Source: an optimization exercise on an open RTL-to-GDS flow (aim: small area, a short achievable clock period and few clock cycles). Production flows keep margins and buffers that such runs may drop. Where RTL was checked, it was by simulation tests only, not by an equivalence proof against the original. Some runs may be left out. An edit can pass the tests and still lose a function that they never use. The RTL of runs 5 and 6 was laid out without a check of its function.

==> flow/run.sh <==
#!/bin/bash
# synth_recipe.tcl (not shown) runs the flow's synth.tcl, then flattens the netlist and writes it again
# the make line also repeats each setting of config.mk as NAME=value (left out here)
make -C /OpenROAD-flow-scripts/flow DESIGN_CONFIG=/design/flow/config.mk WORK_HOME=/design/flow/orfs CLKGATE_MAP_FILE= SYNTH_SCRIPT=/design/flow/synth_recipe.tcl finish
==> flow/config.mk <==
export PLATFORM = sky130hd
export DESIGN_NAME = fft_radix2_top
export DESIGN_NICKNAME = fft_radix2_top
export VERILOG_FILES = /design/flow/design.v
export SDC_FILE = /design/flow/constraint.sdc
export NUM_CORES = 8
export LEC_CHECK = 0
export CAP_MARGIN = 20
export CORE_MARGIN = 2
export CORE_UTILIZATION = 40
export SLEW_MARGIN = 20
==> flow/constraint.sdc <==
create_clock -name core_clock -period 20.0 [get_ports {clk}]
set_input_delay 4.0000 -clock core_clock [delete_from_list [all_inputs] [get_ports {clk}]]
set_output_delay 4.0000 -clock core_clock [all_outputs]
set_load 0.01 [all_outputs]
==> flow/design.v <==
module complex_adder #(
    parameter WIDTH = 16
)(
    input  signed [WIDTH-1:0] a_real,
    input  signed [WIDTH-1:0] a_imag,
    input  signed [WIDTH-1:0] b_real,
    input  signed [WIDTH-1:0] b_imag,
    output signed [WIDTH-1:0] sum_real,
    output signed [WIDTH-1:0] sum_imag,
    output                    overflow
);
    wire signed [WIDTH:0] temp_real;
    wire signed [WIDTH:0] temp_imag;
    assign temp_real = {a_real[WIDTH-1], a_real} + {b_real[WIDTH-1], b_real};
    assign temp_imag = {a_imag[WIDTH-1], a_imag} + {b_imag[WIDTH-1], b_imag};
    wire overflow_real = (temp_real > 17'sd32767) | (temp_real < -17'sd32768);
    wire overflow_imag = (temp_imag > 17'sd32767) | (temp_imag < -17'sd32768);
    assign overflow = overflow_real | overflow_imag;
    assign sum_real = overflow_real ? 
                      (temp_real[WIDTH] ? 16'sh8000 : 16'sh7FFF) :
                      temp_real[WIDTH-1:0];
    assign sum_imag = overflow_imag ? 
                      (temp_imag[WIDTH] ? 16'sh8000 : 16'sh7FFF) :
                      temp_imag[WIDTH-1:0];
endmodule
module complex_subtractor #(
    parameter WIDTH = 16
)(
    input  signed [WIDTH-1:0] a_real,
    input  signed [WIDTH-1:0] a_imag,
    input  signed [WIDTH-1:0] b_real,
    input  signed [WIDTH-1:0] b_imag,
    output signed [WIDTH-1:0] diff_real,
    output signed [WIDTH-1:0] diff_imag,
    output                    overflow
);
    wire signed [WIDTH:0] temp_real;
    wire signed [WIDTH:0] temp_imag;
    assign temp_real = {a_real[WIDTH-1], a_real} - {b_real[WIDTH-1], b_real};
    assign temp_imag = {a_imag[WIDTH-1], a_imag} - {b_imag[WIDTH-1], b_imag};
    wire overflow_real = (temp_real > 17'sd32767) | (temp_real < -17'sd32768);
    wire overflow_imag = (temp_imag > 17'sd32767) | (temp_imag < -17'sd32768);
    assign overflow = overflow_real | overflow_imag;
    assign diff_real = overflow_real ? 
                       (temp_real[WIDTH] ? 16'sh8000 : 16'sh7FFF) :
                       temp_real[WIDTH-1:0];
    assign diff_imag = overflow_imag ? 
                       (temp_imag[WIDTH] ? 16'sh8000 : 16'sh7FFF) :
                       temp_imag[WIDTH-1:0];
endmodule
module complex_multiplier #(
    parameter WIDTH = 16
)(
    input                     clk,
    input                     rst_n,
    input                     enable,
    input  signed [WIDTH-1:0] a_real,
    input  signed [WIDTH-1:0] a_imag,
    input  signed [WIDTH-1:0] b_real,
    input  signed [WIDTH-1:0] b_imag,
    output signed [WIDTH-1:0] result_real,
    output signed [WIDTH-1:0] result_imag,
    output reg                valid
);
    wire signed [31:0] ac, bd, ad, bc;
    assign ac = a_real * b_real;
    assign bd = a_imag * b_imag;
    assign ad = a_real * b_imag;
    assign bc = a_imag * b_real;
    wire signed [32:0] real_temp, imag_temp;
    assign real_temp = ac - bd;
    assign imag_temp = ad + bc;
    wire signed [WIDTH-1:0] real_scaled, imag_scaled;
    assign real_scaled = real_temp[30:15];   
    assign imag_scaled = imag_temp[30:15];
    reg signed [WIDTH-1:0] result_real_reg;
    reg signed [WIDTH-1:0] result_imag_reg;
    always @(posedge clk or negedge rst_n) begin
        if (!rst_n) begin
            result_real_reg <= 16'sd0;
            result_imag_reg <= 16'sd0;
            valid <= 1'b0;
        end else if (enable) begin
            result_real_reg <= real_scaled;
            result_imag_reg <= imag_scaled;
            valid <= 1'b1;
        end else begin
            valid <= 1'b0;
        end
    end
    assign result_real = result_real_reg;
    assign result_imag = result_imag_reg;
endmodule
module register_bank #(
    parameter WIDTH = 16,
    parameter DEPTH = 16
)(
    input wire clk,
    input wire rst_n,
    input wire we,           
    input wire signed [WIDTH*DEPTH-1:0] data_in_real,    
    input wire signed [WIDTH*DEPTH-1:0] data_in_imag,
    output wire signed [WIDTH*DEPTH-1:0] data_out_real,
    output wire signed [WIDTH*DEPTH-1:0] data_out_imag
);
    reg signed [WIDTH-1:0] regs_real [0:DEPTH-1];
    reg signed [WIDTH-1:0] regs_imag [0:DEPTH-1];
    integer i;
    always @(posedge clk or negedge rst_n) begin
        if (!rst_n) begin
            for (i = 0; i < DEPTH; i = i + 1) begin
                regs_real[i] <= {WIDTH{1'b0}};
                regs_imag[i] <= {WIDTH{1'b0}};
            end
        end else if (we) begin
            for (i = 0; i < DEPTH; i = i + 1) begin
                regs_real[i] <= data_in_real[(i+1)*WIDTH-1 -: WIDTH];
                regs_imag[i] <= data_in_imag[(i+1)*WIDTH-1 -: WIDTH];
            end
        end
    end
    genvar j;
    generate
        for (j = 0; j < DEPTH; j = j + 1) begin : flatten_output
            assign data_out_real[(j+1)*WIDTH-1 -: WIDTH] = regs_real[j];
            assign data_out_imag[(j+1)*WIDTH-1 -: WIDTH] = regs_imag[j];
        end
    endgenerate
endmodule
module twiddle_rom_radix2 #(
    parameter WIDTH = 16
)(
    input      [2:0] addr,      
    output reg signed [WIDTH-1:0] tw_real,
    output reg signed [WIDTH-1:0] tw_imag
);
    always @(*) begin
        case(addr)
            3'd0: begin   
                tw_real = 16'sd32767;    
                tw_imag = 16'sd0;        
            end
            3'd1: begin   
                tw_real = 16'sd30273;    
                tw_imag = -16'sd12540;   
            end
            3'd2: begin   
                tw_real = 16'sd23170;    
                tw_imag = -16'sd23170;   
            end
            3'd3: begin   
                tw_real = 16'sd12540;    
                tw_imag = -16'sd30273;   
            end
            3'd4: begin   
                tw_real = 16'sd0;        
                tw_imag = -16'sd32767;   
            end
            3'd5: begin   
                tw_real = -16'sd12540;   
                tw_imag = -16'sd30273;   
            end
            3'd6: begin   
                tw_real = -16'sd23170;   
                tw_imag = -16'sd23170;   
            end
            3'd7: begin   
                tw_real = -16'sd30273;   
                tw_imag = -16'sd12540;   
            end
        endcase
    end
endmodule
module butterfly_radix2 #(
    parameter WIDTH = 16
)(
    input                     clk,
    input                     rst_n,
    input                     enable,
    input  signed [WIDTH-1:0] x0_real,
    input  signed [WIDTH-1:0] x0_imag,
    input  signed [WIDTH-1:0] x1_real,
    input  signed [WIDTH-1:0] x1_imag,
    input  signed [WIDTH-1:0] tw_real,
    input  signed [WIDTH-1:0] tw_imag,
    output signed [WIDTH-1:0] y0_real,
    output signed [WIDTH-1:0] y0_imag,
    output signed [WIDTH-1:0] y1_real,
    output signed [WIDTH-1:0] y1_imag,
    output                    valid
);
    wire signed [WIDTH-1:0] sum_real, sum_imag;
    wire ov_add;
    complex_adder #(.WIDTH(WIDTH)) adder (
        .a_real(x0_real),
        .a_imag(x0_imag),
        .b_real(x1_real),
        .b_imag(x1_imag),
        .sum_real(sum_real),
        .sum_imag(sum_imag),
        .overflow(ov_add)
    );
    wire signed [WIDTH-1:0] diff_real, diff_imag;
    wire ov_sub;
    complex_subtractor #(.WIDTH(WIDTH)) subtractor (
        .a_real(x0_real),
        .a_imag(x0_imag),
        .b_real(x1_real),
        .b_imag(x1_imag),
        .diff_real(diff_real),
        .diff_imag(diff_imag),
        .overflow(ov_sub)
    );
    reg signed [WIDTH-1:0] sum_real_reg, sum_imag_reg;
    always @(posedge clk or negedge rst_n) begin
        if (!rst_n) begin
            sum_real_reg <= 16'sd0;
            sum_imag_reg <= 16'sd0;
        end else begin
            sum_real_reg <= sum_real;
            sum_imag_reg <= sum_imag;
        end
    end
    wire signed [WIDTH-1:0] mult_real, mult_imag;
    wire mult_valid;
    complex_multiplier #(.WIDTH(WIDTH)) multiplier (
        .clk(clk),
        .rst_n(rst_n),
        .enable(enable),
        .a_real(diff_real),
        .a_imag(diff_imag),
        .b_real(tw_real),
        .b_imag(tw_imag),
        .result_real(mult_real),
        .result_imag(mult_imag),
        .valid(mult_valid)
    );
    assign y0_real = sum_real_reg;
    assign y0_imag = sum_imag_reg;
    assign y1_real = mult_real;
    assign y1_imag = mult_imag;
    assign valid = mult_valid;
endmodule
module control_radix2 (
    input  wire clk,
    input  wire rst_n,
    input  wire start,       
    output reg  [1:0] cycle,       
    output reg  bf_enable,   
    output reg  reg_we,      
    output reg  mux_sel,     
    output reg  done,        
    output reg  data_valid   
);
    localparam IDLE      = 4'd0;
    localparam CYCLE_0   = 4'd1;
    localparam WAIT_0    = 4'd2;
    localparam CYCLE_1   = 4'd3;
    localparam WAIT_1    = 4'd4;
    localparam CYCLE_2   = 4'd5;
    localparam WAIT_2    = 4'd6;
    localparam CYCLE_3   = 4'd7;
    localparam WAIT_3    = 4'd8;
    localparam DONE      = 4'd9;
    reg [3:0] state, next_state;
    always @(posedge clk or negedge rst_n) begin
        if (!rst_n)
            state <= IDLE;
        else
            state <= next_state;
    end
    always @(*) begin
        case (state)
            IDLE: begin
                if (start)
                    next_state = CYCLE_0;
                else
                    next_state = IDLE;
            end
            CYCLE_0: next_state = WAIT_0;
            WAIT_0:  next_state = CYCLE_1;
            CYCLE_1: next_state = WAIT_1;
            WAIT_1:  next_state = CYCLE_2;
            CYCLE_2: next_state = WAIT_2;
            WAIT_2:  next_state = CYCLE_3;
            CYCLE_3: next_state = WAIT_3;
            WAIT_3:  next_state = DONE;
            DONE: begin
                if (start)
                    next_state = CYCLE_0;
                else
                    next_state = IDLE;
            end
            default: next_state = IDLE;
        endcase
    end
    always @(*) begin
        cycle = 2'd0;
        bf_enable = 1'b0;
        reg_we = 1'b0;
        mux_sel = 1'b0;
        done = 1'b0;
        data_valid = 1'b0;
        case (state)
            IDLE: begin
                mux_sel = 1'b0;   
            end
            CYCLE_0: begin
                cycle = 2'd0;
                bf_enable = 1'b1;
                mux_sel = 1'b0;   
            end
            WAIT_0: begin
                cycle = 2'd0;
                reg_we = 1'b1;    
                mux_sel = 1'b0;
            end
            CYCLE_1: begin
                cycle = 2'd1;
                bf_enable = 1'b1;
                mux_sel = 1'b1;   
            end
            WAIT_1: begin
                cycle = 2'd1;
                reg_we = 1'b1;
                mux_sel = 1'b1;
            end
            CYCLE_2: begin
                cycle = 2'd2;
                bf_enable = 1'b1;
                mux_sel = 1'b1;   
            end
            WAIT_2: begin
                cycle = 2'd2;
                reg_we = 1'b1;
                mux_sel = 1'b1;
            end
            CYCLE_3: begin
                cycle = 2'd3;
                bf_enable = 1'b1;
                mux_sel = 1'b1;   
            end
            WAIT_3: begin
                cycle = 2'd3;
                reg_we = 1'b1;
                mux_sel = 1'b1;
            end
            DONE: begin
                done = 1'b1;
                data_valid = 1'b1;
                mux_sel = 1'b1;   
            end
            default: begin
            end
        endcase
    end
endmodule
module fft_radix2_top #(
    parameter WIDTH = 16
)(
    input wire clk,
    input wire rst_n,
    input wire start,
    input wire signed [WIDTH*16-1:0] data_in_real,
    input wire signed [WIDTH*16-1:0] data_in_imag,
    output wire signed [WIDTH*16-1:0] data_out_real,
    output wire signed [WIDTH*16-1:0] data_out_imag,
    output wire done,
    output wire valid
);
    wire [1:0] cycle;
    wire bf_enable, reg_we, mux_sel;
    control_radix2 ctrl (
        .clk(clk),
        .rst_n(rst_n),
        .start(start),
        .cycle(cycle),
        .bf_enable(bf_enable),
        .reg_we(reg_we),
        .mux_sel(mux_sel),
        .done(done),
        .data_valid(valid)
    );
    wire signed [WIDTH*16-1:0] reg_out_real, reg_out_imag;
    wire signed [WIDTH*16-1:0] mux_out_real, mux_out_imag;
    assign mux_out_real = mux_sel ? reg_out_real : data_in_real;
    assign mux_out_imag = mux_sel ? reg_out_imag : data_in_imag;
    wire signed [WIDTH-1:0] bf_out_real [0:15];
    wire signed [WIDTH-1:0] bf_out_imag [0:15];
    genvar i;
    generate
        for (i = 0; i < 8; i = i + 1) begin : butterfly_array
            localparam integer I = i;    
            reg [3:0] idx0, idx1;
            reg [2:0] tw_addr;
            always @(*) begin
                case (cycle)
                    2'd0: begin
                        idx0    = I;               
                        idx1    = I + 8;           
                        tw_addr = I[2:0];          
                    end
                    2'd1: begin
                        idx0    = (I < 4) ? I : (I + 4);    
                        idx1    = idx0 + 4;                
                        tw_addr = ((I & 3) << 1);          
                    end
                    2'd2: begin
                        idx0    = (I & 1) + ((I >> 1) << 2);  
                        idx1    = idx0 + 2;                  
                        tw_addr = (I & 1) ? 3'd4 : 3'd0;      
                    end
                    2'd3: begin
                        idx0    = I << 1;                    
                        idx1    = (I << 1) + 1;              
                        tw_addr = 3'd0;
                    end
                    default: begin
                        idx0    = 4'd0;
                        idx1    = 4'd0;
                        tw_addr = 3'd0;
                    end
                endcase
            end
            wire signed [WIDTH-1:0] x0_real = mux_out_real[(idx0+1)*WIDTH-1 -: WIDTH];
            wire signed [WIDTH-1:0] x0_imag = mux_out_imag[(idx0+1)*WIDTH-1 -: WIDTH];
            wire signed [WIDTH-1:0] x1_real = mux_out_real[(idx1+1)*WIDTH-1 -: WIDTH];
            wire signed [WIDTH-1:0] x1_imag = mux_out_imag[(idx1+1)*WIDTH-1 -: WIDTH];
            wire signed [WIDTH-1:0] tw_real, tw_imag;
            twiddle_rom_radix2 #(.WIDTH(WIDTH)) twiddle (
                .addr(tw_addr),
                .tw_real(tw_real),
                .tw_imag(tw_imag)
            );
            wire signed [WIDTH-1:0] y0_real, y0_imag, y1_real, y1_imag;
            butterfly_radix2 #(.WIDTH(WIDTH)) butterfly (
                .clk(clk),
                .rst_n(rst_n),
                .enable(bf_enable),
                .x0_real(x0_real),
                .x0_imag(x0_imag),
                .x1_real(x1_real),
                .x1_imag(x1_imag),
                .tw_real(tw_real),
                .tw_imag(tw_imag),
                .y0_real(y0_real),
                .y0_imag(y0_imag),
                .y1_real(y1_real),
                .y1_imag(y1_imag),
                .valid()
            );
            assign bf_out_real[i]   = y0_real;
            assign bf_out_imag[i]   = y0_imag;
            assign bf_out_real[i+8] = y1_real;
            assign bf_out_imag[i+8] = y1_imag;
        end
    endgenerate
    wire signed [WIDTH*16-1:0] bf_out_real_flat, bf_out_imag_flat;
    genvar k;
    generate
        for (k = 0; k < 16; k = k + 1) begin : flatten_bf_out
            assign bf_out_real_flat[(k+1)*WIDTH-1 -: WIDTH] = bf_out_real[k];
            assign bf_out_imag_flat[(k+1)*WIDTH-1 -: WIDTH] = bf_out_imag[k];
        end
    endgenerate
    register_bank #(
        .WIDTH(WIDTH),
        .DEPTH(16)
    ) reg_bank (
        .clk(clk),
        .rst_n(rst_n),
        .we(reg_we),
        .data_in_real(bf_out_real_flat),
        .data_in_imag(bf_out_imag_flat),
        .data_out_real(reg_out_real),
        .data_out_imag(reg_out_imag)
    );
    assign data_out_real = reg_out_real;
    assign data_out_imag = reg_out_imag;
endmodule
==> run_1/hierarchy.png <==
Other sequential cells in the stronger grey, the rest of the logic in the fainter grey.
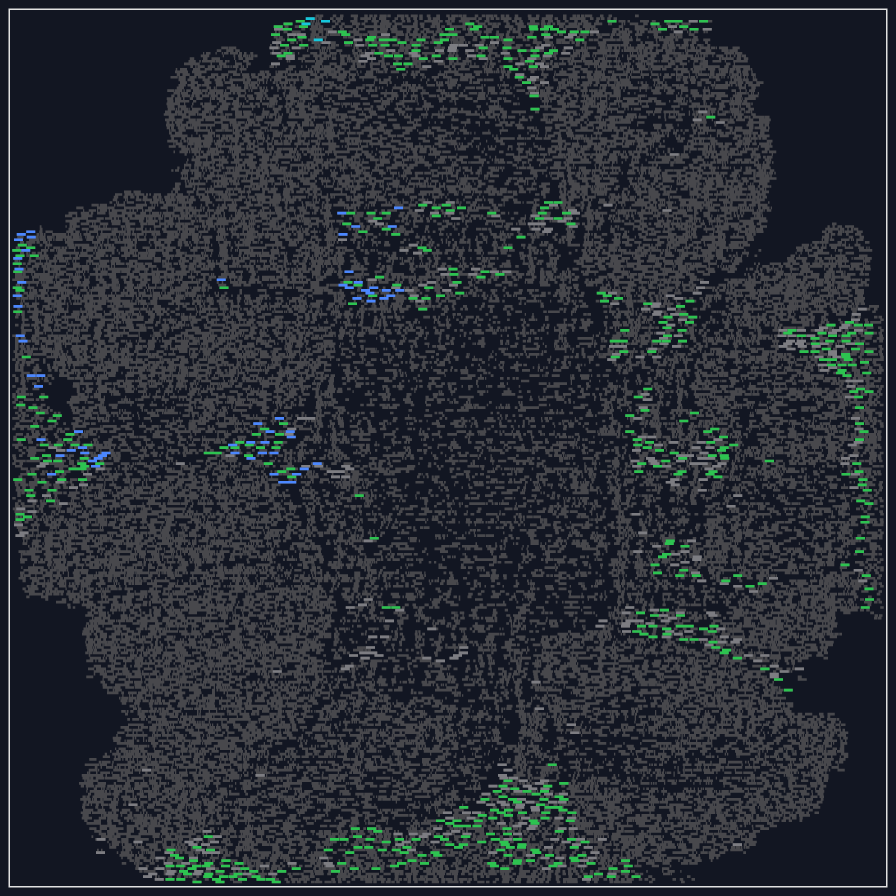
Cyan is `ctrl`, placed flops 4. Blue is `butterfly_array[1]`, placed flops 64. Green is `reg_bank`, placed flops 512, where spread over the die.
Another 448 sequential cells are not coloured.
Layout Utilization: 0.447
die area: 0.799 sq mm
number of standard cells in the layout, taps in and fillers out: 45100

==> run_1/port_nets.png <==
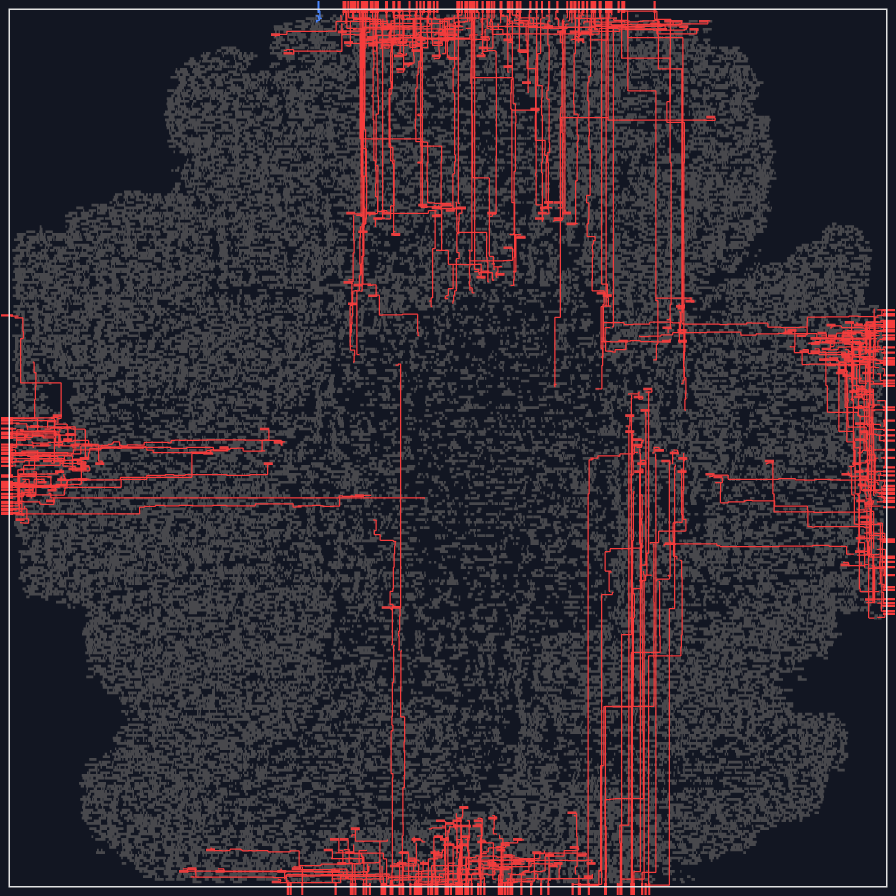
Blue is `valid`, direction output, end cells 1, buffers 1, wire 22.8 um. Red is `data_out_imag`, direction output, end cells 256, buffers 258, wire 43.0 mm.
Ports: 1029
port buffer count: 1028

==> run_1/final_routing.png <==
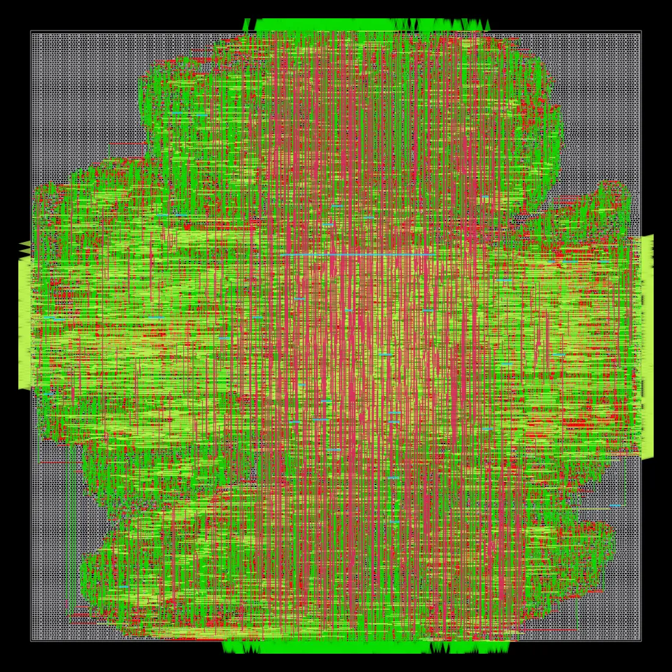
total number of vias: 246000
WL final: 1470000 um
per-cell routed wire length: 32.6 um

## run 1: metrics by stage
| stage | hold slack [ps] | setup WS, ps | utilization | instance area [sq um] |
|---|---|---|---|---|
| final | 426 | 1390 | 0.447 | 352000 |
| after global routing | 411 | 554 | 0.446 | 352000 |
| after CTS | 411 | 1800 | 0.446 | 352000 |
| after detailed placement | 462 | 845 | 0.439 | 346000 |
| after global placement | 455 | 840 | 0.439 | 346000 |
| after floorplan | 433 | 3260 | - | 317000 |
## run 1: path summary, 6_finish.rpt
kind                                                              start                         end  slack, ps  cells past startpoint
setup / recovery                                       data_in_real[96]                   flip-flop       1390                     51
hold / removal             butterfly_array[1].butterfly.sum_real_reg[8]    reg_bank.regs_real[1][8]        430                      1
setup reg to reg                                          ctrl.state[0]                   flip-flop       1580                     52
hold reg to reg            butterfly_array[1].butterfly.sum_real_reg[8]    reg_bank.regs_real[1][8]        430                      1
max in group asynchronous                                         rst_n  asynchronous set/reset pin      13320                      5
min in group asynchronous                                         rst_n  asynchronous set/reset pin       2920                      1
## run 1: metal layers
layer / vias up / part of all wire
met5: - / 0.00049
met4: 74 / 0.097
met3: 2771 / 0.11
met2: 12400 / 0.42
met1: 128000 / 0.38
li1: 103000 / -
## run 1: kinds of logic after synthesis
kind of cell	Yosys count
xor gates and xnor gates	1016
DFF	1028
other	1
buffers and inverters	10300
and+or+nand+nor	5522
adders and majority gates	9983
muxes	1852
AOI/OAI and AO/OA	3411
## run 1: final cells by class
class / count / share of cell area
clock buffers: 179 / 0.0113
diodes: 235 / 0.00167
flip-flops and latches: 1028 / 0.0730
well taps: 10500 / 0.0373
inverters: 9179 / 0.0979
multi-input cells: 21800 / 0.723
clock inverters: 85 / 0.00335
repair buffers: 2081 / 0.0530
## run 1: worst reg2reg max path: cells and delay by family, from the launching register on
family / cells / cell delay (ps)
AO/OA/AOI/OAI: 19 / 5870
XOR/XNOR: 1 / 150
adder cells (fa/ha/maj): 13 / 6720
buffers and inverters: 11 / 2670
flip-flops: 1 / 440
multiplexers: 1 / 290
AND/OR/NAND/NOR: 7 / 2080
==> run summary, run 1 <==
- The clock drives 1028 sinks.
- For the final routed database, the setup TNS stands at 0 ps.
- The routing usage on met2 is 0.527.
- For the final database, setup skew stands at 129 ps.
- The portion of synthesized area spent on multiplexers is 0.0723.
- The mean instance size in the synthesized netlist is 9.56 sq um.
- For this configuration, the core starts out at a cell density of 0.402.
- The routed via count divided by cell count is 5.46.
- The number of nets in the finished design is 44700.
- For this block, the initial DRC count from the detailed router was 25500.
- The leading area contributor after synthesis is sky130_fd_sc_hd__fa_1.
- The post-detailed-placement half-perimeter wirelength is 1260000 um.
- Of the synthesized area, sequential elements account for 0.0812.
- For this design, the slowest cell found on the critical path is sky130_fd_sc_hd__clkdlybuf4s50_1.
- The hold violation total from the final report is 0.
- In the synthesized netlist, the cells that appear most often are 9165 x sky130_fd_sc_hd__inv_1, 6758 x sky130_fd_sc_hd__fa_1, 3205 x sky130_fd_sc_hd__ha_1.
- Leaving out fill and tap cells, the most frequent cells in the layout are 9154 x sky130_fd_sc_hd__inv_1, 6758 x sky130_fd_sc_hd__fa_1, 3191 x sky130_fd_sc_hd__ha_1.
- The number of inserted filler cells in the final layout is 76700.
- Setup repair after global routing left no endpoint under its margin.
- Among all cell types in the netlist, the one instantiated most often is sky130_fd_sc_hd__inv_1.
- The synthesized design contains 0 enable-type register cells.
- In this run the worst path has a maximum fanout of 22.
- The complex-gate fraction of the synthesized area was 0.0667.
- In the final layout, the share of cells above drive strength 1 is 0.0819.
- After technology mapping, the gate count stands at 33100.
- The class of the tightest hold or removal check is reg2reg.
- By startpoint and endpoint, the worst setup path is classified as in2reg.
- Among all flip-flop cells after synthesis, the most frequent one is sky130_fd_sc_hd__dfrtp_1.
- In the global route stage, met3 resource usage came out at 0.121.
- By area, the combinational part of the netlist is dominated by adder cells.
- The largest registers in the layout are reg_bank.regs_imag: 256 flops, reg_bank.regs_real: 256 flops.
- The required time of the critical path is 20800 ps.
- The element type at the critical path end is a flip-flop.
- The library cell used most frequently in the layout, excluding fill and tap cells, is sky130_fd_sc_hd__inv_1.
- Entering global routing, the biggest net connects 140 pins.
- The number of buffers on the longest clock path is 4.
- In this run the post-CTS setup repair buffer count came out at 0.
- The count of antenna-violating nets left after detailed routing is 0.
- The number of placement rows is 326.
- TritonCTS created 146 clock buffers.
- The max-slew violation count was 0.
- The first global-routing pass estimated 2040000 um of wire.
- The most heavily used metal layer in global routing is met2.
- Based on the critical path, the design can be clocked at up to 0.0537 GHz.
- At the later pin of the worst-skew pair, clock insertion delay measures 1060 ps.
- The die is 894 um tall.
- In this run, placement finished with an instance count of 44600.
- The CTS tree is done.
- For the finished layout, the period the worst path requires is 18610 ps.
- The core region is 0.789 sq mm.
- The number of buffers and inverters on the critical path is 7.
- For this run, global-route usage on met1 was measured as 0.458.
- Of the total synthesized cell area, the portion taken by full adders, half adders and majority gates is 0.554.
- The fraction of post-synthesis cell area in the top cell type by area is 0.427.
- The number of iterations in the first detailed-routing pass is 9.
- When the netlist entered floorplanning its net count stood at 43600.
- Of the total synthesized cell area, the portion taken by AND, OR, NAND and NOR gates is 0.0752.
- The number of setup violations in the final report is 0.
- The largest delay contributor family on the critical path is compound AO/OA/AOI/OAI gates.
- The post-cts hold buffer count is 0.
- After global routing the overflow that remains totals 0.
- Summing all multi-input logic gate instances after layout gives 0.255 sq mm.
- The most numerous cell type found on the critical path is sky130_fd_sc_hd__fa_1.
- The number of antenna violations at the first check in global routing is 218.
- By area the synthesized netlist is led by sky130_fd_sc_hd__fa_1 43%, sky130_fd_sc_hd__ha_1 13%, sky130_fd_sc_hd__inv_1 11%.
- Of the total synthesized cell area, the portion taken by XOR and XNOR cells is 0.0281.
- The area growth from synthesis to final layout is 11.2%.
- The maximum cell stage delay along the critical path is 870 ps.
- In this run the number of H-tree levels came out at 4.
- The mapped netlist covers 0.317 sq mm.
- At the end of routability-driven placement, the weighted congestion stood at 1.09.
- The worst-case headroom to the max-slew limit is 0.0762.
- The run finished with no timing, DRC or antenna violations.
- For this run, the total global-route usage over all layers was measured as 0.367.
- The root buffer cell is sky130_fd_sc_hd__clkbuf_16.
- The number of different library cells in the post-synthesis netlist is 111.
- The residual DRC count is 0.
- Yosys printed 8 warnings.
- Summing all flip-flop and latch instances after layout gives 0.0257 sq mm.
- The via count of the first global-routing pass is 256000.
- The critical path arrival is 19410 ps.
- STA classifies the critical path startpoint as an input pin.
- The number of resized instances in the post-cts repair step is 0.
- For the pin with the worst max-slew slack, the measured transition is 1350 ps.
- Counting flops and latches in the post-synthesis netlist gives 1028.
- After synthesis, the share of flip-flops with an asynchronous set or reset is 1.00.
- Clock-pin slew was measured on the worst setup and hold paths at 60 ps.
- The die extent in x is 894 um.
- Across the run, the number of max-cap violations was 0.
- The period utilization is 0.930.
Testbench counts for the RTL of run 1, summed over its fixed seeds: cycles 3,456.
## Run 2: files that changed since run 1, shown whole
==> flow/design.v <==
module prefix_net #(
    parameter N = 16
)(
    input  [N-1:0] g,
    input  [N-1:0] p,
    output [N-1:0] G,
    output [N-1:0] P
);
    reg [N-1:0] gg, pp, ng, np;
    integer i, l, j;
    always @(*) begin
        gg = g;
        pp = p;
        for (l = 0; (1 << l) < N; l = l + 1) begin
            ng = gg;
            np = pp;
            for (i = 0; i < N; i = i + 1)
                if ((i >> l) & 1) begin
                    j = ((i >> l) << l) - 1;
                    ng[i] = gg[i] | (pp[i] & gg[j]);
                    np[i] = pp[i] & pp[j];
                end
            gg = ng;
            pp = np;
        end
    end
    assign G = gg;
    assign P = pp;
endmodule
module complex_adder #(
    parameter SUB = 0
)(
    input  [15:0] a,
    input  [15:0] b,
    output [15:0] y
);
    wire [15:0] bb = SUB ? ~b : b;
    wire [15:0] g = a & bb;
    wire [15:0] p = a ^ bb;
    wire [15:0] G, P;
    prefix_net #(.N(16)) pn (.g(g), .p(p), .G(G), .P(P));
    wire [15:0] c = SUB ? ({G[14:0], 1'b0} | {P[14:0], 1'b1}) : {G[14:0], 1'b0};
    wire [15:0] s = p ^ c;
    wire ovf = (a[15] == bb[15]) & (s[15] != a[15]);
    assign y = ovf ? {a[15], {15{~a[15]}}} : s;
endmodule
module complex_subtractor #(
    parameter HI = 32766
)(
    input  [15:0] a,
    input  [15:0] b,
    output [15:0] y
);
    wire [15:0] bb = ~b;
    wire [15:0] g = a & bb;
    wire [15:0] p = a ^ bb;
    wire [15:0] G, P;
    prefix_net #(.N(16)) pn (.g(g), .p(p), .G(G), .P(P));
    wire [16:0] c0 = {G, 1'b0};           
    wire [16:0] c1 = {G | P, 1'b1};       
    wire u16 = p[15] ^ c0[16];            
    wire u15 = p[15] ^ c0[15];
    wire t16 = p[15] ^ c1[16];
    wire t15 = p[15] ^ c1[15];
    wire [15:0] c = u16 ? c1[15:0] : c0[15:0];
    wire [15:0] r = p ^ c;
    wire cpos = ~t16 & t15;               
    wire cneg = u16 & ~u15;               
    assign y = cpos ? HI[15:0] : cneg ? 16'h8001 : r;
endmodule
module complex_multiplier #(
    parameter K = 1
)(
    input  signed [16:0] xr,
    input  signed [16:0] xi,
    output signed [15:0] yr,
    output signed [15:0] yi
);
    wire signed [31:0] r = xr;
    wire signed [31:0] i = xi;
    reg signed [31:0] pr, pi;
    always @(*) begin
        case (K)
            1: begin
                pr = (r <<< 15) - (r <<< 11) - (r <<< 9) + (r <<< 6) + r
                   + (i <<< 14) - (i <<< 12) + (i <<< 8) - (i <<< 2);
                pi = (i <<< 15) - (i <<< 11) - (i <<< 9) + (i <<< 6) + i
                   - (r <<< 14) + (r <<< 12) - (r <<< 8) + (r <<< 2);
            end
            3: begin
                pr = (r <<< 14) - (r <<< 12) + (r <<< 8) - (r <<< 2)
                   + (i <<< 15) - (i <<< 11) - (i <<< 9) + (i <<< 6) + i;
                pi = (i <<< 14) - (i <<< 12) + (i <<< 8) - (i <<< 2)
                   - (r <<< 15) + (r <<< 11) + (r <<< 9) - (r <<< 6) - r;
            end
            5: begin
                pr = (i <<< 15) - (i <<< 11) - (i <<< 9) + (i <<< 6) + i
                   - (r <<< 14) + (r <<< 12) - (r <<< 8) + (r <<< 2);
                pi = - (r <<< 15) + (r <<< 11) + (r <<< 9) - (r <<< 6) - r
                     - (i <<< 14) + (i <<< 12) - (i <<< 8) + (i <<< 2);
            end
            7: begin
                pr = (i <<< 14) - (i <<< 12) + (i <<< 8) - (i <<< 2)
                   - (r <<< 15) + (r <<< 11) + (r <<< 9) - (r <<< 6) - r;
                pi = - (r <<< 14) + (r <<< 12) - (r <<< 8) + (r <<< 2)
                     - (i <<< 15) + (i <<< 11) + (i <<< 9) - (i <<< 6) - i;
            end
            2: begin  
                pr = (r <<< 15) - (r <<< 13) - (r <<< 10) - (r <<< 9) + (r <<< 7) + (r <<< 1);
                pi = (i <<< 15) - (i <<< 13) - (i <<< 10) - (i <<< 9) + (i <<< 7) + (i <<< 1);
            end
            default: begin  
                pr = (i <<< 15) - (i <<< 13) - (i <<< 10) - (i <<< 9) + (i <<< 7) + (i <<< 1);
                pi = - (r <<< 15) + (r <<< 13) + (r <<< 10) + (r <<< 9) - (r <<< 7) - (r <<< 1);
            end
        endcase
    end
    assign yr = pr[30:15];
    assign yi = pi[30:15];
endmodule
module register_bank #(
    parameter W = 512
)(
    input              clk,
    input  [W-1:0]     d,
    output reg [W-1:0] q
);
    always @(posedge clk)
        q <= d;
endmodule
module twiddle_rom_radix2 #(
    parameter P = 0,
    parameter FRONT = 2
)(
    input  [255:0] vin_real,
    input  [255:0] vin_imag,
    output [255:0] vout_real,
    output [255:0] vout_imag
);
    genvar g;
    generate
        for (g = 0; g < 8; g = g + 1) begin : bf
            localparam integer A = (P == 0) ? g :
                                   (P == 1) ? ((g < 4) ? g : g + 4) :
                                   (P == 2) ? ((g % 2) + 4 * (g / 2)) : 2 * g;
            localparam integer B = A + ((P == 0) ? 8 : (P == 1) ? 4 : (P == 2) ? 2 : 1);
            localparam integer K = (P == 0) ? g :
                                   (P == 1) ? 2 * (g % 4) :
                                   (P == 2) ? ((g % 2) ? 4 : 0) : 0;
            if (FRONT == 0) begin : back
                assign vout_real[16*g +: 16] = vin_real[16*g +: 16];
                assign vout_imag[16*g +: 16] = vin_imag[16*g +: 16];
                butterfly_back #(.K(K)) u (
                    .d_real(vin_real[16*(g+8) +: 16]), .d_imag(vin_imag[16*(g+8) +: 16]),
                    .y1_real(vout_real[16*(g+8) +: 16]), .y1_imag(vout_imag[16*(g+8) +: 16]));
            end else begin : front
                wire [15:0] dr, di;
                butterfly_radix2 #(.K(K)) u (
                    .x0_real(vin_real[16*A +: 16]), .x0_imag(vin_imag[16*A +: 16]),
                    .x1_real(vin_real[16*B +: 16]), .x1_imag(vin_imag[16*B +: 16]),
                    .y0_real(vout_real[16*g +: 16]), .y0_imag(vout_imag[16*g +: 16]),
                    .d_real(dr), .d_imag(di));
                if (FRONT == 1) begin : only
                    assign vout_real[16*(g+8) +: 16] = dr;
                    assign vout_imag[16*(g+8) +: 16] = di;
                end else begin : both
                    butterfly_back #(.K(K)) ub (
                        .d_real(dr), .d_imag(di),
                        .y1_real(vout_real[16*(g+8) +: 16]), .y1_imag(vout_imag[16*(g+8) +: 16]));
                end
            end
        end
    endgenerate
endmodule
module butterfly_radix2 #(
    parameter K = 0
)(
    input  [15:0] x0_real,
    input  [15:0] x0_imag,
    input  [15:0] x1_real,
    input  [15:0] x1_imag,
    output [15:0] y0_real,
    output [15:0] y0_imag,
    output [15:0] d_real,       
    output [15:0] d_imag
);
    complex_adder #(.SUB(0)) add_r (.a(x0_real), .b(x1_real), .y(y0_real));
    complex_adder #(.SUB(0)) add_i (.a(x0_imag), .b(x1_imag), .y(y0_imag));
    generate
        if (K == 0) begin : k0
            complex_subtractor #(.HI(32766)) sr (.a(x0_real), .b(x1_real), .y(d_real));
            complex_subtractor #(.HI(32766)) si (.a(x0_imag), .b(x1_imag), .y(d_imag));
        end else if (K == 4) begin : k4
            complex_subtractor #(.HI(32766)) sr (.a(x0_imag), .b(x1_imag), .y(d_real));
            complex_subtractor #(.HI(32767)) si (.a(x1_real), .b(x0_real), .y(d_imag));
        end else begin : kx
            complex_adder #(.SUB(1)) sr (.a(x0_real), .b(x1_real), .y(d_real));
            complex_adder #(.SUB(1)) si (.a(x0_imag), .b(x1_imag), .y(d_imag));
        end
    endgenerate
endmodule
module butterfly_back #(
    parameter K = 0
)(
    input  [15:0] d_real,
    input  [15:0] d_imag,
    output [15:0] y1_real,
    output [15:0] y1_imag
);
    generate
        if (K == 0 || K == 4) begin : pass_through
            assign y1_real = d_real;
            assign y1_imag = d_imag;
        end else if (K == 2 || K == 6) begin : k26
            wire signed [16:0] dr = {d_real[15], d_real};
            wire signed [16:0] di = {d_imag[15], d_imag};
            wire signed [16:0] s = dr + di;
            wire signed [16:0] t = di - dr;
            complex_multiplier #(.K(K)) m (.xr(s), .xi(t), .yr(y1_real), .yi(y1_imag));
        end else begin : kodd
            complex_multiplier #(.K(K)) m (.xr({d_real[15], d_real}), .xi({d_imag[15], d_imag}),
                                           .yr(y1_real), .yi(y1_imag));
        end
    endgenerate
endmodule
module control_radix2 (
    input      clk,
    input      rst_n,
    input      start,
    output reg done
);
    always @(posedge clk or negedge rst_n) begin
        if (!rst_n)
            done <= 1'b0;
        else
            done <= start;
    end
endmodule
module fft_radix2_top #(
    parameter WIDTH = 16
)(
    input wire clk,
    input wire rst_n,
    input wire start,
    input wire signed [WIDTH*16-1:0] data_in_real,
    input wire signed [WIDTH*16-1:0] data_in_imag,
    output wire signed [WIDTH*16-1:0] data_out_real,
    output wire signed [WIDTH*16-1:0] data_out_imag,
    output wire done,
    output wire valid
);
    control_radix2 ctrl (.clk(clk), .rst_n(rst_n), .start(start), .done(done));
    assign valid = done;
    wire [255:0] p0r, p0i, f1r, f1i, qr, qi, b1r, b1i, p2r, p2i;
    twiddle_rom_radix2 #(.P(0), .FRONT(2)) pass0 (.vin_real(data_in_real), .vin_imag(data_in_imag), .vout_real(p0r), .vout_imag(p0i));
    twiddle_rom_radix2 #(.P(1), .FRONT(1)) pass1f (.vin_real(p0r), .vin_imag(p0i), .vout_real(f1r), .vout_imag(f1i));
    register_bank #(.W(512)) mid (.clk(clk), .d({f1i, f1r}), .q({qi, qr}));
    twiddle_rom_radix2 #(.P(1), .FRONT(0)) pass1b (.vin_real(qr), .vin_imag(qi), .vout_real(b1r), .vout_imag(b1i));
    twiddle_rom_radix2 #(.P(2), .FRONT(2)) pass2 (.vin_real(b1r), .vin_imag(b1i), .vout_real(p2r), .vout_imag(p2i));
    twiddle_rom_radix2 #(.P(3), .FRONT(2)) pass3 (.vin_real(p2r), .vin_imag(p2i), .vout_real(data_out_real), .vout_imag(data_out_imag));
endmodule
==> run 2 against run 1 <==
Against the previous run: area after synthesis is 42% lower; sequential share of layout area down 2.3 points; fmax decreased by 1.7%; cell count is 34% lower; critical path depth up 1; die area shrank 42%; hold slack gained 3000 ps; final area shrank 42%; routed wire length fell by 52%; largest cell class unchanged; highest routed layer unchanged.
==> run summary, run 2 <==
- The hold violation total from the final report is 0 (unchanged).
- The library cell used most frequently in the layout, excluding fill and tap cells, is sky130_fd_sc_hd__inv_1.
- The residual DRC count is 0 (unchanged).
- The CTS sink count was 513 (-50%).
- The initial core utilization is 0.402 (+0.000410).
- The number of buffer cells added on primary ports came to 1028 (unchanged).
- The number of inserted filler cells in the final layout came to 45900 (-40%).
- Sorting the synthesized cells by how often they occur yields 4006 x sky130_fd_sc_hd__inv_1, 3398 x sky130_fd_sc_hd__ha_1, 1886 x sky130_fd_sc_hd__fa_1.
- The core area is 0.457 sq mm (-42%).
- The clock period minus worst slack is 18920 ps (+316 ps).
- The maximum fanout encountered on the critical timing path is 12 (-45%).
- The maximum cell stage delay along the critical path is 730 ps (-140 ps).
- The critical path is of the reg2out type.
- The setup slack after layout is 1080 ps (-316 ps).
- The max-slew violation count was 0 (unchanged).
- The design area is 0.204 sq mm (-42%).
- The complex-gate fraction of the synthesized area is 0.203 (+0.136).
- The root buffer cell is sky130_fd_sc_hd__clkbuf_16.
- The mean instance size in the synthesized netlist came to 8.04 sq um (-16%).
- The startpoint type of the worst setup path is a flip-flop.
- The setup slack at placement is 1220 ps (+373 ps).
- Counting stages on the worst path, the most repeated cell is sky130_fd_sc_hd__a21oi_1.
- The number of warnings printed during yosys synthesis is 9 (+1).
- The worst-case headroom to the max-slew limit came to 0.0752 (-0.00104).
- The slew at the pin closest to its max-slew limit is 1370 ps (+25.6 ps).
- The initial detailed-routing violation count is 13700 (-46%).
- The met1 global-route usage is 0.406 (-0.0516).
- The final weighted congestion in routability-driven placement is 1.04 (-4.4%).
- The number of buffers on the longest clock path is 3 (-1).
- The detailed route wirelength on metal3 is 52700 um (-67%).
- The critical path arrival was 14920 ps (-4490 ps).
- The number of flip-flops and latches in the synthesized netlist came to 513 (-50%).
- The count of antenna-violating nets left after detailed routing is 0 (unchanged).
- The arithmetic-cell share of the synthesized area counting full adders, half adders and majority gates came to 0.438 (-0.116).
- The class of the tightest hold or removal check is in2async.
- The total via count in the routed design is 161000 (-35%).
- The sequential standard cell area came to 0.0103 sq mm (-60%).
- The CTS tree is done.
- The number of enable-type register cells in the synthesized netlist was 0 (unchanged).
- The netlist area before placement is 0.184 sq mm (-42%).
- The period utilization is 0.946 (+0.0158).
- The maximum clock frequency is 0.0528 GHz (-1.7%).
- The most heavily used metal layer in global routing is met2.
- Among all stages on the critical path, the largest delay is contributed by sky130_fd_sc_hd__fa_1.
- The number of placement rows is 248 (-24%).
- The number of nets in the finished design was 29400 (-34%).
- The sequential area share after synthesis was 0.0559 (-0.0252).
- After synthesis, the cell types taking the most area are sky130_fd_sc_hd__ha_1 23%, sky130_fd_sc_hd__fa_1 21%, sky130_fd_sc_hd__inv_1 8.2%.
- The number of iterations in the first detailed-routing pass is 6 (-3).
- The number of levels the H-tree was split into is 3 (-1).
- For this run, the leading register cell type out of synthesis is sky130_fd_sc_hd__dfxtp_1.
- The clock buffer count from CTS is 71 (-51%).
- The footprint of the multi-input gates came to 0.157 sq mm (-39%).
- The worst setup path startpoint is mid.q[400].
- The most used standard cell by instance count after synthesis is sky130_fd_sc_hd__inv_1.
- The required time of the critical path is 16000 ps (-4800 ps).
- The pin count of the biggest net entering global routing is 32 (-77%).
- The worst setup path is captured at an output port.
- The register clock-pin slew on the reported worst setup and hold paths is 70 ps (about the same).
- The simple-gate share of the synthesized area is 0.117 (+0.0418).
- More flip-flops sit in one register than any other, and that register is mid.q.
- The reported max-cap violation count was 0 (unchanged).
- The multiplexer area fraction after synthesis is 0.00271 (-0.0696).
- The die area came to 0.465 sq mm (-42%).
- The library cells used most frequently in the layout, excluding fill and tap cells, are 4001 x sky130_fd_sc_hd__inv_1, 3398 x sky130_fd_sc_hd__ha_1, 1883 x sky130_fd_sc_hd__fa_1.
- The largest registers in the layout are mid.q: 512 flops, ctrl.done: 1 flops.
- The fraction of registers with async set or reset after synthesis is 0.00195 (-0.998).
- The fraction of post-synthesis cell area in the top cell type by area is 0.231 (-0.195).
- The met3 usage is 0.0465 (-0.0743).
- Summed over all instances, the cell type with the most area after synthesis is sky130_fd_sc_hd__ha_1.
- The dominant combinational cell family by area after synthesis is adder cells.
- The net count after synthesis is 28700 (-34%).
- The setup TNS after final layout is 0 ps (unchanged).
- The number of different library cells in the post-synthesis netlist came to 111 (unchanged).
- The total congestion overflow after global routing is 0 (unchanged).
- The post-detailed-placement half-perimeter wirelength is 627000 um (-50%).
- The number of antenna violations at the first check in global routing is 77 (-65%).
- The share of final-layout standard cells stronger than drive strength 1 was 0.0306 (-0.0513).
- The area growth from synthesis to final layout was 11.2% (about the same).
- The via count of the first global-routing pass is 156000 (-39%).
- The global-route wire length before repair is 1020000 um (-50%).
- The share of the core filled with cells was 0.447 (+0.000491).
- The XOR/XNOR share of the synthesized area is 0.0899 (+0.0619).
- The routed via count divided by cell count is 5.40 (-1.1%).
- The number of setup violations in the final report came to 0 (unchanged).
- The routing usage on met2 came to 0.457 (-0.0700).
- The cell area reported after detailed placement is 0.201 sq mm (-42%).
- The run finished with no timing, DRC or antenna violations.
- The instance count of the mapped netlist is 22900 (-31%).
- The count of boundary I/O pins is 1029 (unchanged).
Testbench counts for the RTL of run 2, summed over its fixed seeds: cycles 384.
## run 2: cell types whose count changed in the layout (fill, tap and decap cells not counted), moves of 401 or more
cell and change:
sky130_fd_sc_hd__dfrtp_1 -1027, sky130_fd_sc_hd__mux2_2 -622, sky130_fd_sc_hd__inv_1 -5153, sky130_fd_sc_hd__xnor2_1 +557, sky130_fd_sc_hd__mux2i_1 -589, sky130_fd_sc_hd__o21ai_0 +786, sky130_fd_sc_hd__a21oi_1 +725, sky130_fd_sc_hd__buf_4 -768
sky130_fd_sc_hd__dfxtp_1 +512, sky130_fd_sc_hd__a21o_1 +401, sky130_fd_sc_hd__nand2_1 -1501, sky130_fd_sc_hd__fa_1 -4875
## run 2: worst max path at each step
stage	endpoint	slack, ps	depth (start not counted)
after detailed placement	data_out_imag[183]	1220	51
final	data_out_imag[170]	1080	52
after CTS	data_out_imag[183]	380	51
after floorplan	mid.q[238]	3700	56
after global placement	data_out_imag[183]	1410	52
after global routing	data_out_real[183]	-40	53
## run 2: area by class of cell
cell class,instances,area share
multi-input combinational,17800,0.766
inverter,4008,0.0737
timing repair buffer,1276,0.0596
sequential,513,0.0503
tap,6125,0.0375
clock buffer,81,0.00918
clock inverter,48,0.00301
antenna,35,0.000429
## run 2: timing repair
action                                  CTS  global route
endpoints found under the setup margin    0           102
hold buffers                              0             0
buffers inserted                          0            17
resized for setup                         0            37
## run 2: stage by stage
stage,hold slack [ps],cells
floorplan,3700,22900
global placement,4150,29700
detailed placement,4160,29700
CTS,3370,29800
global route,3420,29800
finish,3430,29900
## run 2: worst max-delay path, delay by kind of cell (launching register included)
| family | cells | cell delay [ps] |
|---|---|---|
| AO/OA/AOI/OAI | 26 | 6610 |
| XOR/XNOR | 2 | 370 |
| AND/OR/NAND/NOR | 9 | 2040 |
| adder cells (fa/ha/maj) | 9 | 3850 |
| buffers and inverters | 6 | 970 |
| flip-flops | 1 | 330 |
## run 2: kinds of logic after synthesis
family / Yosys count
AOI/OAI and AO/OA: 6005
buffers and inverters: 4581
adders and majority gates: 5296
and+or+nand+nor: 4536
DFF: 513
muxes: 48
xor gates and xnor gates: 1882
==> run_2/pins.png <==
Scale bar: 200 um. Pins as bars across the die edge, other pins in grey.
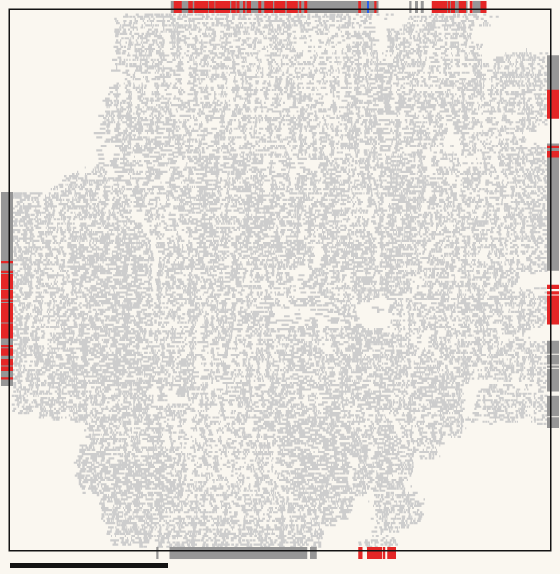
Blue is `valid`, pins 1, direction output, edge top. Red is `data_out_imag`, pins 256, direction output, edge 111 top, 60 right, 51 left, 34 bottom.
All pins by edge: 354 top, 269 right, 227 bottom, 179 left.
die span in x: 682 um
Die H: 682 um

==> run_2/final_routing.png <==
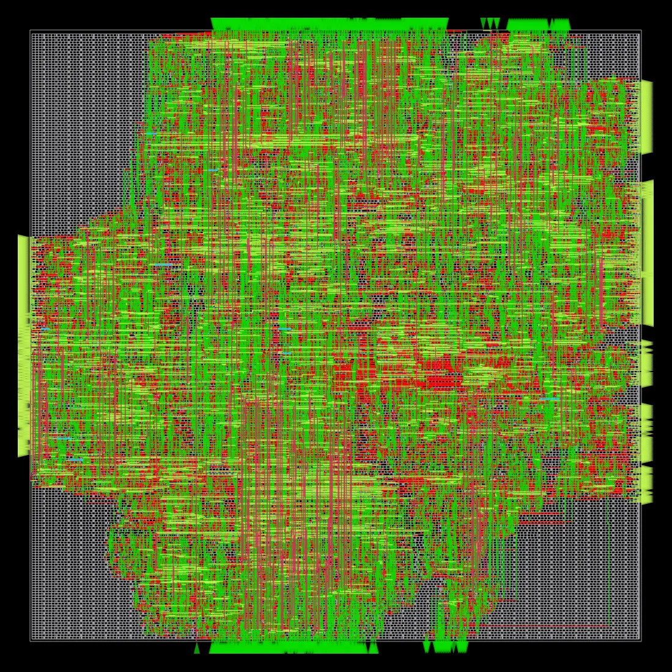
overall track demand over capacity in global routing: 0.294
sum of met2 wire segment lengths after detailed routing: 303000 um
M1 wire length: 313000 um
per-cell routed wire length: 23.5 um
WL final: 701000 um

## Run 3: large edit since run 2, in outline
flow/design.v: 261 -> 5150 lines; modules unchanged: 5
  exact_addsub: new, 16 lines
  complex_multiplier: edited, 50 -> 4886 lines
  twiddle_rom_radix2: edited, 44 -> 55 lines
  butterfly_radix2: edited, 27 -> 36 lines
  butterfly_back: edited, 24 -> 25 lines
  fft_radix2_top: edited, 23 -> 39 lines
==> module fft_radix2_top as of run 3 <==
module fft_radix2_top #(
    parameter WIDTH = 16
)(
    input wire clk,
    input wire rst_n,
    input wire start,
    input wire signed [WIDTH*16-1:0] data_in_real,
    input wire signed [WIDTH*16-1:0] data_in_imag,
    output wire signed [WIDTH*16-1:0] data_out_real,
    output wire signed [WIDTH*16-1:0] data_out_imag,
    output wire done,
    output wire valid
);
    localparam PRE = 1;    
    control_radix2 ctrl (.clk(clk), .rst_n(rst_n), .start(start), .done(done));
    assign valid = done;
    wire [255:0] p0r, p0i, f1r, f1i, b1r, b1i, p2r, p2i;
    wire [135:0] d1r, d1i, nr, ni;
    wire [127:0] qr, qi;
    wire [135:0] er, ei;
    twiddle_rom_radix2 #(.P(0), .FRONT(2)) pass0 (
        .vin_real(data_in_real), .vin_imag(data_in_imag), .din_real(136'd0), .din_imag(136'd0),
        .vout_real(p0r), .vout_imag(p0i), .dout_real(nr), .dout_imag(ni));
    twiddle_rom_radix2 #(.P(1), .FRONT(1), .PRE(PRE)) pass1f (
        .vin_real(p0r), .vin_imag(p0i), .din_real(136'd0), .din_imag(136'd0),
        .vout_real(f1r), .vout_imag(f1i), .dout_real(d1r), .dout_imag(d1i));
    register_bank #(.W(528)) mid (.clk(clk),
        .d({d1i, d1r, f1i[127:0], f1r[127:0]}),
        .q({ei, er, qi, qr}));
    twiddle_rom_radix2 #(.P(1), .FRONT(0), .PRE(PRE)) pass1b (
        .vin_real({128'd0, qr}), .vin_imag({128'd0, qi}), .din_real(er), .din_imag(ei),
        .vout_real(b1r), .vout_imag(b1i), .dout_real(), .dout_imag());
    twiddle_rom_radix2 #(.P(2), .FRONT(2)) pass2 (
        .vin_real(b1r), .vin_imag(b1i), .din_real(136'd0), .din_imag(136'd0),
        .vout_real(p2r), .vout_imag(p2i), .dout_real(), .dout_imag());
    twiddle_rom_radix2 #(.P(3), .FRONT(2)) pass3 (
        .vin_real(p2r), .vin_imag(p2i), .din_real(136'd0), .din_imag(136'd0),
        .vout_real(data_out_real), .vout_imag(data_out_imag), .dout_real(), .dout_imag());
endmodule
==> module twiddle_rom_radix2 as of run 3 <==
module twiddle_rom_radix2 #(
    parameter P = 0,
    parameter FRONT = 2,
    parameter PRE = 0
)(
    input  [255:0] vin_real,
    input  [255:0] vin_imag,
    input  [135:0] din_real,
    input  [135:0] din_imag,
    output [255:0] vout_real,
    output [255:0] vout_imag,
    output [135:0] dout_real,
    output [135:0] dout_imag
);
    genvar g;
    generate
        for (g = 0; g < 8; g = g + 1) begin : bf
            localparam integer A = (P == 0) ? g :
                                   (P == 1) ? ((g < 4) ? g : g + 4) :
                                   (P == 2) ? ((g % 2) + 4 * (g / 2)) : 2 * g;
            localparam integer B = A + ((P == 0) ? 8 : (P == 1) ? 4 : (P == 2) ? 2 : 1);
            localparam integer K = (P == 0) ? g :
                                   (P == 1) ? 2 * (g % 4) :
                                   (P == 2) ? ((g % 2) ? 4 : 0) : 0;
            if (FRONT == 0) begin : back
                assign vout_real[16*g +: 16] = vin_real[16*g +: 16];
                assign vout_imag[16*g +: 16] = vin_imag[16*g +: 16];
                butterfly_back #(.K(K), .PRE(PRE)) u (
                    .d_real(din_real[17*g +: 17]), .d_imag(din_imag[17*g +: 17]),
                    .y1_real(vout_real[16*(g+8) +: 16]), .y1_imag(vout_imag[16*(g+8) +: 16]));
                assign dout_real[17*g +: 17] = 17'd0;
                assign dout_imag[17*g +: 17] = 17'd0;
            end else begin : front
                wire [16:0] dr, di;
                butterfly_radix2 #(.K(K), .PRE(PRE)) u (
                    .x0_real(vin_real[16*A +: 16]), .x0_imag(vin_imag[16*A +: 16]),
                    .x1_real(vin_real[16*B +: 16]), .x1_imag(vin_imag[16*B +: 16]),
                    .y0_real(vout_real[16*g +: 16]), .y0_imag(vout_imag[16*g +: 16]),
                    .d_real(dr), .d_imag(di));
                if (FRONT == 1) begin : only
                    assign vout_real[16*(g+8) +: 16] = 16'd0;
                    assign vout_imag[16*(g+8) +: 16] = 16'd0;
                    assign dout_real[17*g +: 17] = dr;
                    assign dout_imag[17*g +: 17] = di;
                end else begin : both
                    butterfly_back #(.K(K), .PRE(PRE)) ub (
                        .d_real(dr), .d_imag(di),
                        .y1_real(vout_real[16*(g+8) +: 16]), .y1_imag(vout_imag[16*(g+8) +: 16]));
                    assign dout_real[17*g +: 17] = 17'd0;
                    assign dout_imag[17*g +: 17] = 17'd0;
                end
            end
        end
    endgenerate
endmodule
==> module butterfly_radix2 as of run 3 <==
module butterfly_radix2 #(
    parameter K = 0,
    parameter PRE = 0
)(
    input  [15:0] x0_real,
    input  [15:0] x0_imag,
    input  [15:0] x1_real,
    input  [15:0] x1_imag,
    output [15:0] y0_real,
    output [15:0] y0_imag,
    output [16:0] d_real,
    output [16:0] d_imag
);
    complex_adder #(.SUB(0)) add_r (.a(x0_real), .b(x1_real), .y(y0_real));
    complex_adder #(.SUB(0)) add_i (.a(x0_imag), .b(x1_imag), .y(y0_imag));
    wire [15:0] dr, di;
    generate
        if (K == 0) begin : k0
            complex_subtractor #(.HI(32766)) sr (.a(x0_real), .b(x1_real), .y(dr));
            complex_subtractor #(.HI(32766)) si (.a(x0_imag), .b(x1_imag), .y(di));
        end else if (K == 4) begin : k4
            complex_subtractor #(.HI(32766)) sr (.a(x0_imag), .b(x1_imag), .y(dr));
            complex_subtractor #(.HI(32767)) si (.a(x1_real), .b(x0_real), .y(di));
        end else begin : kx
            complex_adder #(.SUB(1)) sr (.a(x0_real), .b(x1_real), .y(dr));
            complex_adder #(.SUB(1)) si (.a(x0_imag), .b(x1_imag), .y(di));
        end
        if ((K == 2 || K == 6) && PRE) begin : pre
            exact_addsub #(.SUB(0)) ps (.a(dr), .b(di), .y(d_real));
            exact_addsub #(.SUB(1)) pt (.a(di), .b(dr), .y(d_imag));
        end else begin : nopre
            assign d_real = {dr[15], dr};
            assign d_imag = {di[15], di};
        end
    endgenerate
endmodule
==> module butterfly_back as of run 3 <==
module butterfly_back #(
    parameter K = 0,
    parameter PRE = 0
)(
    input  [16:0] d_real,
    input  [16:0] d_imag,
    output [15:0] y1_real,
    output [15:0] y1_imag
);
    generate
        if (K == 0 || K == 4) begin : pass_through
            assign y1_real = d_real[15:0];
            assign y1_imag = d_imag[15:0];
        end else if ((K == 2 || K == 6) && PRE) begin : k26pre
            complex_multiplier #(.K(K)) m (.xr(d_real), .xi(d_imag), .yr(y1_real), .yi(y1_imag));
        end else if (K == 2 || K == 6) begin : k26
            wire [16:0] s, t;
            exact_addsub #(.SUB(0)) ps (.a(d_real[15:0]), .b(d_imag[15:0]), .y(s));
            exact_addsub #(.SUB(1)) pt (.a(d_imag[15:0]), .b(d_real[15:0]), .y(t));
            complex_multiplier #(.K(K)) m (.xr(s), .xi(t), .yr(y1_real), .yi(y1_imag));
        end else begin : kodd
            complex_multiplier #(.K(K)) m (.xr(d_real), .xi(d_imag), .yr(y1_real), .yi(y1_imag));
        end
    endgenerate
endmodule
==> module exact_addsub as of run 3 <==
module exact_addsub #(
    parameter SUB = 0
)(
    input  [15:0] a,
    input  [15:0] b,
    output [16:0] y
);
    wire [16:0] aa = {a[15], a};
    wire [16:0] bb = SUB ? ~{b[15], b} : {b[15], b};
    wire [16:0] g = aa & bb;
    wire [16:0] p = aa ^ bb;
    wire [16:0] G, P;
    prefix_net #(.N(17)) pn (.g(g), .p(p), .G(G), .P(P));
    wire [16:0] c = SUB ? ({G[15:0], 1'b0} | {P[15:0], 1'b1}) : {G[15:0], 1'b0};
    assign y = p ^ c;
endmodule
--- a/flow/config.mk
+++ b/flow/config.mk
@@ -9,3 +9,4 @@
 export CORE_MARGIN = 2
 export CORE_UTILIZATION = 40
+export SETUP_SLACK_MARGIN = 3
 export SLEW_MARGIN = 20
==> run 3 against run 2 <==
Against the previous run: sequential cell count up 4; synthesized cell count down 2.4%; first-iteration DRC count up 5.0%; core utilization up 1.0 points; sequential share of layout area up 0.19 points; via count down 0.13%; hold slack better by 25 ps; routed wire length up 3.2%; area after synthesis down 5.2%; fmax up 14%; die area down 5.1%; critical path depth up 5.
==> run summary, run 3 <==
- The run finished with no timing, DRC or antenna violations.
- The largest registers in the layout are mid.q: 516 flops, ctrl.done: 1 flops.
- The fraction of registers with async set or reset after synthesis came to 0.00193 (-0.0000151).
- The register with the most flip-flops in the final layout is mid.q.
- The fraction of post-synthesis cell area in the top cell type by area is 0.232 (+0.00101).
- The number of levels the H-tree was split into is 3 (unchanged).
- The mean instance size in the synthesized netlist is 7.80 sq um (-2.9%).
- The post-detailed-placement half-perimeter wirelength is 642000 um (+2.4%).
- The endpoint of the most critical setup path is mid.q[356].
- The number of iterations in the first detailed-routing pass came to 8 (+2).
- The kind of critical path is in2reg.
- The max-slew violation count is 0 (unchanged).
- The CTS sink count is 517 (+0.78%).
- The worst-case headroom to the max-slew limit was 0.101 (+0.0254).
- The sequential area share after synthesis is 0.0594 (+0.00352).
- The share of final-layout standard cells stronger than drive strength 1 is 0.0604 (+0.0298).
- The net count after synthesis is 27500 (-4.0%).
- The number of antenna violations at the first check in global routing is 120 (+56%).
- The period utilization came to 0.829 (-0.118).
- The global-route wire length before repair was 1030000 um (+0.78%).
- The critical path arrival came to 17210 ps (+2290 ps).
- The initial core utilization is 0.401 (-0.000745).
- The cell sitting at the root of the clock tree is a sky130_fd_sc_hd__clkbuf_16.
- The number of nets in the finished design is 28500 (-3.2%).
- Sorting the synthesized cells by area gives the leading types as sky130_fd_sc_hd__ha_1 23%, sky130_fd_sc_hd__fa_1 17%, sky130_fd_sc_hd__inv_1 8.0%.
- The number of buffers on the longest clock path is 3 (unchanged).
- The met2 wire length is 316000 um (+4.4%).
- The count of boundary I/O pins is 1029 (unchanged).
- sky130_fd_sc_hd__ha_1 takes more of the synthesized area than any other cell.
- The all-layer global routing usage was 0.315 (+0.0211).
- The count of antenna-violating nets left after detailed routing came to 0 (unchanged).
- The most used flip-flop cell after synthesis is sky130_fd_sc_hd__dfxtp_1.
- The die span in y is 664 um (-2.6%).
- The routed via count divided by cell count was 5.51 (+2.0%).
- Sorting the synthesized cells by how often they occur yields 3699 x sky130_fd_sc_hd__inv_1, 3236 x sky130_fd_sc_hd__ha_1, 1840 x sky130_fd_sc_hd__a21oi_1.
- The netlist area before placement is 0.174 sq mm (-5.2%).
- The instance count of the mapped netlist is 22300 (-2.4%).
- The number of setup violations in the final report is 0 (unchanged).
- The number of placed instances, taps included is 28800 (-3.1%).
- The number of placement rows was 242 (-2.4%).
- The CTS tree is done.
- The clock period minus worst slack is 16570 ps (-2350 ps).
- The number of different library cells in the post-synthesis netlist is 123 (+11%).
- The share of the core filled with cells is 0.458 (+0.0104).
- The required time of the critical path is 20640 ps (+4640 ps).
- The register clock-pin slew on the reported worst setup and hold paths is 60 ps (about the same).
- The maximum fanout encountered on the critical timing path came to 6 (-6).
- The number of enable-type register cells in the synthesized netlist was 0 (unchanged).
- The clock buffer count from CTS was 71 (unchanged).
- The total congestion overflow after global routing was 0 (unchanged).
- The die extent in x was 664 um (-2.6%).
- The final wirelength was 724000 um (+3.2%).
- The top cell types in the final layout, fill and taps aside, are 3665 x sky130_fd_sc_hd__inv_1, 3204 x sky130_fd_sc_hd__ha_1, 1765 x sky130_fd_sc_hd__a21oi_1.
- The via count of the first global-routing pass came to 152000 (-2.8%).
- The pin count of the biggest net entering global routing is 31 (-3.1%).
- The cell area reported after detailed placement is 0.191 sq mm (-4.9%).
Testbench counts for the RTL of run 3, summed over its fixed seeds: cycles 384.
## run 3: cell count changes in the layout (fill, tap and decap cells not counted), sizes merged, moves of 66 or more
cell / before / now
fa: 1886 / 1459
inv: 4023 / 3709
buf: 246 / 448
ha: 3398 / 3236
nand2: 964 / 1118
xor2: 493 / 607
diode: 35 / 148
or3: 119 / 228
nand3: 230 / 296
## run 3: how the worst min path moves through the flow
stage | start | endpoint | slack, ps
2_1_floorplan | rst_n | ctrl.done | 3700
3_3_place_gp | rst_n | ctrl.done | 4150
3_5_place_dp | rst_n | ctrl.done | 4150
4_1_cts | rst_n | ctrl.done | 3380
5_1_grt | rst_n | ctrl.done | 3430
6_report | rst_n | ctrl.done | 3450
## run 3: layout make-up
| type | instances | area [sq um] |
|---|---|---|
| Multi-Input combinational cell | 17500 | 150000 |
| Clock buffer | 85 | 1950 |
| Fill cell | 43700 | 235000 |
| Clock inverter | 43 | 474 |
| Tap cell | 5734 | 7170 |
| Sequential cell | 517 | 10400 |
| Inverter | 3725 | 14100 |
| Antenna cell | 148 | 370 |
| Timing Repair Buffer | 1478 | 13800 |
## run 3: metrics by stage
step                      hold WS [ps]  setup slack (ps)
after floorplan                   3700              3020
after global placement            4150              1020
after detailed placement          4150               706
after CTS                         3380              2860
after global routing              3430              2800
final                             3450              3430
## run 3: worst max-delay path, delay by kind of cell
kind	cells	cell delay (ps)
xor+xnor	1	160
buf+inv	6	920
fa+ha+maj	12	4790
compound gates	33	6360
simple gates	5	980
## run 3: metal layers
metal  global-route usage  vias to the layer above
li1                     -                    76200
met1                0.421                    78100
met4                0.159                       36
met2                0.492                     5651
met5                    0                        -
met3               0.0476                      965
## run 3: kinds of logic after synthesis
logic type	Yosys count	synth area share
and+or+nand+nor	4835	0.132
adders and majority gates	4729	0.402
buffers and inverters	4298	0.0933
muxes	50	0.00292
DFF	517	0.0594
xor gates and xnor gates	1944	0.0985
AOI/OAI and AO/OA	5944	0.211
## run 3: what timing repair did
item,4_1_cts,5_1_grt
resized for setup,242,421
buffers inserted,33,167
cloned,0,2
setup endpoints to repair,144,284
pin swaps,30,129
==> run_3/port_nets.png <==
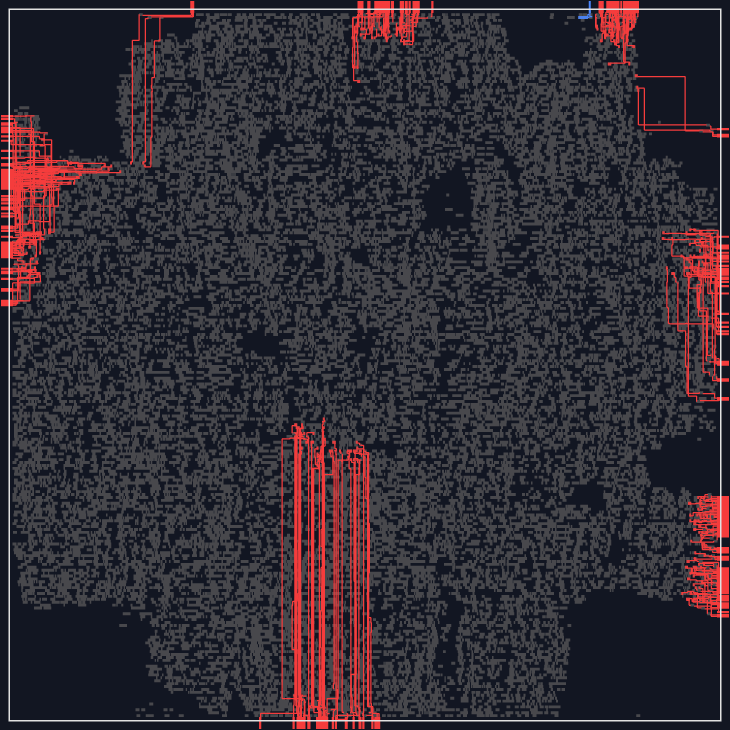
Blue is `valid`, direction output, end cells 1, buffers 1, wire 12.4 um. Red is `data_out_imag`, direction output, end cells 256, buffers 279, wire 19400 um.

==> run_3/final_routing.png <==
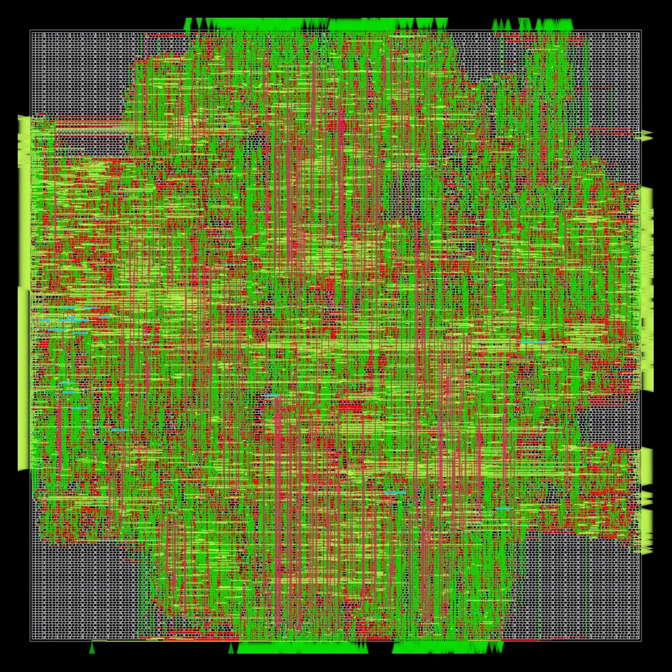
total number of vias: 161000
M1 wire length: 313000 um
per-cell routed wire length: 24.8 um

==> run 4: changes to the inputs <==
--- a/flow/config.mk
+++ b/flow/config.mk
@@ -9,4 +9,3 @@
 export CORE_MARGIN = 2
 export CORE_UTILIZATION = 40
-export SETUP_SLACK_MARGIN = 3
 export SLEW_MARGIN = 20
==> run 4 against run 3 <==
Against the previous run: critical endpoint is now mid.q[527]; critical path depth decreased by 1; final area down 2.1%; routed wire length grew 0.19%; fmax is 13% lower; hold slack lost 81 ps; count of clock-buffer cells in the layout is 2 lower; sequential share of layout area up 0.11 points.
==> run summary, run 4 <==
- Across the run, the number of max-cap violations was 0.
- The total area inside the core boundary comes to 0.434 sq mm.
- The count of antenna-violating nets left after detailed routing is 0 (unchanged).
- The CTS tree is done.
- The via count of the first global-routing pass was 151000 (-0.35%).
- The post-CTS setup-driven buffer insertion count is 0 (-100%).
- The number of antenna violations at the first check in global routing is 144 (+20%).
- The most repeated library cell on the critical path is sky130_fd_sc_hd__o21bai_1.
- The max-slew violation count is 0 (unchanged).
- The instance count of the mapped netlist is 22300 (unchanged).
- The netlist area before placement is 0.174 sq mm (unchanged).
- The number of levels the H-tree was split into is 3 (unchanged).
- The number of different library cells in the post-synthesis netlist came to 123 (unchanged).
- The number of enable-type register cells in the synthesized netlist came to 0 (unchanged).
- STA classifies the critical path startpoint as an input pin.
- The initial core utilization was 0.401 (unchanged).
- The most common cell after layout, fill and taps aside is sky130_fd_sc_hd__inv_1.
- The maximum fanout encountered on the critical timing path is 8 (+2).
- The CTS sink count is 517 (unchanged).
- The flow ran to the end and the layout has no timing, DRC or antenna violations.
- Ranked by flip-flop count, first place goes to mid.q.
- The period utilization was 0.948 (+0.119).
- The kind of critical path is in2reg.
- The share of final-layout standard cells stronger than drive strength 1 is 0.0330 (-0.0273).
- The sum of routed wire segments on met1 came to 314000 um (+0.39%).
- The largest registers in the layout are mid.q: 516 flops, ctrl.done: 1 flops.
- In the post-synthesis netlist, the biggest area contributors are sky130_fd_sc_hd__ha_1 23%, sky130_fd_sc_hd__fa_1 17%, sky130_fd_sc_hd__inv_1 8.0%.
- The min-delay analysis places its worst path in the category in2async.
- The all-layer global routing usage came to 0.317 (+0.00219).
- The register clock-pin slew on the reported worst setup and hold paths is 70 ps (about the same).
- The top cell types in the final layout, fill and taps aside, are 3699 x sky130_fd_sc_hd__inv_1, 3236 x sky130_fd_sc_hd__ha_1, 1834 x sky130_fd_sc_hd__a21oi_1.
- The fraction of registers with async set or reset after synthesis was 0.00193 (unchanged).
- The fraction of post-synthesis cell area in the top cell type by area is 0.232 (unchanged).
- The pin count of the biggest net entering global routing was 31 (unchanged).
- The total via count in the routed design is 159000 (-1.0%).
- In the detailed route, the total length drawn on met3 is 52200 um.
- The number of setup violations in the final report is 0 (unchanged).
- The Yosys step of the flow raised 5 warnings.
- The number of placement rows came to 242 (unchanged).
- The maximum clock frequency is 0.0528 GHz.
- The flip-flop count of the largest register after layout is 516.
- The total congestion overflow after global routing was 0 (unchanged).
- The number of iterations in the first detailed-routing pass is 8 (unchanged).
- The count of boundary I/O pins is 1029 (unchanged).
- The global-route wire length before repair came to 1030000 um (+0.41%).
- The number of resized instances in the post-cts repair step was 0 (-100%).
- The number of buffers on the longest clock path came to 4 (+1).
- By count the netlist is led by 3699 x sky130_fd_sc_hd__inv_1, 3236 x sky130_fd_sc_hd__ha_1, 1840 x sky130_fd_sc_hd__a21oi_1.
- The net count after synthesis came to 27500 (unchanged).
- The hold slack is 3370 ps (-80.9 ps).
- The critical path arrival is 19620 ps (+2410 ps).
- The final wirelength is 725000 um (+0.19%).
- The number of inserted filler cells in the final layout is 43800 (+0.31%).
- The clock period minus worst slack is 18950 ps (+2380 ps).
- The clock buffer count from CTS is 76 (+7.0%).
- The number of nets in the finished design is 28300 (-0.60%).
- The met2 wire length is 320000 um (+1.2%).
- The element type at the critical path end is a flip-flop.
- The routed via count divided by cell count is 5.49 (-0.25%).
- The cell sitting at the root of the clock tree is a sky130_fd_sc_hd__clkbuf_16.
- In this run, post-CTS hold repair placed 0 buffers.
- The sequential area share after synthesis is 0.0594 (unchanged).
- The required time of the critical path is 20670 ps (+30 ps).
- The slew at the pin closest to its max-slew limit is 1360 ps.
- The post-detailed-route wirelength per cell was 25.0 um (+0.95%).
- The commonest register cell after synthesis is sky130_fd_sc_hd__dfxtp_1.
- The mean instance size in the synthesized netlist is 7.80 sq um (unchanged).
- The worst-case headroom to the max-slew limit is 0.0874 (-0.0132).
- The post-detailed-placement half-perimeter wirelength is 649000 um (+1.1%).
- In this design, the stage delay of the slowest critical-path cell is 600 ps.
- The leading area contributor after synthesis is sky130_fd_sc_hd__ha_1.
[run 4: metal layers]
metal / up-vias / global-route usage
met5: - / 0
met4: 48 / 0.151
met3: 915 / 0.0484
met2: 5340 / 0.501
met1: 77200 / 0.423
li1: 75900 / -
[run 4: metrics by stage]
step	utilization	instances	setup slack, ps	area, sq um
after floorplan	-	22300	2800	174000
after global placement	0.441	28800	998	191000
after detailed placement	0.441	28800	572	192000
after CTS	0.447	28900	1380	194000
after global routing	0.448	29000	256	194000
final	0.448	29000	1050	194000
[run 4: path summary, 6_finish.rpt]
kind	startpoint	to	cells past startpoint	slack (ps)
worst max-delay path	data_in_real[48]	mid.q[527]	56	1050
min in group core_clock	start	ctrl.done	1	3670
worst min-delay path	rst_n	ctrl.done	1	3370
max in group asynchronous	rst_n	ctrl.done	1	16530
[run 4: final cells by class]
type	instances	area, sq um	area share
flip-flops and latches	517	10400	0.0533
inverters	3725	14000	0.0719
multi-input cells	17500	148000	0.760
diodes	98	245	0.00126
clock buffers	83	1980	0.0102
clock inverters	51	619	0.00319
well taps	5734	7170	0.0369
repair buffers	1303	12300	0.0635
[run 4: cells by family (layout without fill, tap and decap cells)]
family	count (synthesis)	count (layout)	share of synthesized area
AO/OA/AOI/OAI	5944	5944	0.211
AND/OR/NAND/NOR	4835	4835	0.132
adder cells (fa/ha/maj)	4729	4729	0.402
buffers and inverters	4298	5162	0.0933
XOR/XNOR	1944	1944	0.0985
flip-flops	517	517	0.0594
multiplexers	50	50	0.00292
other	0	98	0
[run 4: critical path, delay by kind of cell]
family / cells / cell delay (ps)
AO/OA/AOI/OAI: 32 / 7650
adder cells (fa/ha/maj): 10 / 4620
buffers and inverters: 3 / 910
AND/OR/NAND/NOR: 11 / 2390
==> run_4/drive_strength.png <==
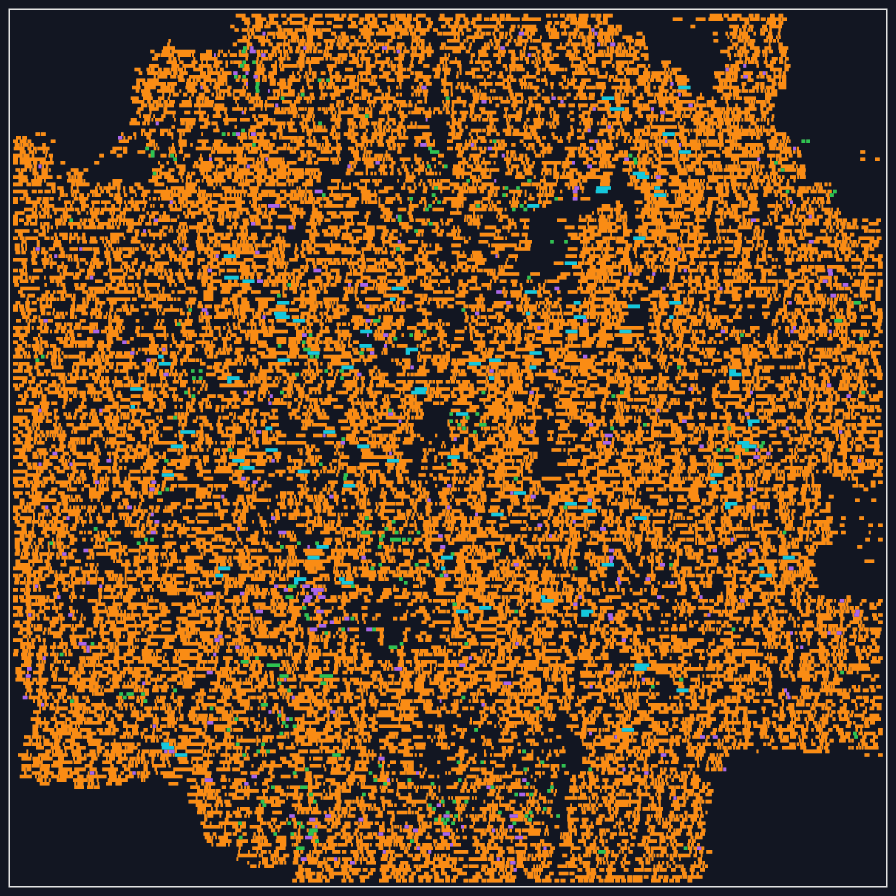
Green is drive 3 to 4, cells 304, share 1.3%. Purple is drive 2, cells 353, share 1.5%. Orange is drive 1 or less, cells 22415, share 97%. Cyan is drive 6 and up, cells 109, share 0.47%.
slack of the critical path: 1050 ps
layout overhead on the synthesized area: 11.6%
number of ordinary and repair buffers in the finished layout: 1303
area of all placed cells without fillers: 0.194 sq mm

==> run_4/pins.png <==
Scale bar: 200 um. Pins as bars across the die edge, other pins in grey.
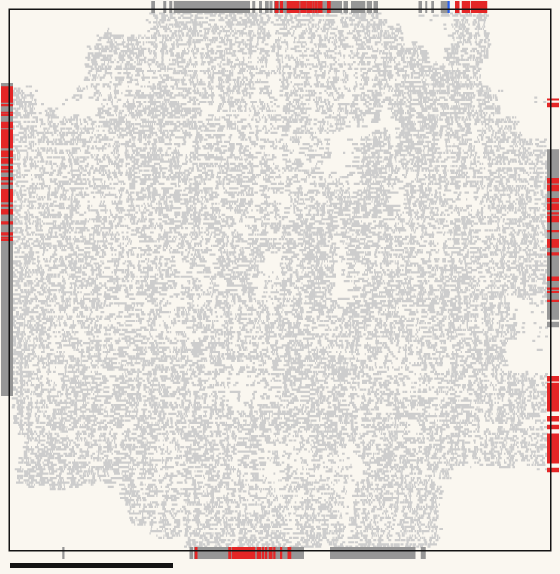
Red is `data_out_imag`, pins 256, direction output, edge 99 right, 64 left, 61 top, 32 bottom. Blue is `valid`, pins 1, direction output, edge top.
All pins by edge: 282 left, 262 top, 261 bottom, 224 right.
Die H: 664 um
die span in x: 664 um

==> run 5: changes to the inputs <==
--- a/flow/design.v
+++ b/flow/design.v
@@ -29,5 +29,6 @@
 endmodule
 module complex_adder #(
-    parameter SUB = 0
+    parameter SUB = 0,
+    parameter FAST = 1
 )(
     input  [15:0] a,
@@ -36,10 +37,23 @@
 );
     wire [15:0] bb = SUB ? ~b : b;
-    wire [15:0] g = a & bb;
-    wire [15:0] p = a ^ bb;
-    wire [15:0] G, P;
-    prefix_net #(.N(16)) pn (.g(g), .p(p), .G(G), .P(P));
-    wire [15:0] c = SUB ? ({G[14:0], 1'b0} | {P[14:0], 1'b1}) : {G[14:0], 1'b0};
-    wire [15:0] s = p ^ c;
+    wire [15:0] s;
+    genvar i;
+    generate
+        if (FAST) begin : pf
+            wire [15:0] g = a & bb;
+            wire [15:0] p = a ^ bb;
+            wire [15:0] G, P;
+            prefix_net #(.N(16)) pn (.g(g), .p(p), .G(G), .P(P));
+            wire [15:0] c = SUB ? ({G[14:0], 1'b0} | {P[14:0], 1'b1}) : {G[14:0], 1'b0};
+            assign s = p ^ c;
+        end else begin : rc
+            wire [16:0] c;
+            assign c[0] = SUB ? 1'b1 : 1'b0;
+            for (i = 0; i < 16; i = i + 1) begin : fa
+                assign s[i] = a[i] ^ bb[i] ^ c[i];
+                assign c[i+1] = (a[i] & bb[i]) | (a[i] & c[i]) | (bb[i] & c[i]);
+            end
+        end
+    endgenerate
     wire ovf = (a[15] == bb[15]) & (s[15] != a[15]);
     assign y = ovf ? {a[15], {15{~a[15]}}} : s;
@@ -62,5 +76,6 @@
 endmodule
 module complex_subtractor #(
-    parameter HI = 32766
+    parameter HI = 32766,
+    parameter FAST = 1
 )(
     input  [15:0] a,
@@ -69,18 +84,42 @@
 );
     wire [15:0] bb = ~b;
-    wire [15:0] g = a & bb;
-    wire [15:0] p = a ^ bb;
-    wire [15:0] G, P;
-    prefix_net #(.N(16)) pn (.g(g), .p(p), .G(G), .P(P));
-    wire [16:0] c0 = {G, 1'b0};           
-    wire [16:0] c1 = {G | P, 1'b1};       
-    wire u16 = p[15] ^ c0[16];            
-    wire u15 = p[15] ^ c0[15];
-    wire t16 = p[15] ^ c1[16];
-    wire t15 = p[15] ^ c1[15];
-    wire [15:0] c = u16 ? c1[15:0] : c0[15:0];
-    wire [15:0] r = p ^ c;
-    wire cpos = ~t16 & t15;               
-    wire cneg = u16 & ~u15;               
+    wire [15:0] r;
+    wire cpos, cneg;
+    genvar i;
+    generate
+        if (FAST) begin : pf
+            wire [15:0] g = a & bb;
+            wire [15:0] p = a ^ bb;
+            wire [15:0] G, P;
+            prefix_net #(.N(16)) pn (.g(g), .p(p), .G(G), .P(P));
+            wire [16:0] c0 = {G, 1'b0};           
+            wire [16:0] c1 = {G | P, 1'b1};       
+            wire u16 = p[15] ^ c0[16];            
+            wire u15 = p[15] ^ c0[15];
+            wire t16 = p[15] ^ c1[16];
+            wire t15 = p[15] ^ c1[15];
+            wire [15:0] c = u16 ? c1[15:0] : c0[15:0];
+            assign r = p ^ c;
+            assign cpos = ~t16 & t15;             
+            assign cneg = u16 & ~u15;             
+        end else begin : rc
+            wire [16:0] c;
+            wire [15:0] u;
+            assign c[0] = 1'b0;
+            for (i = 0; i < 16; i = i + 1) begin : fa
+                assign u[i] = a[i] ^ bb[i] ^ c[i];
+                assign c[i+1] = (a[i] & bb[i]) | (a[i] & c[i]) | (bb[i] & c[i]);
+            end
+            wire u16 = a[15] ^ bb[15] ^ c[16];    
+            wire [15:0] ones;                     
+            assign ones[0] = 1'b1;
+            for (i = 1; i < 16; i = i + 1) begin : an
+                assign ones[i] = ones[i-1] & u[i-1];
+            end
+            assign r = u ^ (ones & {16{u16}});
+            assign cpos = ~u16 & (u[15] | (&u[14:0]));    
+            assign cneg = u16 & ~u[15];                   
+        end
+    endgenerate
     assign y = cpos ? HI[15:0] : cneg ? 16'h8001 : r;
 endmodule
@@ -5005,4 +5044,7 @@
                                    (P == 1) ? 2 * (g % 4) :
                                    (P == 2) ? ((g % 2) ? 4 : 0) : 0;
+            localparam integer FY = !((P == 0 && g % 2 == 0) || (P == 1 && g == 4) ||
+                                      (P == 2 && g != 5 && g != 7));
+            localparam integer FD = !((P == 1 && g == 4) || (P == 2 && g != 5 && g != 7));
             if (FRONT == 0) begin : back
                 assign vout_real[16*g +: 16] = vin_real[16*g +: 16];
@@ -5015,5 +5057,5 @@
             end else begin : front
                 wire [16:0] dr, di;
-                butterfly_radix2 #(.K(K), .PRE(PRE)) u (
+                butterfly_radix2 #(.K(K), .PRE(PRE), .FAST_Y0(FY), .FAST_D(FD)) u (
                     .x0_real(vin_real[16*A +: 16]), .x0_imag(vin_imag[16*A +: 16]),
                     .x1_real(vin_real[16*B +: 16]), .x1_imag(vin_imag[16*B +: 16]),
@@ -5038,5 +5080,7 @@
 module butterfly_radix2 #(
     parameter K = 0,
-    parameter PRE = 0
+    parameter PRE = 0,
+    parameter FAST_Y0 = 1,      
+    parameter FAST_D = 1        
 )(
     input  [15:0] x0_real,
@@ -5049,17 +5093,17 @@
     output [16:0] d_imag
 );
-    complex_adder #(.SUB(0)) add_r (.a(x0_real), .b(x1_real), .y(y0_real));
-    complex_adder #(.SUB(0)) add_i (.a(x0_imag), .b(x1_imag), .y(y0_imag));
+    complex_adder #(.SUB(0), .FAST(FAST_Y0)) add_r (.a(x0_real), .b(x1_real), .y(y0_real));
+    complex_adder #(.SUB(0), .FAST(FAST_Y0)) add_i (.a(x0_imag), .b(x1_imag), .y(y0_imag));
     wire [15:0] dr, di;
     generate
         if (K == 0) begin : k0
-            complex_subtractor #(.HI(32766)) sr (.a(x0_real), .b(x1_real), .y(dr));
-            complex_subtractor #(.HI(32766)) si (.a(x0_imag), .b(x1_imag), .y(di));
+            complex_subtractor #(.HI(32766), .FAST(FAST_D)) sr (.a(x0_real), .b(x1_real), .y(dr));
+            complex_subtractor #(.HI(32766), .FAST(FAST_D)) si (.a(x0_imag), .b(x1_imag), .y(di));
         end else if (K == 4) begin : k4
-            complex_subtractor #(.HI(32766)) sr (.a(x0_imag), .b(x1_imag), .y(dr));
-            complex_subtractor #(.HI(32767)) si (.a(x1_real), .b(x0_real), .y(di));
+            complex_subtractor #(.HI(32766), .FAST(FAST_D)) sr (.a(x0_imag), .b(x1_imag), .y(dr));
+            complex_subtractor #(.HI(32767), .FAST(FAST_D)) si (.a(x1_real), .b(x0_real), .y(di));
         end else begin : kx
-            complex_adder #(.SUB(1)) sr (.a(x0_real), .b(x1_real), .y(dr));
-            complex_adder #(.SUB(1)) si (.a(x0_imag), .b(x1_imag), .y(di));
+            complex_adder #(.SUB(1), .FAST(FAST_D)) sr (.a(x0_real), .b(x1_real), .y(dr));
+            complex_adder #(.SUB(1), .FAST(FAST_D)) si (.a(x0_imag), .b(x1_imag), .y(di));
         end
         if ((K == 2 || K == 6) && PRE) begin : pre
--- a/flow/config.mk
+++ b/flow/config.mk
@@ -9,3 +9,4 @@
 export CORE_MARGIN = 2
 export CORE_UTILIZATION = 40
+export SETUP_SLACK_MARGIN = 5
 export SLEW_MARGIN = 20
==> run 5 against run 4 <==
Against the previous run: now fails the layout checks on max-capacitance violations, max-slew violations; sequential cell count unchanged; core utilization increased by 6.1 points; setup slack improved by 3100 ps; count of clock-buffer cells in the layout increased by 1; area after synthesis decreased by 6.1%; largest cell class unchanged; final area increased by 6.4%; non-clock buffer count increased by 1147; sequential share of layout area decreased by 0.29 points; hold slack improved by 22 ps.
==> run summary, run 5 <==
- The biggest area contributor in the post-synthesis netlist is sky130_fd_sc_hd__fa_1.
- The largest delay contributor family on the critical path is compound AO/OA/AOI/OAI gates.
- The sequential standard cell area was 0.0104 sq mm (+0.65%).
- The class of the tightest hold or removal check is in2async.
- The final sequential cell count is 517 (unchanged).
- The register clock-pin slew on the reported worst setup and hold paths is 80 ps (about the same).
- The number of iterations in the first detailed-routing pass is 11 (+3).
- STA classifies the critical path endpoint as a flip-flop.
- The required time of the critical path was 20580 ps (-90 ps).
- The clock period minus worst slack is 15840 ps (-3110 ps).
- The fraction of registers with async set or reset after synthesis came to 0.00193 (unchanged).
- The share of final layout cell area taken by clock buffers and inverters was 0.0108 (-0.00258).
- The total congestion overflow after global routing is 0 (unchanged).
- The CTS sink count was 517 (unchanged).
- The maximum cell stage delay along the critical path is 560 ps (-40 ps).
- The number of setup violations in the final report is 0 (unchanged).
- The post-detailed-placement half-perimeter wirelength is 559000 um (-14%).
- The well tap count is 5428 (-5.3%).
- The count of plain and timing-repair buffers is 2450 (+88%).
- The number of enable-type register cells in the synthesized netlist came to 0 (unchanged).
- The post-cts hold buffer count was 0 (unchanged).
- The maximum fanout encountered on the critical timing path was 5 (-3).
- The run finished, with violations left.
- The reasons given for failing layout checks are max-capacitance violations, max-slew violations.
- The worst-case headroom to the max-slew limit is -0.0676 (-0.155).
- The number of antenna violations at the first check in global routing came to 62 (-57%).
- Leaving out fill and tap cells, the most frequent cells in the layout are 3967 x sky130_fd_sc_hd__inv_1, 2424 x sky130_fd_sc_hd__ha_1, 1883 x sky130_fd_sc_hd__fa_1.
- The most flop-heavy register is mid.q.
- The simple-gate share of the synthesized area is 0.105 (-0.0275).
- The netlist area before placement is 0.164 sq mm (-6.1%).
- The footprint of the multi-input gates is 0.150 sq mm (+1.4%).
- The die span in y is 643 um (-3.1%).
- The final antenna diode count was 74 (-24%).
- The multiplexer area fraction after synthesis is 0.00112 (-0.00180).
- The number of levels the H-tree was split into is 3 (unchanged).
- The share of cell area taken by multi-input logic gates is 0.724 (-0.0361).
- After synthesis, the largest family of logic cells by area is adder cells.
- The number of multi-input logic gates was 14900 (-15%).
- The initial core utilization is 0.402 (+0.000804).
- The CTS tree is done.
- The core area came to 0.407 sq mm (-6.3%).
- The number of warnings printed during yosys synthesis is 5 (unchanged).
- The global-route wire length before repair is 938000 um (-9.3%).
- The area share of buffers outside the clock network came to 0.106 (+0.0420).
- The instance count of the mapped netlist is 19900 (-11%).
- The number of different library cells in the post-synthesis netlist was 96 (-22%).
- The reported max-cap violation count is 1 (+1).
- The all-layer global routing usage is 0.303 (-0.0142).
- The count of boundary I/O pins was 1029 (unchanged).
- The arithmetic-cell share of the synthesized area counting full adders, half adders and majority gates is 0.458 (+0.0556).
- The number of nets in the finished design was 27300 (-3.8%).
- In the final layout, the registers with the most flip-flops are mid.q: 516 flops, ctrl.done: 1 flops.
- The most repeated library cell on the critical path is sky130_fd_sc_hd__buf_4.
- The kind of critical path is in2reg.
- The clock buffer count from CTS is 66 (-13%).
- The area growth from synthesis to final layout is 26.5%.
- The max-slew violation count came to 11 (+11).
- The share of the core filled with cells is 0.509 (+0.0606).
- The sequential area share after synthesis is 0.0633 (+0.00385).
- The startpoint type of the worst setup path is an input pin.
- The root buffer cell is sky130_fd_sc_hd__clkbuf_16.
- The slew at the pin closest to its max-slew limit is 1590 ps (+231 ps).
- The most common cell after layout, fill and taps aside is sky130_fd_sc_hd__inv_1.
- The mean instance size in the synthesized netlist is 8.21 sq um (+5.1%).
- Among all cell classes, the greatest summed area belongs to multi-input combinational cells.
- The number of clock buffer instances in the layout is 84 (+1.2%).
- Ranked by total cell area, the synthesized netlist is headed by sky130_fd_sc_hd__fa_1 25%, sky130_fd_sc_hd__ha_1 20%, sky130_fd_sc_hd__inv_1 9.4%.
- The XOR/XNOR share of the synthesized area is 0.0851 (-0.0134).
- The pin count of the biggest net entering global routing is 33 (+6.5%).
- The number of buffers on the longest clock path is 3 (-1).
- The share of final-layout standard cells stronger than drive strength 1 is 0.185 (+0.152).
- The period utilization is 0.792 (-0.155).
-- run 5: cell types whose count changed in the layout (fill, tap and decap cells not counted), moves of 227 or more --
cell,delta
sky130_fd_sc_hd__a21oi_1,-652
sky130_fd_sc_hd__a21oi_2,+227
sky130_fd_sc_hd__buf_4,+1011
sky130_fd_sc_hd__clkdlybuf4s50_1,-472
sky130_fd_sc_hd__fa_1,+424
sky130_fd_sc_hd__ha_1,-812
sky130_fd_sc_hd__inv_1,+268
sky130_fd_sc_hd__nand2_1,-393
sky130_fd_sc_hd__nor2_1,-589
sky130_fd_sc_hd__o21ai_0,-474
sky130_fd_sc_hd__xnor2_1,-307
-- run 5: kinds of logic after synthesis --
group / Yosys count
XOR/XNOR: 1589
AND/OR/NAND/NOR: 3578
flip-flops: 517
multiplexers: 18
adder cells (fa/ha/maj): 4738
AO/OA/AOI/OAI: 4905
buffers and inverters: 4588
-- run 5: through the flow --
stage | instances | hold WS (ps) | instance area (sq um) | setup WS (ps)
6_report | 27600 | 3390 | 207000 | 4160
3_3_place_gp | 26100 | 4150 | 181000 | 1080
2_1_floorplan | 19900 | 3700 | 165000 | 3720
3_5_place_dp | 26100 | 4150 | 181000 | 906
5_1_grt | 27500 | 3390 | 207000 | 3680
4_1_cts | 27000 | 3350 | 198000 | 4070
-- run 5: per-layer routing --
layer,global-route usage,vias up,part of all wire
met1,0.404,72300,0.43
met2,0.479,4814,0.45
met5,0,-,0.00027
met3,0.0407,997,0.066
li1,-,68800,-
met4,0.157,24,0.063
-- run 5: final timing paths --
check                      cells after the start    endpoint              start
hold / removal                                 1   ctrl.done              rst_n
max in group asynchronous                      1   ctrl.done              rst_n
setup / recovery                              64  mid.q[527]  data_in_real[181]
min in group core_clock                        1   ctrl.done              start
-- run 5: timing repair --
action / in CTS / in global routing
pin swaps: 613 / 740
resized for setup: 2295 / 1726
buffers inserted: 789 / 464
setup endpoints to repair: 704 / 748
gates cloned: 22 / 11
==> run_5/port_nets.png <==
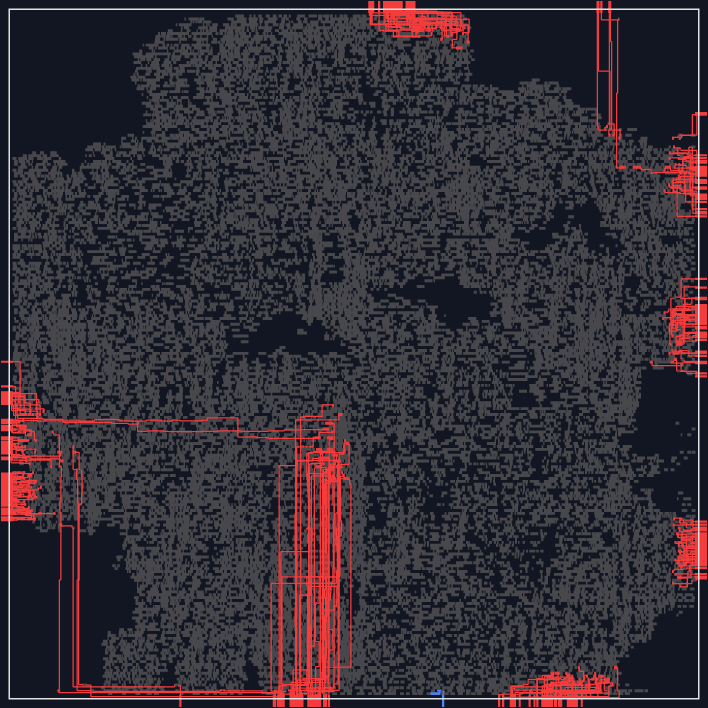
Blue is `valid`, direction output, end cells 1, buffers 1, wire 13.2 um. Red is `data_out_imag`, direction output, end cells 256, buffers 272, wire 19100 um.

==> run_5/final_routing.png <==
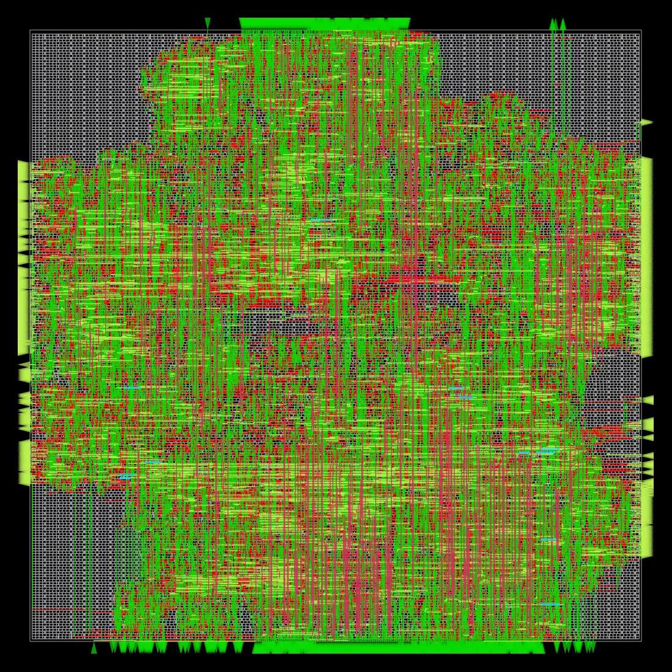
total number of vias: 147000
detailed-routed wire length on met3: 42900 um
WL final: 653000 um
per-cell routed wire length: 23.7 um

==> run 6: changes to the inputs <==
--- a/flow/config.mk
+++ b/flow/config.mk
@@ -6,4 +6,5 @@
 export NUM_CORES = 8
 export LEC_CHECK = 0
+export ABC_AREA = 1
 export CAP_MARGIN = 20
 export CORE_MARGIN = 2
==> run 6 against run 5 <==
Against the previous run: the run now finishes clean; first-iteration DRC count up 23%; synthesized cell count up 27%; global-route usage up 1.5 points; die area up 7.6%; hold slack better by 25 ps; core utilization down 2.4 points; routed wire length up 12%; sequential cell count unchanged.
==> run summary, run 6 <==
- The run finished with no timing, DRC or antenna violations.
- The total via count in the routed design came to 170000 (+16%).
- The post-detailed-route wirelength per cell was 22.1 um (-6.7%).
- The cell area reported after detailed placement is 0.193 sq mm (+6.4%).
- The maximum cell stage delay along the critical path is 640 ps (+80 ps).
- In this design, the critical path's most frequently occurring cell is sky130_fd_sc_hd__fa_1.
- The share of final-layout standard cells stronger than drive strength 1 is 0.114 (-0.0710).
- The routed via count divided by cell count is 5.13.
- The period utilization is 0.746 (-0.0465).
- The maximum fanout encountered on the critical timing path is 8 (+3).
- The library cells used most frequently in the layout, excluding fill and tap cells, are 5930 x sky130_fd_sc_hd__inv_1, 5235 x sky130_fd_sc_hd__nand2_1, 2475 x sky130_fd_sc_hd__ha_1.
- The number of buffer cells added on primary ports is 1028.
- The worst-case headroom to the max-slew limit is 0.144 (+0.211).
- Ranked by instance count, the synthesized netlist is headed by 6131 x sky130_fd_sc_hd__inv_1, 5455 x sky130_fd_sc_hd__nand2_1, 2654 x sky130_fd_sc_hd__ha_1.
- The largest registers in the layout are mid.q: 516 flops, ctrl.done: 1 flops.
- The number of nets handed over by synthesis was 30700.
- The number of warnings printed during yosys synthesis is 5 (unchanged).
- The total congestion overflow after global routing was 0 (unchanged).
- The element type at the critical path end is an output port.
- The initial core utilization was 0.402 (about the same).
- The required time of the critical path is 16000 ps (-4580 ps).
- The fraction of registers with async set or reset after synthesis is 0.00193 (unchanged).
- After detailed routing, the number of remaining DRC violations is 0.
- Of all cell types, the one taking the most synthesized area is sky130_fd_sc_hd__fa_1.
- The post-detailed-placement half-perimeter wirelength is 644000 um (+15%).
- The sequential area share after synthesis was 0.0588 (-0.00449).
- The via count of the first global-routing pass is 162000.
- The count of boundary I/O pins is 1029 (unchanged).
- The clock period minus worst slack is 14910 ps (-930 ps).
- The number of placement rows is 243.
- The CTS tree is done.
- The design area is 0.213 sq mm (+2.8%).
- The tree is rooted in a sky130_fd_sc_hd__clkbuf_16.
- The pin count of the biggest net entering global routing came to 31 (-6.1%).
- The class of the tightest hold or removal check is in2async.
- The number of buffers on the longest clock path was 3 (unchanged).
- The count of antenna-violating nets left after detailed routing is 0.
- From synthesis to final layout, the design area changed by 20.7%.
- The slew at the pin closest to its max-slew limit is 1280 ps (-307 ps).
- Setup repair after global routing could not meet its margin everywhere.
- The clock buffer count from CTS is 69 (+4.5%).
- The sequential standard cell area came to 0.0104 sq mm (about the same).
- The kind of critical path is reg2out.
- The number of enable-type register cells in the synthesized netlist is 0 (unchanged).
- The number of setup violations in the final report is 0 (unchanged).
- The CTS sink count is 517 (unchanged).
- The register with the most flip-flops in the layout has 516 of them.
- The hold violation total from the final report is 0.
- The reported max-cap violation count is 0 (-1).
- The footprint of the multi-input gates is 0.150 sq mm (+0.10%).
- The all-layer global routing usage came to 0.318 (+0.0153).
- The number of antenna violations at the first check in global routing came to 122 (+97%).
- The global-route wire length before repair is 1050000 um (+12%).
- The final weighted congestion in routability-driven placement is 1.09.
- The worst setup path is launched from a flip-flop.
- In the post-synthesis netlist, the biggest area contributors are sky130_fd_sc_hd__fa_1 24%, sky130_fd_sc_hd__ha_1 19%, sky130_fd_sc_hd__inv_1 13%.
- The first routing iteration left 13600 violations.
- The setup TNS after final layout is 0 ps.
- The die area is 0.445 sq mm.
- The number of flip-flops and latches in the synthesized netlist is 517.
- The mean instance size in the synthesized netlist is 6.93 sq um (-16%).
- The max-slew violation count is 0 (-11).
- The library cell used most frequently in the layout, excluding fill and tap cells, is sky130_fd_sc_hd__inv_1.
- The number of nets in the finished design is 32300 (+19%).
- The netlist area before placement is 0.176 sq mm (+7.6%).
- The slowest stage of the critical path is the sky130_fd_sc_hd__clkdlybuf4s50_1 cell.
- Tracing the worst setup path back leads to its startpoint at mid.q[48].
- The number of levels the H-tree was split into was 3 (unchanged).
- The hold slack is 3420 ps (+25.4 ps).
- The number of different library cells in the post-synthesis netlist is 82 (-15%).
- The instance count of the mapped netlist is 25400 (+27%).
- Of the post-synthesis cell area, the dominant cell type holds 0.236.
- More flip-flops sit in one register than any other, and that register is mid.q.
- At the worst endpoint, the arrival time is 10910 ps.
- The core area was 0.438 sq mm (+7.7%).
- The number of iterations in the first detailed-routing pass came to 9 (-2).
- The final wirelength is 733000 um (+12%).
- The register clock-pin slew on the reported worst setup and hold paths is 80 ps (about the same).
- Counting the fill cells in the layout gives 44300.
==> run 6: timing repair <==
action | 4_1_cts | 5_1_grt
gates cloned | 5 | 19
pin swaps | 116 | 378
gates resized for setup | 975 | 1739
hold buffers | 0 | 0
buffers inserted | 277 | 553
setup endpoints to repair | 626 | 659
==> run 6: critical path: cells and delay by family (launching register included) <==
kind | cells | cell delay (ps)
compound gates | 2 | 340
flops | 1 | 410
buf+inv | 8 | 1370
simple gates | 14 | 1600
fa+ha+maj | 17 | 6430
==> run 6: layout make-up <==
class | count | share of cell area
Tap cell | 5880 | 0.0346
Inverter | 6228 | 0.112
Antenna cell | 127 | 0.00150
Timing Repair inverter | 3 | 0.000100
Clock inverter | 44 | 0.00279
Clock buffer | 83 | 0.00875
Sequential cell | 517 | 0.0490
Multi-Input combinational cell | 18300 | 0.705
Timing Repair Buffer | 1963 | 0.0859
==> run 6: final timing paths <==
kind | end | slack, ps | cells after the start
max | data_out_real[142] | 5090 | 41
min | ctrl.done | 3420 | 1
max in group asynchronous | ctrl.done | 16490 | 1
min in group core_clock | ctrl.done | 3720 | 1
==> run 6: logic make-up (layout without fill, tap and decap cells) <==
logic type               count (synthesis)  after routing  synth area share
flip-flops                             517            517            0.0588
AND/OR/NAND/NOR                       9171           9188             0.218
multiplexers                             1              1         0.0000640
AO/OA/AOI/OAI                         3580           3580             0.116
XOR/XNOR                               808            808            0.0402
adder cells (fa/ha/maj)               4733           4733             0.425
buffers and inverters                 6604           8321             0.143
other                                    0            127                 0
==> run 6: metal layers <==
| metal | vias to the layer above | GRT usage | wire length, um |
|---|---|---|---|
| met4 | 38 | 0.153 | 42400 |
| met2 | 5739 | 0.506 | 325000 |
| li1 | 81700 | - | - |
| met3 | 1010 | 0.0600 | 54600 |
| met1 | 81600 | 0.415 | 310000 |
| met5 | - | 0 | 329 |
==> run 6: stage by stage <==
stage	util	cells	worst slack [ps]
2_1_floorplan	-	25400	5010
3_3_place_gp	0.440	32000	2240
3_5_place_dp	0.440	32000	2080
4_1_cts	0.459	32500	4900
5_1_grt	0.485	33100	4700
6_report	0.485	33200	5090
==> run_6/pins.png <==
Scale bar: 200 um. Pins as bars across the die edge, other pins in grey.
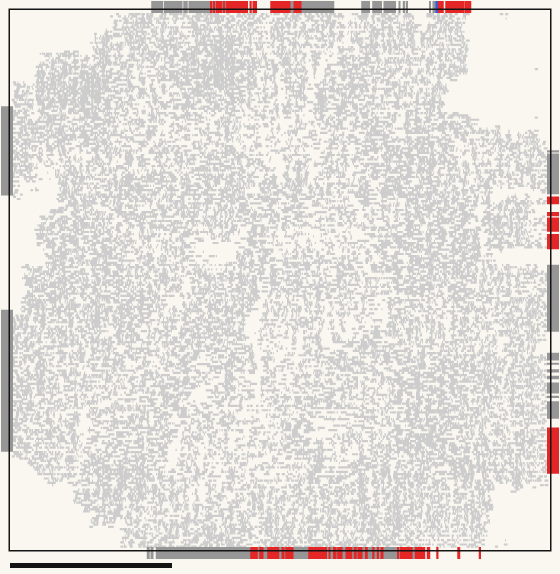
Red is `data_out_imag`, pins 256, direction output, edge 96 top, 93 bottom, 67 right. Blue is `valid`, pins 1, direction output, edge top.
die span in x: 667 um
Die H: 667 um

==> run_6/port_nets.png <==
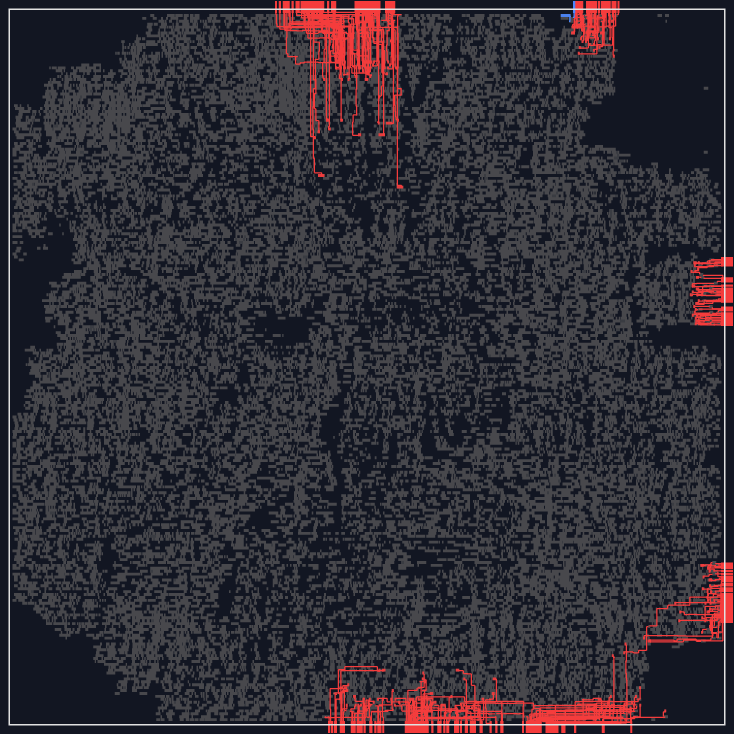
Blue is `valid`, direction output, end cells 1, buffers 1, wire 13.3 um. Red is `data_out_imag`, direction output, end cells 256, buffers 256, wire 13700 um.

==> run 7: changes to the inputs <==
--- a/flow/design.v
+++ b/flow/design.v
@@ -122,5 +122,5 @@
         end
     endgenerate
-    assign y = cpos ? HI[15:0] : cneg ? 16'h8001 : r;
+    assign y = (cpos | cneg) ? (cpos ? HI[15:0] : 16'h8001) : r;
 endmodule
 module complex_multiplier #(
@@ -5180,7 +5180,29 @@
         .vin_real(p0r), .vin_imag(p0i), .din_real(136'd0), .din_imag(136'd0),
         .vout_real(f1r), .vout_imag(f1i), .dout_real(d1r), .dout_imag(d1i));
-    register_bank #(.W(528)) mid (.clk(clk),
-        .d({d1i, d1r, f1i[127:0], f1r[127:0]}),
-        .q({ei, er, qi, qr}));
+    localparam LWR = PRE ? 132 : 128;
+    localparam LWI = PRE ? 128 : 128;
+    wire [LWR-1:0] lr, mr;
+    wire [LWI-1:0] li, mi;
+    genvar g;
+    generate
+        for (g = 0; g < 8; g = g + 1) begin : lane
+            if (PRE && (g % 2)) begin : st
+                localparam integer O = 16 * g + g / 2;
+                assign lr[O +: 17] = d1r[17*g +: 17];
+                assign li[16*g +: 16] = d1i[17*g + 1 +: 16];
+                assign er[17*g +: 17] = mr[O +: 17];
+                assign ei[17*g +: 17] = {mi[16*g +: 16], mr[O]};
+            end else begin : dd
+                localparam integer O = PRE ? 16 * g + g / 2 : 16 * g;
+                assign lr[O +: 16] = d1r[17*g +: 16];
+                assign li[16*g +: 16] = d1i[17*g +: 16];
+                assign er[17*g +: 17] = {mr[O+15], mr[O +: 16]};
+                assign ei[17*g +: 17] = {mi[16*g+15], mi[16*g +: 16]};
+            end
+        end
+    endgenerate
+    register_bank #(.W(256 + LWR + LWI)) mid (.clk(clk),
+        .d({li, lr, f1i[127:0], f1r[127:0]}),
+        .q({mi, mr, qi, qr}));
     twiddle_rom_radix2 #(.P(1), .FRONT(0), .PRE(PRE)) pass1b (
         .vin_real({128'd0, qr}), .vin_imag({128'd0, qi}), .din_real(er), .din_imag(ei),
==> run 7 against run 6 <==
Against the previous run: non-clock buffer count is 67 higher; sequential share of layout area about the same; final area increased by 0.81%; critical path depth grew 1; via count is 1.0% higher; largest cell class unchanged; synthesized cell count barely moved; global-route usage down 0.28 points; die area rose by 1.0%; count of clock-buffer cells in the layout grew 5; hold slack lost 37 ps; critical endpoint is now data_out_real[167].
==> run summary, run 7 <==
- By area the synthesized netlist is led by sky130_fd_sc_hd__fa_1 23%, sky130_fd_sc_hd__ha_1 19%, sky130_fd_sc_hd__inv_1 13%.
- The met2 wire length came to 324000 um (-0.40%).
- By count the netlist is led by 6076 x sky130_fd_sc_hd__inv_1, 5317 x sky130_fd_sc_hd__nand2_1, 2678 x sky130_fd_sc_hd__ha_1.
- The post-detailed-route wirelength per cell is 22.2 um (+0.46%).
- The via count of the first global-routing pass is 163000 (+0.50%).
- The max-slew violation count was 0 (unchanged).
- The setup path with the least slack is of type reg2out.
- The maximum cell stage delay along the critical path is 430 ps (-210 ps).
- Derived from the worst setup path, the maximum achievable clock frequency is 0.0673 GHz.
- The number of setup violations in the final report is 0 (unchanged).
- The register clock-pin slew on the reported worst setup and hold paths came to 80 ps (about the same).
- Among the stages of the critical path, the cell type that occurs most often is sky130_fd_sc_hd__fa_1.
- The run finished with no timing, DRC or antenna violations.
- The period utilization is 0.743 (-0.00299).
- The hold violation total from the final report came to 0 (unchanged).
- The critical path arrival is 10850 ps (-60 ps).
- The setup TNS after final layout came to 0 ps (unchanged).
- The sequential area share after synthesis is 0.0582 (-0.000597).
- The mean instance size in the synthesized netlist is 7.00 sq um (+1.0%).
- The startpoint type of the worst setup path is a flip-flop.
- The required time of the critical path was 16000 ps (about the same).
- The number of nets in the finished design is 32500 (+0.38%).
- The instance count of the mapped netlist is 25400 (-0.016%).
- The hold slack is 3380 ps (-36.8 ps).
- The detailed route wirelength on metal3 was 53800 um (-1.4%).
- The most heavily used metal layer in global routing is met2.
- The slew at the pin closest to its max-slew limit is 1330 ps (+42.3 ps).
- The die area came to 0.450 sq mm (+1.0%).
- The number of different library cells in the post-synthesis netlist is 87 (+6.1%).
- The initial core utilization is 0.402 (+0.000506).
- The reported max-cap violation count is 0 (unchanged).
- The total via count in the routed design came to 172000 (+1.0%).
- The critical path starts at mid.q[289].
- The number of buffer cells added on primary ports was 1028 (unchanged).
- STA classifies the critical path endpoint as an output port.
- The residual DRC count came to 0 (unchanged).
- The number of placed instances, taps included came to 32100 (+0.090%).
- mid.q holds more flip-flops than any other register.
- The pin count of the biggest net entering global routing is 31 (unchanged).
- The sum of routed wire segments on met1 is 317000 um (+2.0%).
- In the layout the commonest cells are 5889 x sky130_fd_sc_hd__inv_1, 5092 x sky130_fd_sc_hd__nand2_1, 2510 x sky130_fd_sc_hd__ha_1.
- The final wirelength is 739000 um (+0.76%).
- The met3 usage was 0.0508 (-0.00919).
- The initial detailed-routing violation count is 14200 (+4.2%).
- The core area came to 0.442 sq mm (+0.90%).
- The number of antenna violations at the first check in global routing was 122 (unchanged).
- On the critical path, the stage with the largest delay is an instance of sky130_fd_sc_hd__fa_1.
- The routed via count divided by cell count is 5.17 (+0.74%).
- The fraction of post-synthesis cell area in the top cell type by area is 0.234 (-0.00195).
- The clock buffer count from CTS is 72 (+4.3%).
- The CTS tree is done.
- The routing usage on met2 is 0.496 (-0.0101).
- The worst-case headroom to the max-slew limit is 0.106 (-0.0376).
- The class of the tightest hold or removal check is in2async.
- The netlist area before placement is 0.178 sq mm (+1.0%).
- The met1 global-route usage came to 0.421 (+0.00597).
- The clock period minus worst slack is 14850 ps (-59.9 ps).
- The highest metal layer used by the detailed router is met5.
- The number of buffers and inverters on the critical path is 11 (+3).
- The number of enable-type register cells in the synthesized netlist is 0 (unchanged).
- The area growth from synthesis to final layout is 20.5%.
- In this run the clock root is driven by a sky130_fd_sc_hd__clkbuf_16.
- The net count after synthesis is 30700 (+0.078%).
- The filler-free cell count of the finished design is 33300 (+0.30%).
- The number of inserted filler cells in the final layout is 44600 (+0.67%).
- The design area is 0.214 sq mm (+0.81%).
- The number of buffers on the longest clock path is 3 (unchanged).
- The global-route wire length before repair is 1060000 um (+0.79%).
- The flip-flop count of the largest register after layout is 516 (unchanged).
- The number of flip-flops and latches in the synthesized netlist is 517 (unchanged).
- The share of final-layout standard cells stronger than drive strength 1 is 0.128 (+0.0138).
- The count of antenna-violating nets left after detailed routing is 0 (unchanged).
- The maximum fanout encountered on the critical timing path is 5 (-3).
- The CTS sink count came to 517 (unchanged).
- The fraction of registers with async set or reset after synthesis is 0.00193 (unchanged).
- In the post-synthesis netlist, the cell with the most instances is sky130_fd_sc_hd__inv_1.
- Setup repair after global routing could not meet its margin everywhere.
- The number of placement rows is 244 (+0.41%).
- Among all flip-flop cells after synthesis, the most frequent one is sky130_fd_sc_hd__dfxtp_1.
- The largest registers in the layout are mid.q: 516 flops, ctrl.done: 1 flops.
- Summed over all instances, the cell type with the most area after synthesis is sky130_fd_sc_hd__fa_1.
- The all-layer global routing usage is 0.316 (-0.00284).
- The number of levels the H-tree was split into came to 3 (unchanged).
- The number of iterations in the first detailed-routing pass is 9 (unchanged).
- The final weighted congestion in routability-driven placement came to 1.06 (-2.3%).
- The post-detailed-placement half-perimeter wirelength came to 646000 um (+0.45%).
- The post-cts hold buffer count was 0 (unchanged).
- The number of warnings printed during yosys synthesis is 5 (unchanged).
- The count of boundary I/O pins is 1029 (unchanged).
- The library cell used most frequently in the layout, excluding fill and tap cells, is sky130_fd_sc_hd__inv_1.
- Grouping stages by cell kind, the critical path spends the most delay in adder cells.
- The cell area reported after detailed placement is 0.194 sq mm (+0.70%).
- The total congestion overflow after global routing is 0 (unchanged).
Testbench counts for the RTL of run 7, summed over its fixed seeds: cycles 384.
==> run 7: cell types whose count changed after synthesis, moves of 50 or more <==
cell | before | now
sky130_fd_sc_hd__o21ai_0 | 660 | 841
sky130_fd_sc_hd__nand2_1 | 5455 | 5317
sky130_fd_sc_hd__nor2_1 | 1530 | 1410
sky130_fd_sc_hd__o21ai_1 | 225 | 129
sky130_fd_sc_hd__nor2_2 | 26 | 98
sky130_fd_sc_hd__nand3_1 | 1334 | 1404
sky130_fd_sc_hd__a21oi_1 | 1756 | 1821
sky130_fd_sc_hd__clkbuf_1 | 185 | 128
sky130_fd_sc_hd__inv_1 | 6131 | 6076
sky130_fd_sc_hd__nand2_2 | 66 | 116
==> run 7: timing repair <==
action | CTS | global route
resized for setup | 1300 | 1784
pin swaps | 150 | 393
setup endpoints to repair | 638 | 683
buffers inserted | 341 | 572
gates cloned | 9 | 20
==> run 7: cells by family after synthesis <==
kind of cell             share of synthesized area
AND/OR/NAND/NOR                              0.219
buffers and inverters                        0.142
adder cells (fa/ha/maj)                      0.423
AO/OA/AOI/OAI                                0.117
XOR/XNOR                                    0.0414
flip-flops                                  0.0582
==> run 7: worst max path at each step <==
stage | endpoint | cells after the start
floorplan | mid.q[353] | 64
CTS | data_out_real[183] | 40
finish | data_out_real[167] | 42
detailed placement | mid.q[386] | 66
global route | mid.q[353] | 71
global placement | mid.q[386] | 66
==> run 7: final cells by class <==
| type | count | area [sq um] | area share |
|---|---|---|---|
| repair buffers | 2030 | 18400 | 0.0857 |
| clock buffers | 88 | 1950 | 0.00911 |
| well taps | 5904 | 7390 | 0.0345 |
| repair inverters | 6 | 40.0 | 0.000187 |
| diodes | 106 | 265 | 0.00124 |
| clock inverters | 42 | 556 | 0.00259 |
| flip-flops and latches | 517 | 10400 | 0.0487 |
| inverters | 6168 | 23600 | 0.110 |
| multi-input cells | 18400 | 152000 | 0.708 |
==> run 7: metrics by stage <==
step	util	worst slack, ps
floorplan	-	5150
global placement	0.439	3000
detailed placement	0.439	2730
CTS	0.460	4740
global route	0.484	4760
finish	0.485	5150
==> run_7/pins.png <==
Scale bar: 200 um. Pins as bars across the die edge, other pins in grey.
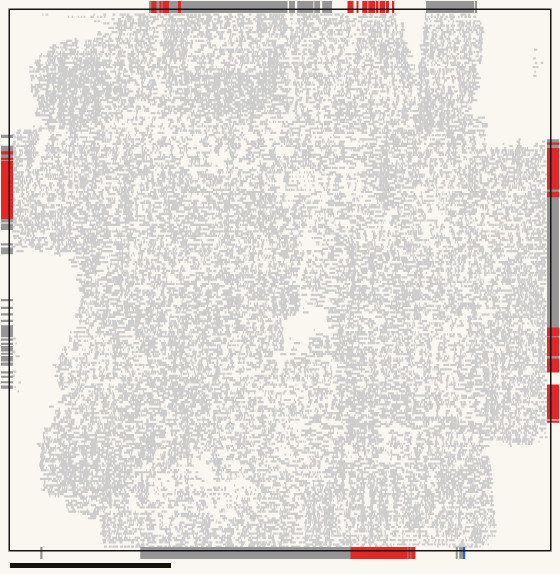
Blue is `valid`, pins 1, direction output, edge bottom. Red is `data_out_imag`, pins 256, direction output, edge 104 right, 64 bottom, 53 left, 35 top.
All pins by edge: 375 bottom, 300 top, 242 right, 112 left.
Die H: 671 um
die span in x: 671 um

==> run_7/drive_strength.png <==
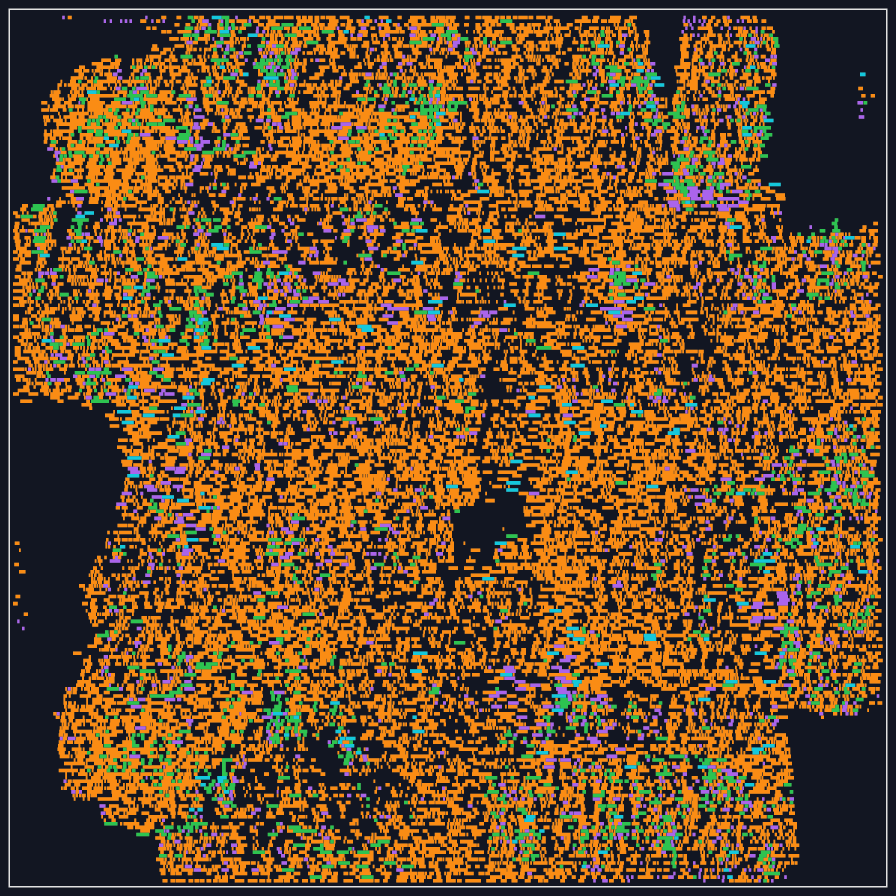
Purple is drive 2, cells 1554, share 5.7%. Cyan is drive 6 and up, cells 207, share 0.76%. Green is drive 3 to 4, cells 1719, share 6.3%. Orange is drive 1 or less, cells 23764, share 87%.
slack of the critical path: 5150 ps
number of ordinary and repair buffers in the finished layout: 2030

-- re-timing with driven ports --
Ports are ideal in the flow. The routed layouts listed here were re-timed in OpenROAD. Step 1 assumes that a clkbuf_16 drives the clock port and a buf_2 every other input. Step 2 times the ports against the registers' clock, not the clock port: input delays grow and output delays shrink by t, the midpoint of the rising clock arrivals with the driver on. Slacks: ideal / step 1 / step 2; pairs: ideal / step 1.
| run | shift t [ns] | setup WS [ns] | hold slack, ns | worst data-port slew with drivers (ns) |
|---|---|---|---|---|
| run 1 | 1.142 | 1.392 / 1.508 / 0.366 | 0.426 / 0.426 / 0.426 | 0.68 |
| run 2 | 0.843 | 1.076 / 0.957 / 1.189 | 3.429 / 3.336 / 4.179 | 0.34 |
| run 3 | 0.822 | 3.428 / 3.443 / 2.706 | 3.453 / 3.353 / 4.175 | 0.31 |
| run 4 | 0.888 | 1.049 / 1.142 / 0.254 | 3.372 / 3.282 / 4.170 | 0.31 |
| run 5 | 0.812 | 4.159 / 4.232 / 3.420 | 3.394 / 3.303 / 4.115 | 0.25 |
| run 6 | 0.824 | 5.088 / 4.972 / 4.544 | 3.419 / 3.330 / 4.154 | 0.34 |
| run 7 | 0.831 | 5.148 / 5.024 / 4.521 | 3.383 / 3.285 / 4.116 | 0.35 |
The setup slack of run 1, which loses most, moves by +0.116 ns with the drivers and by -1.026 ns with both steps.
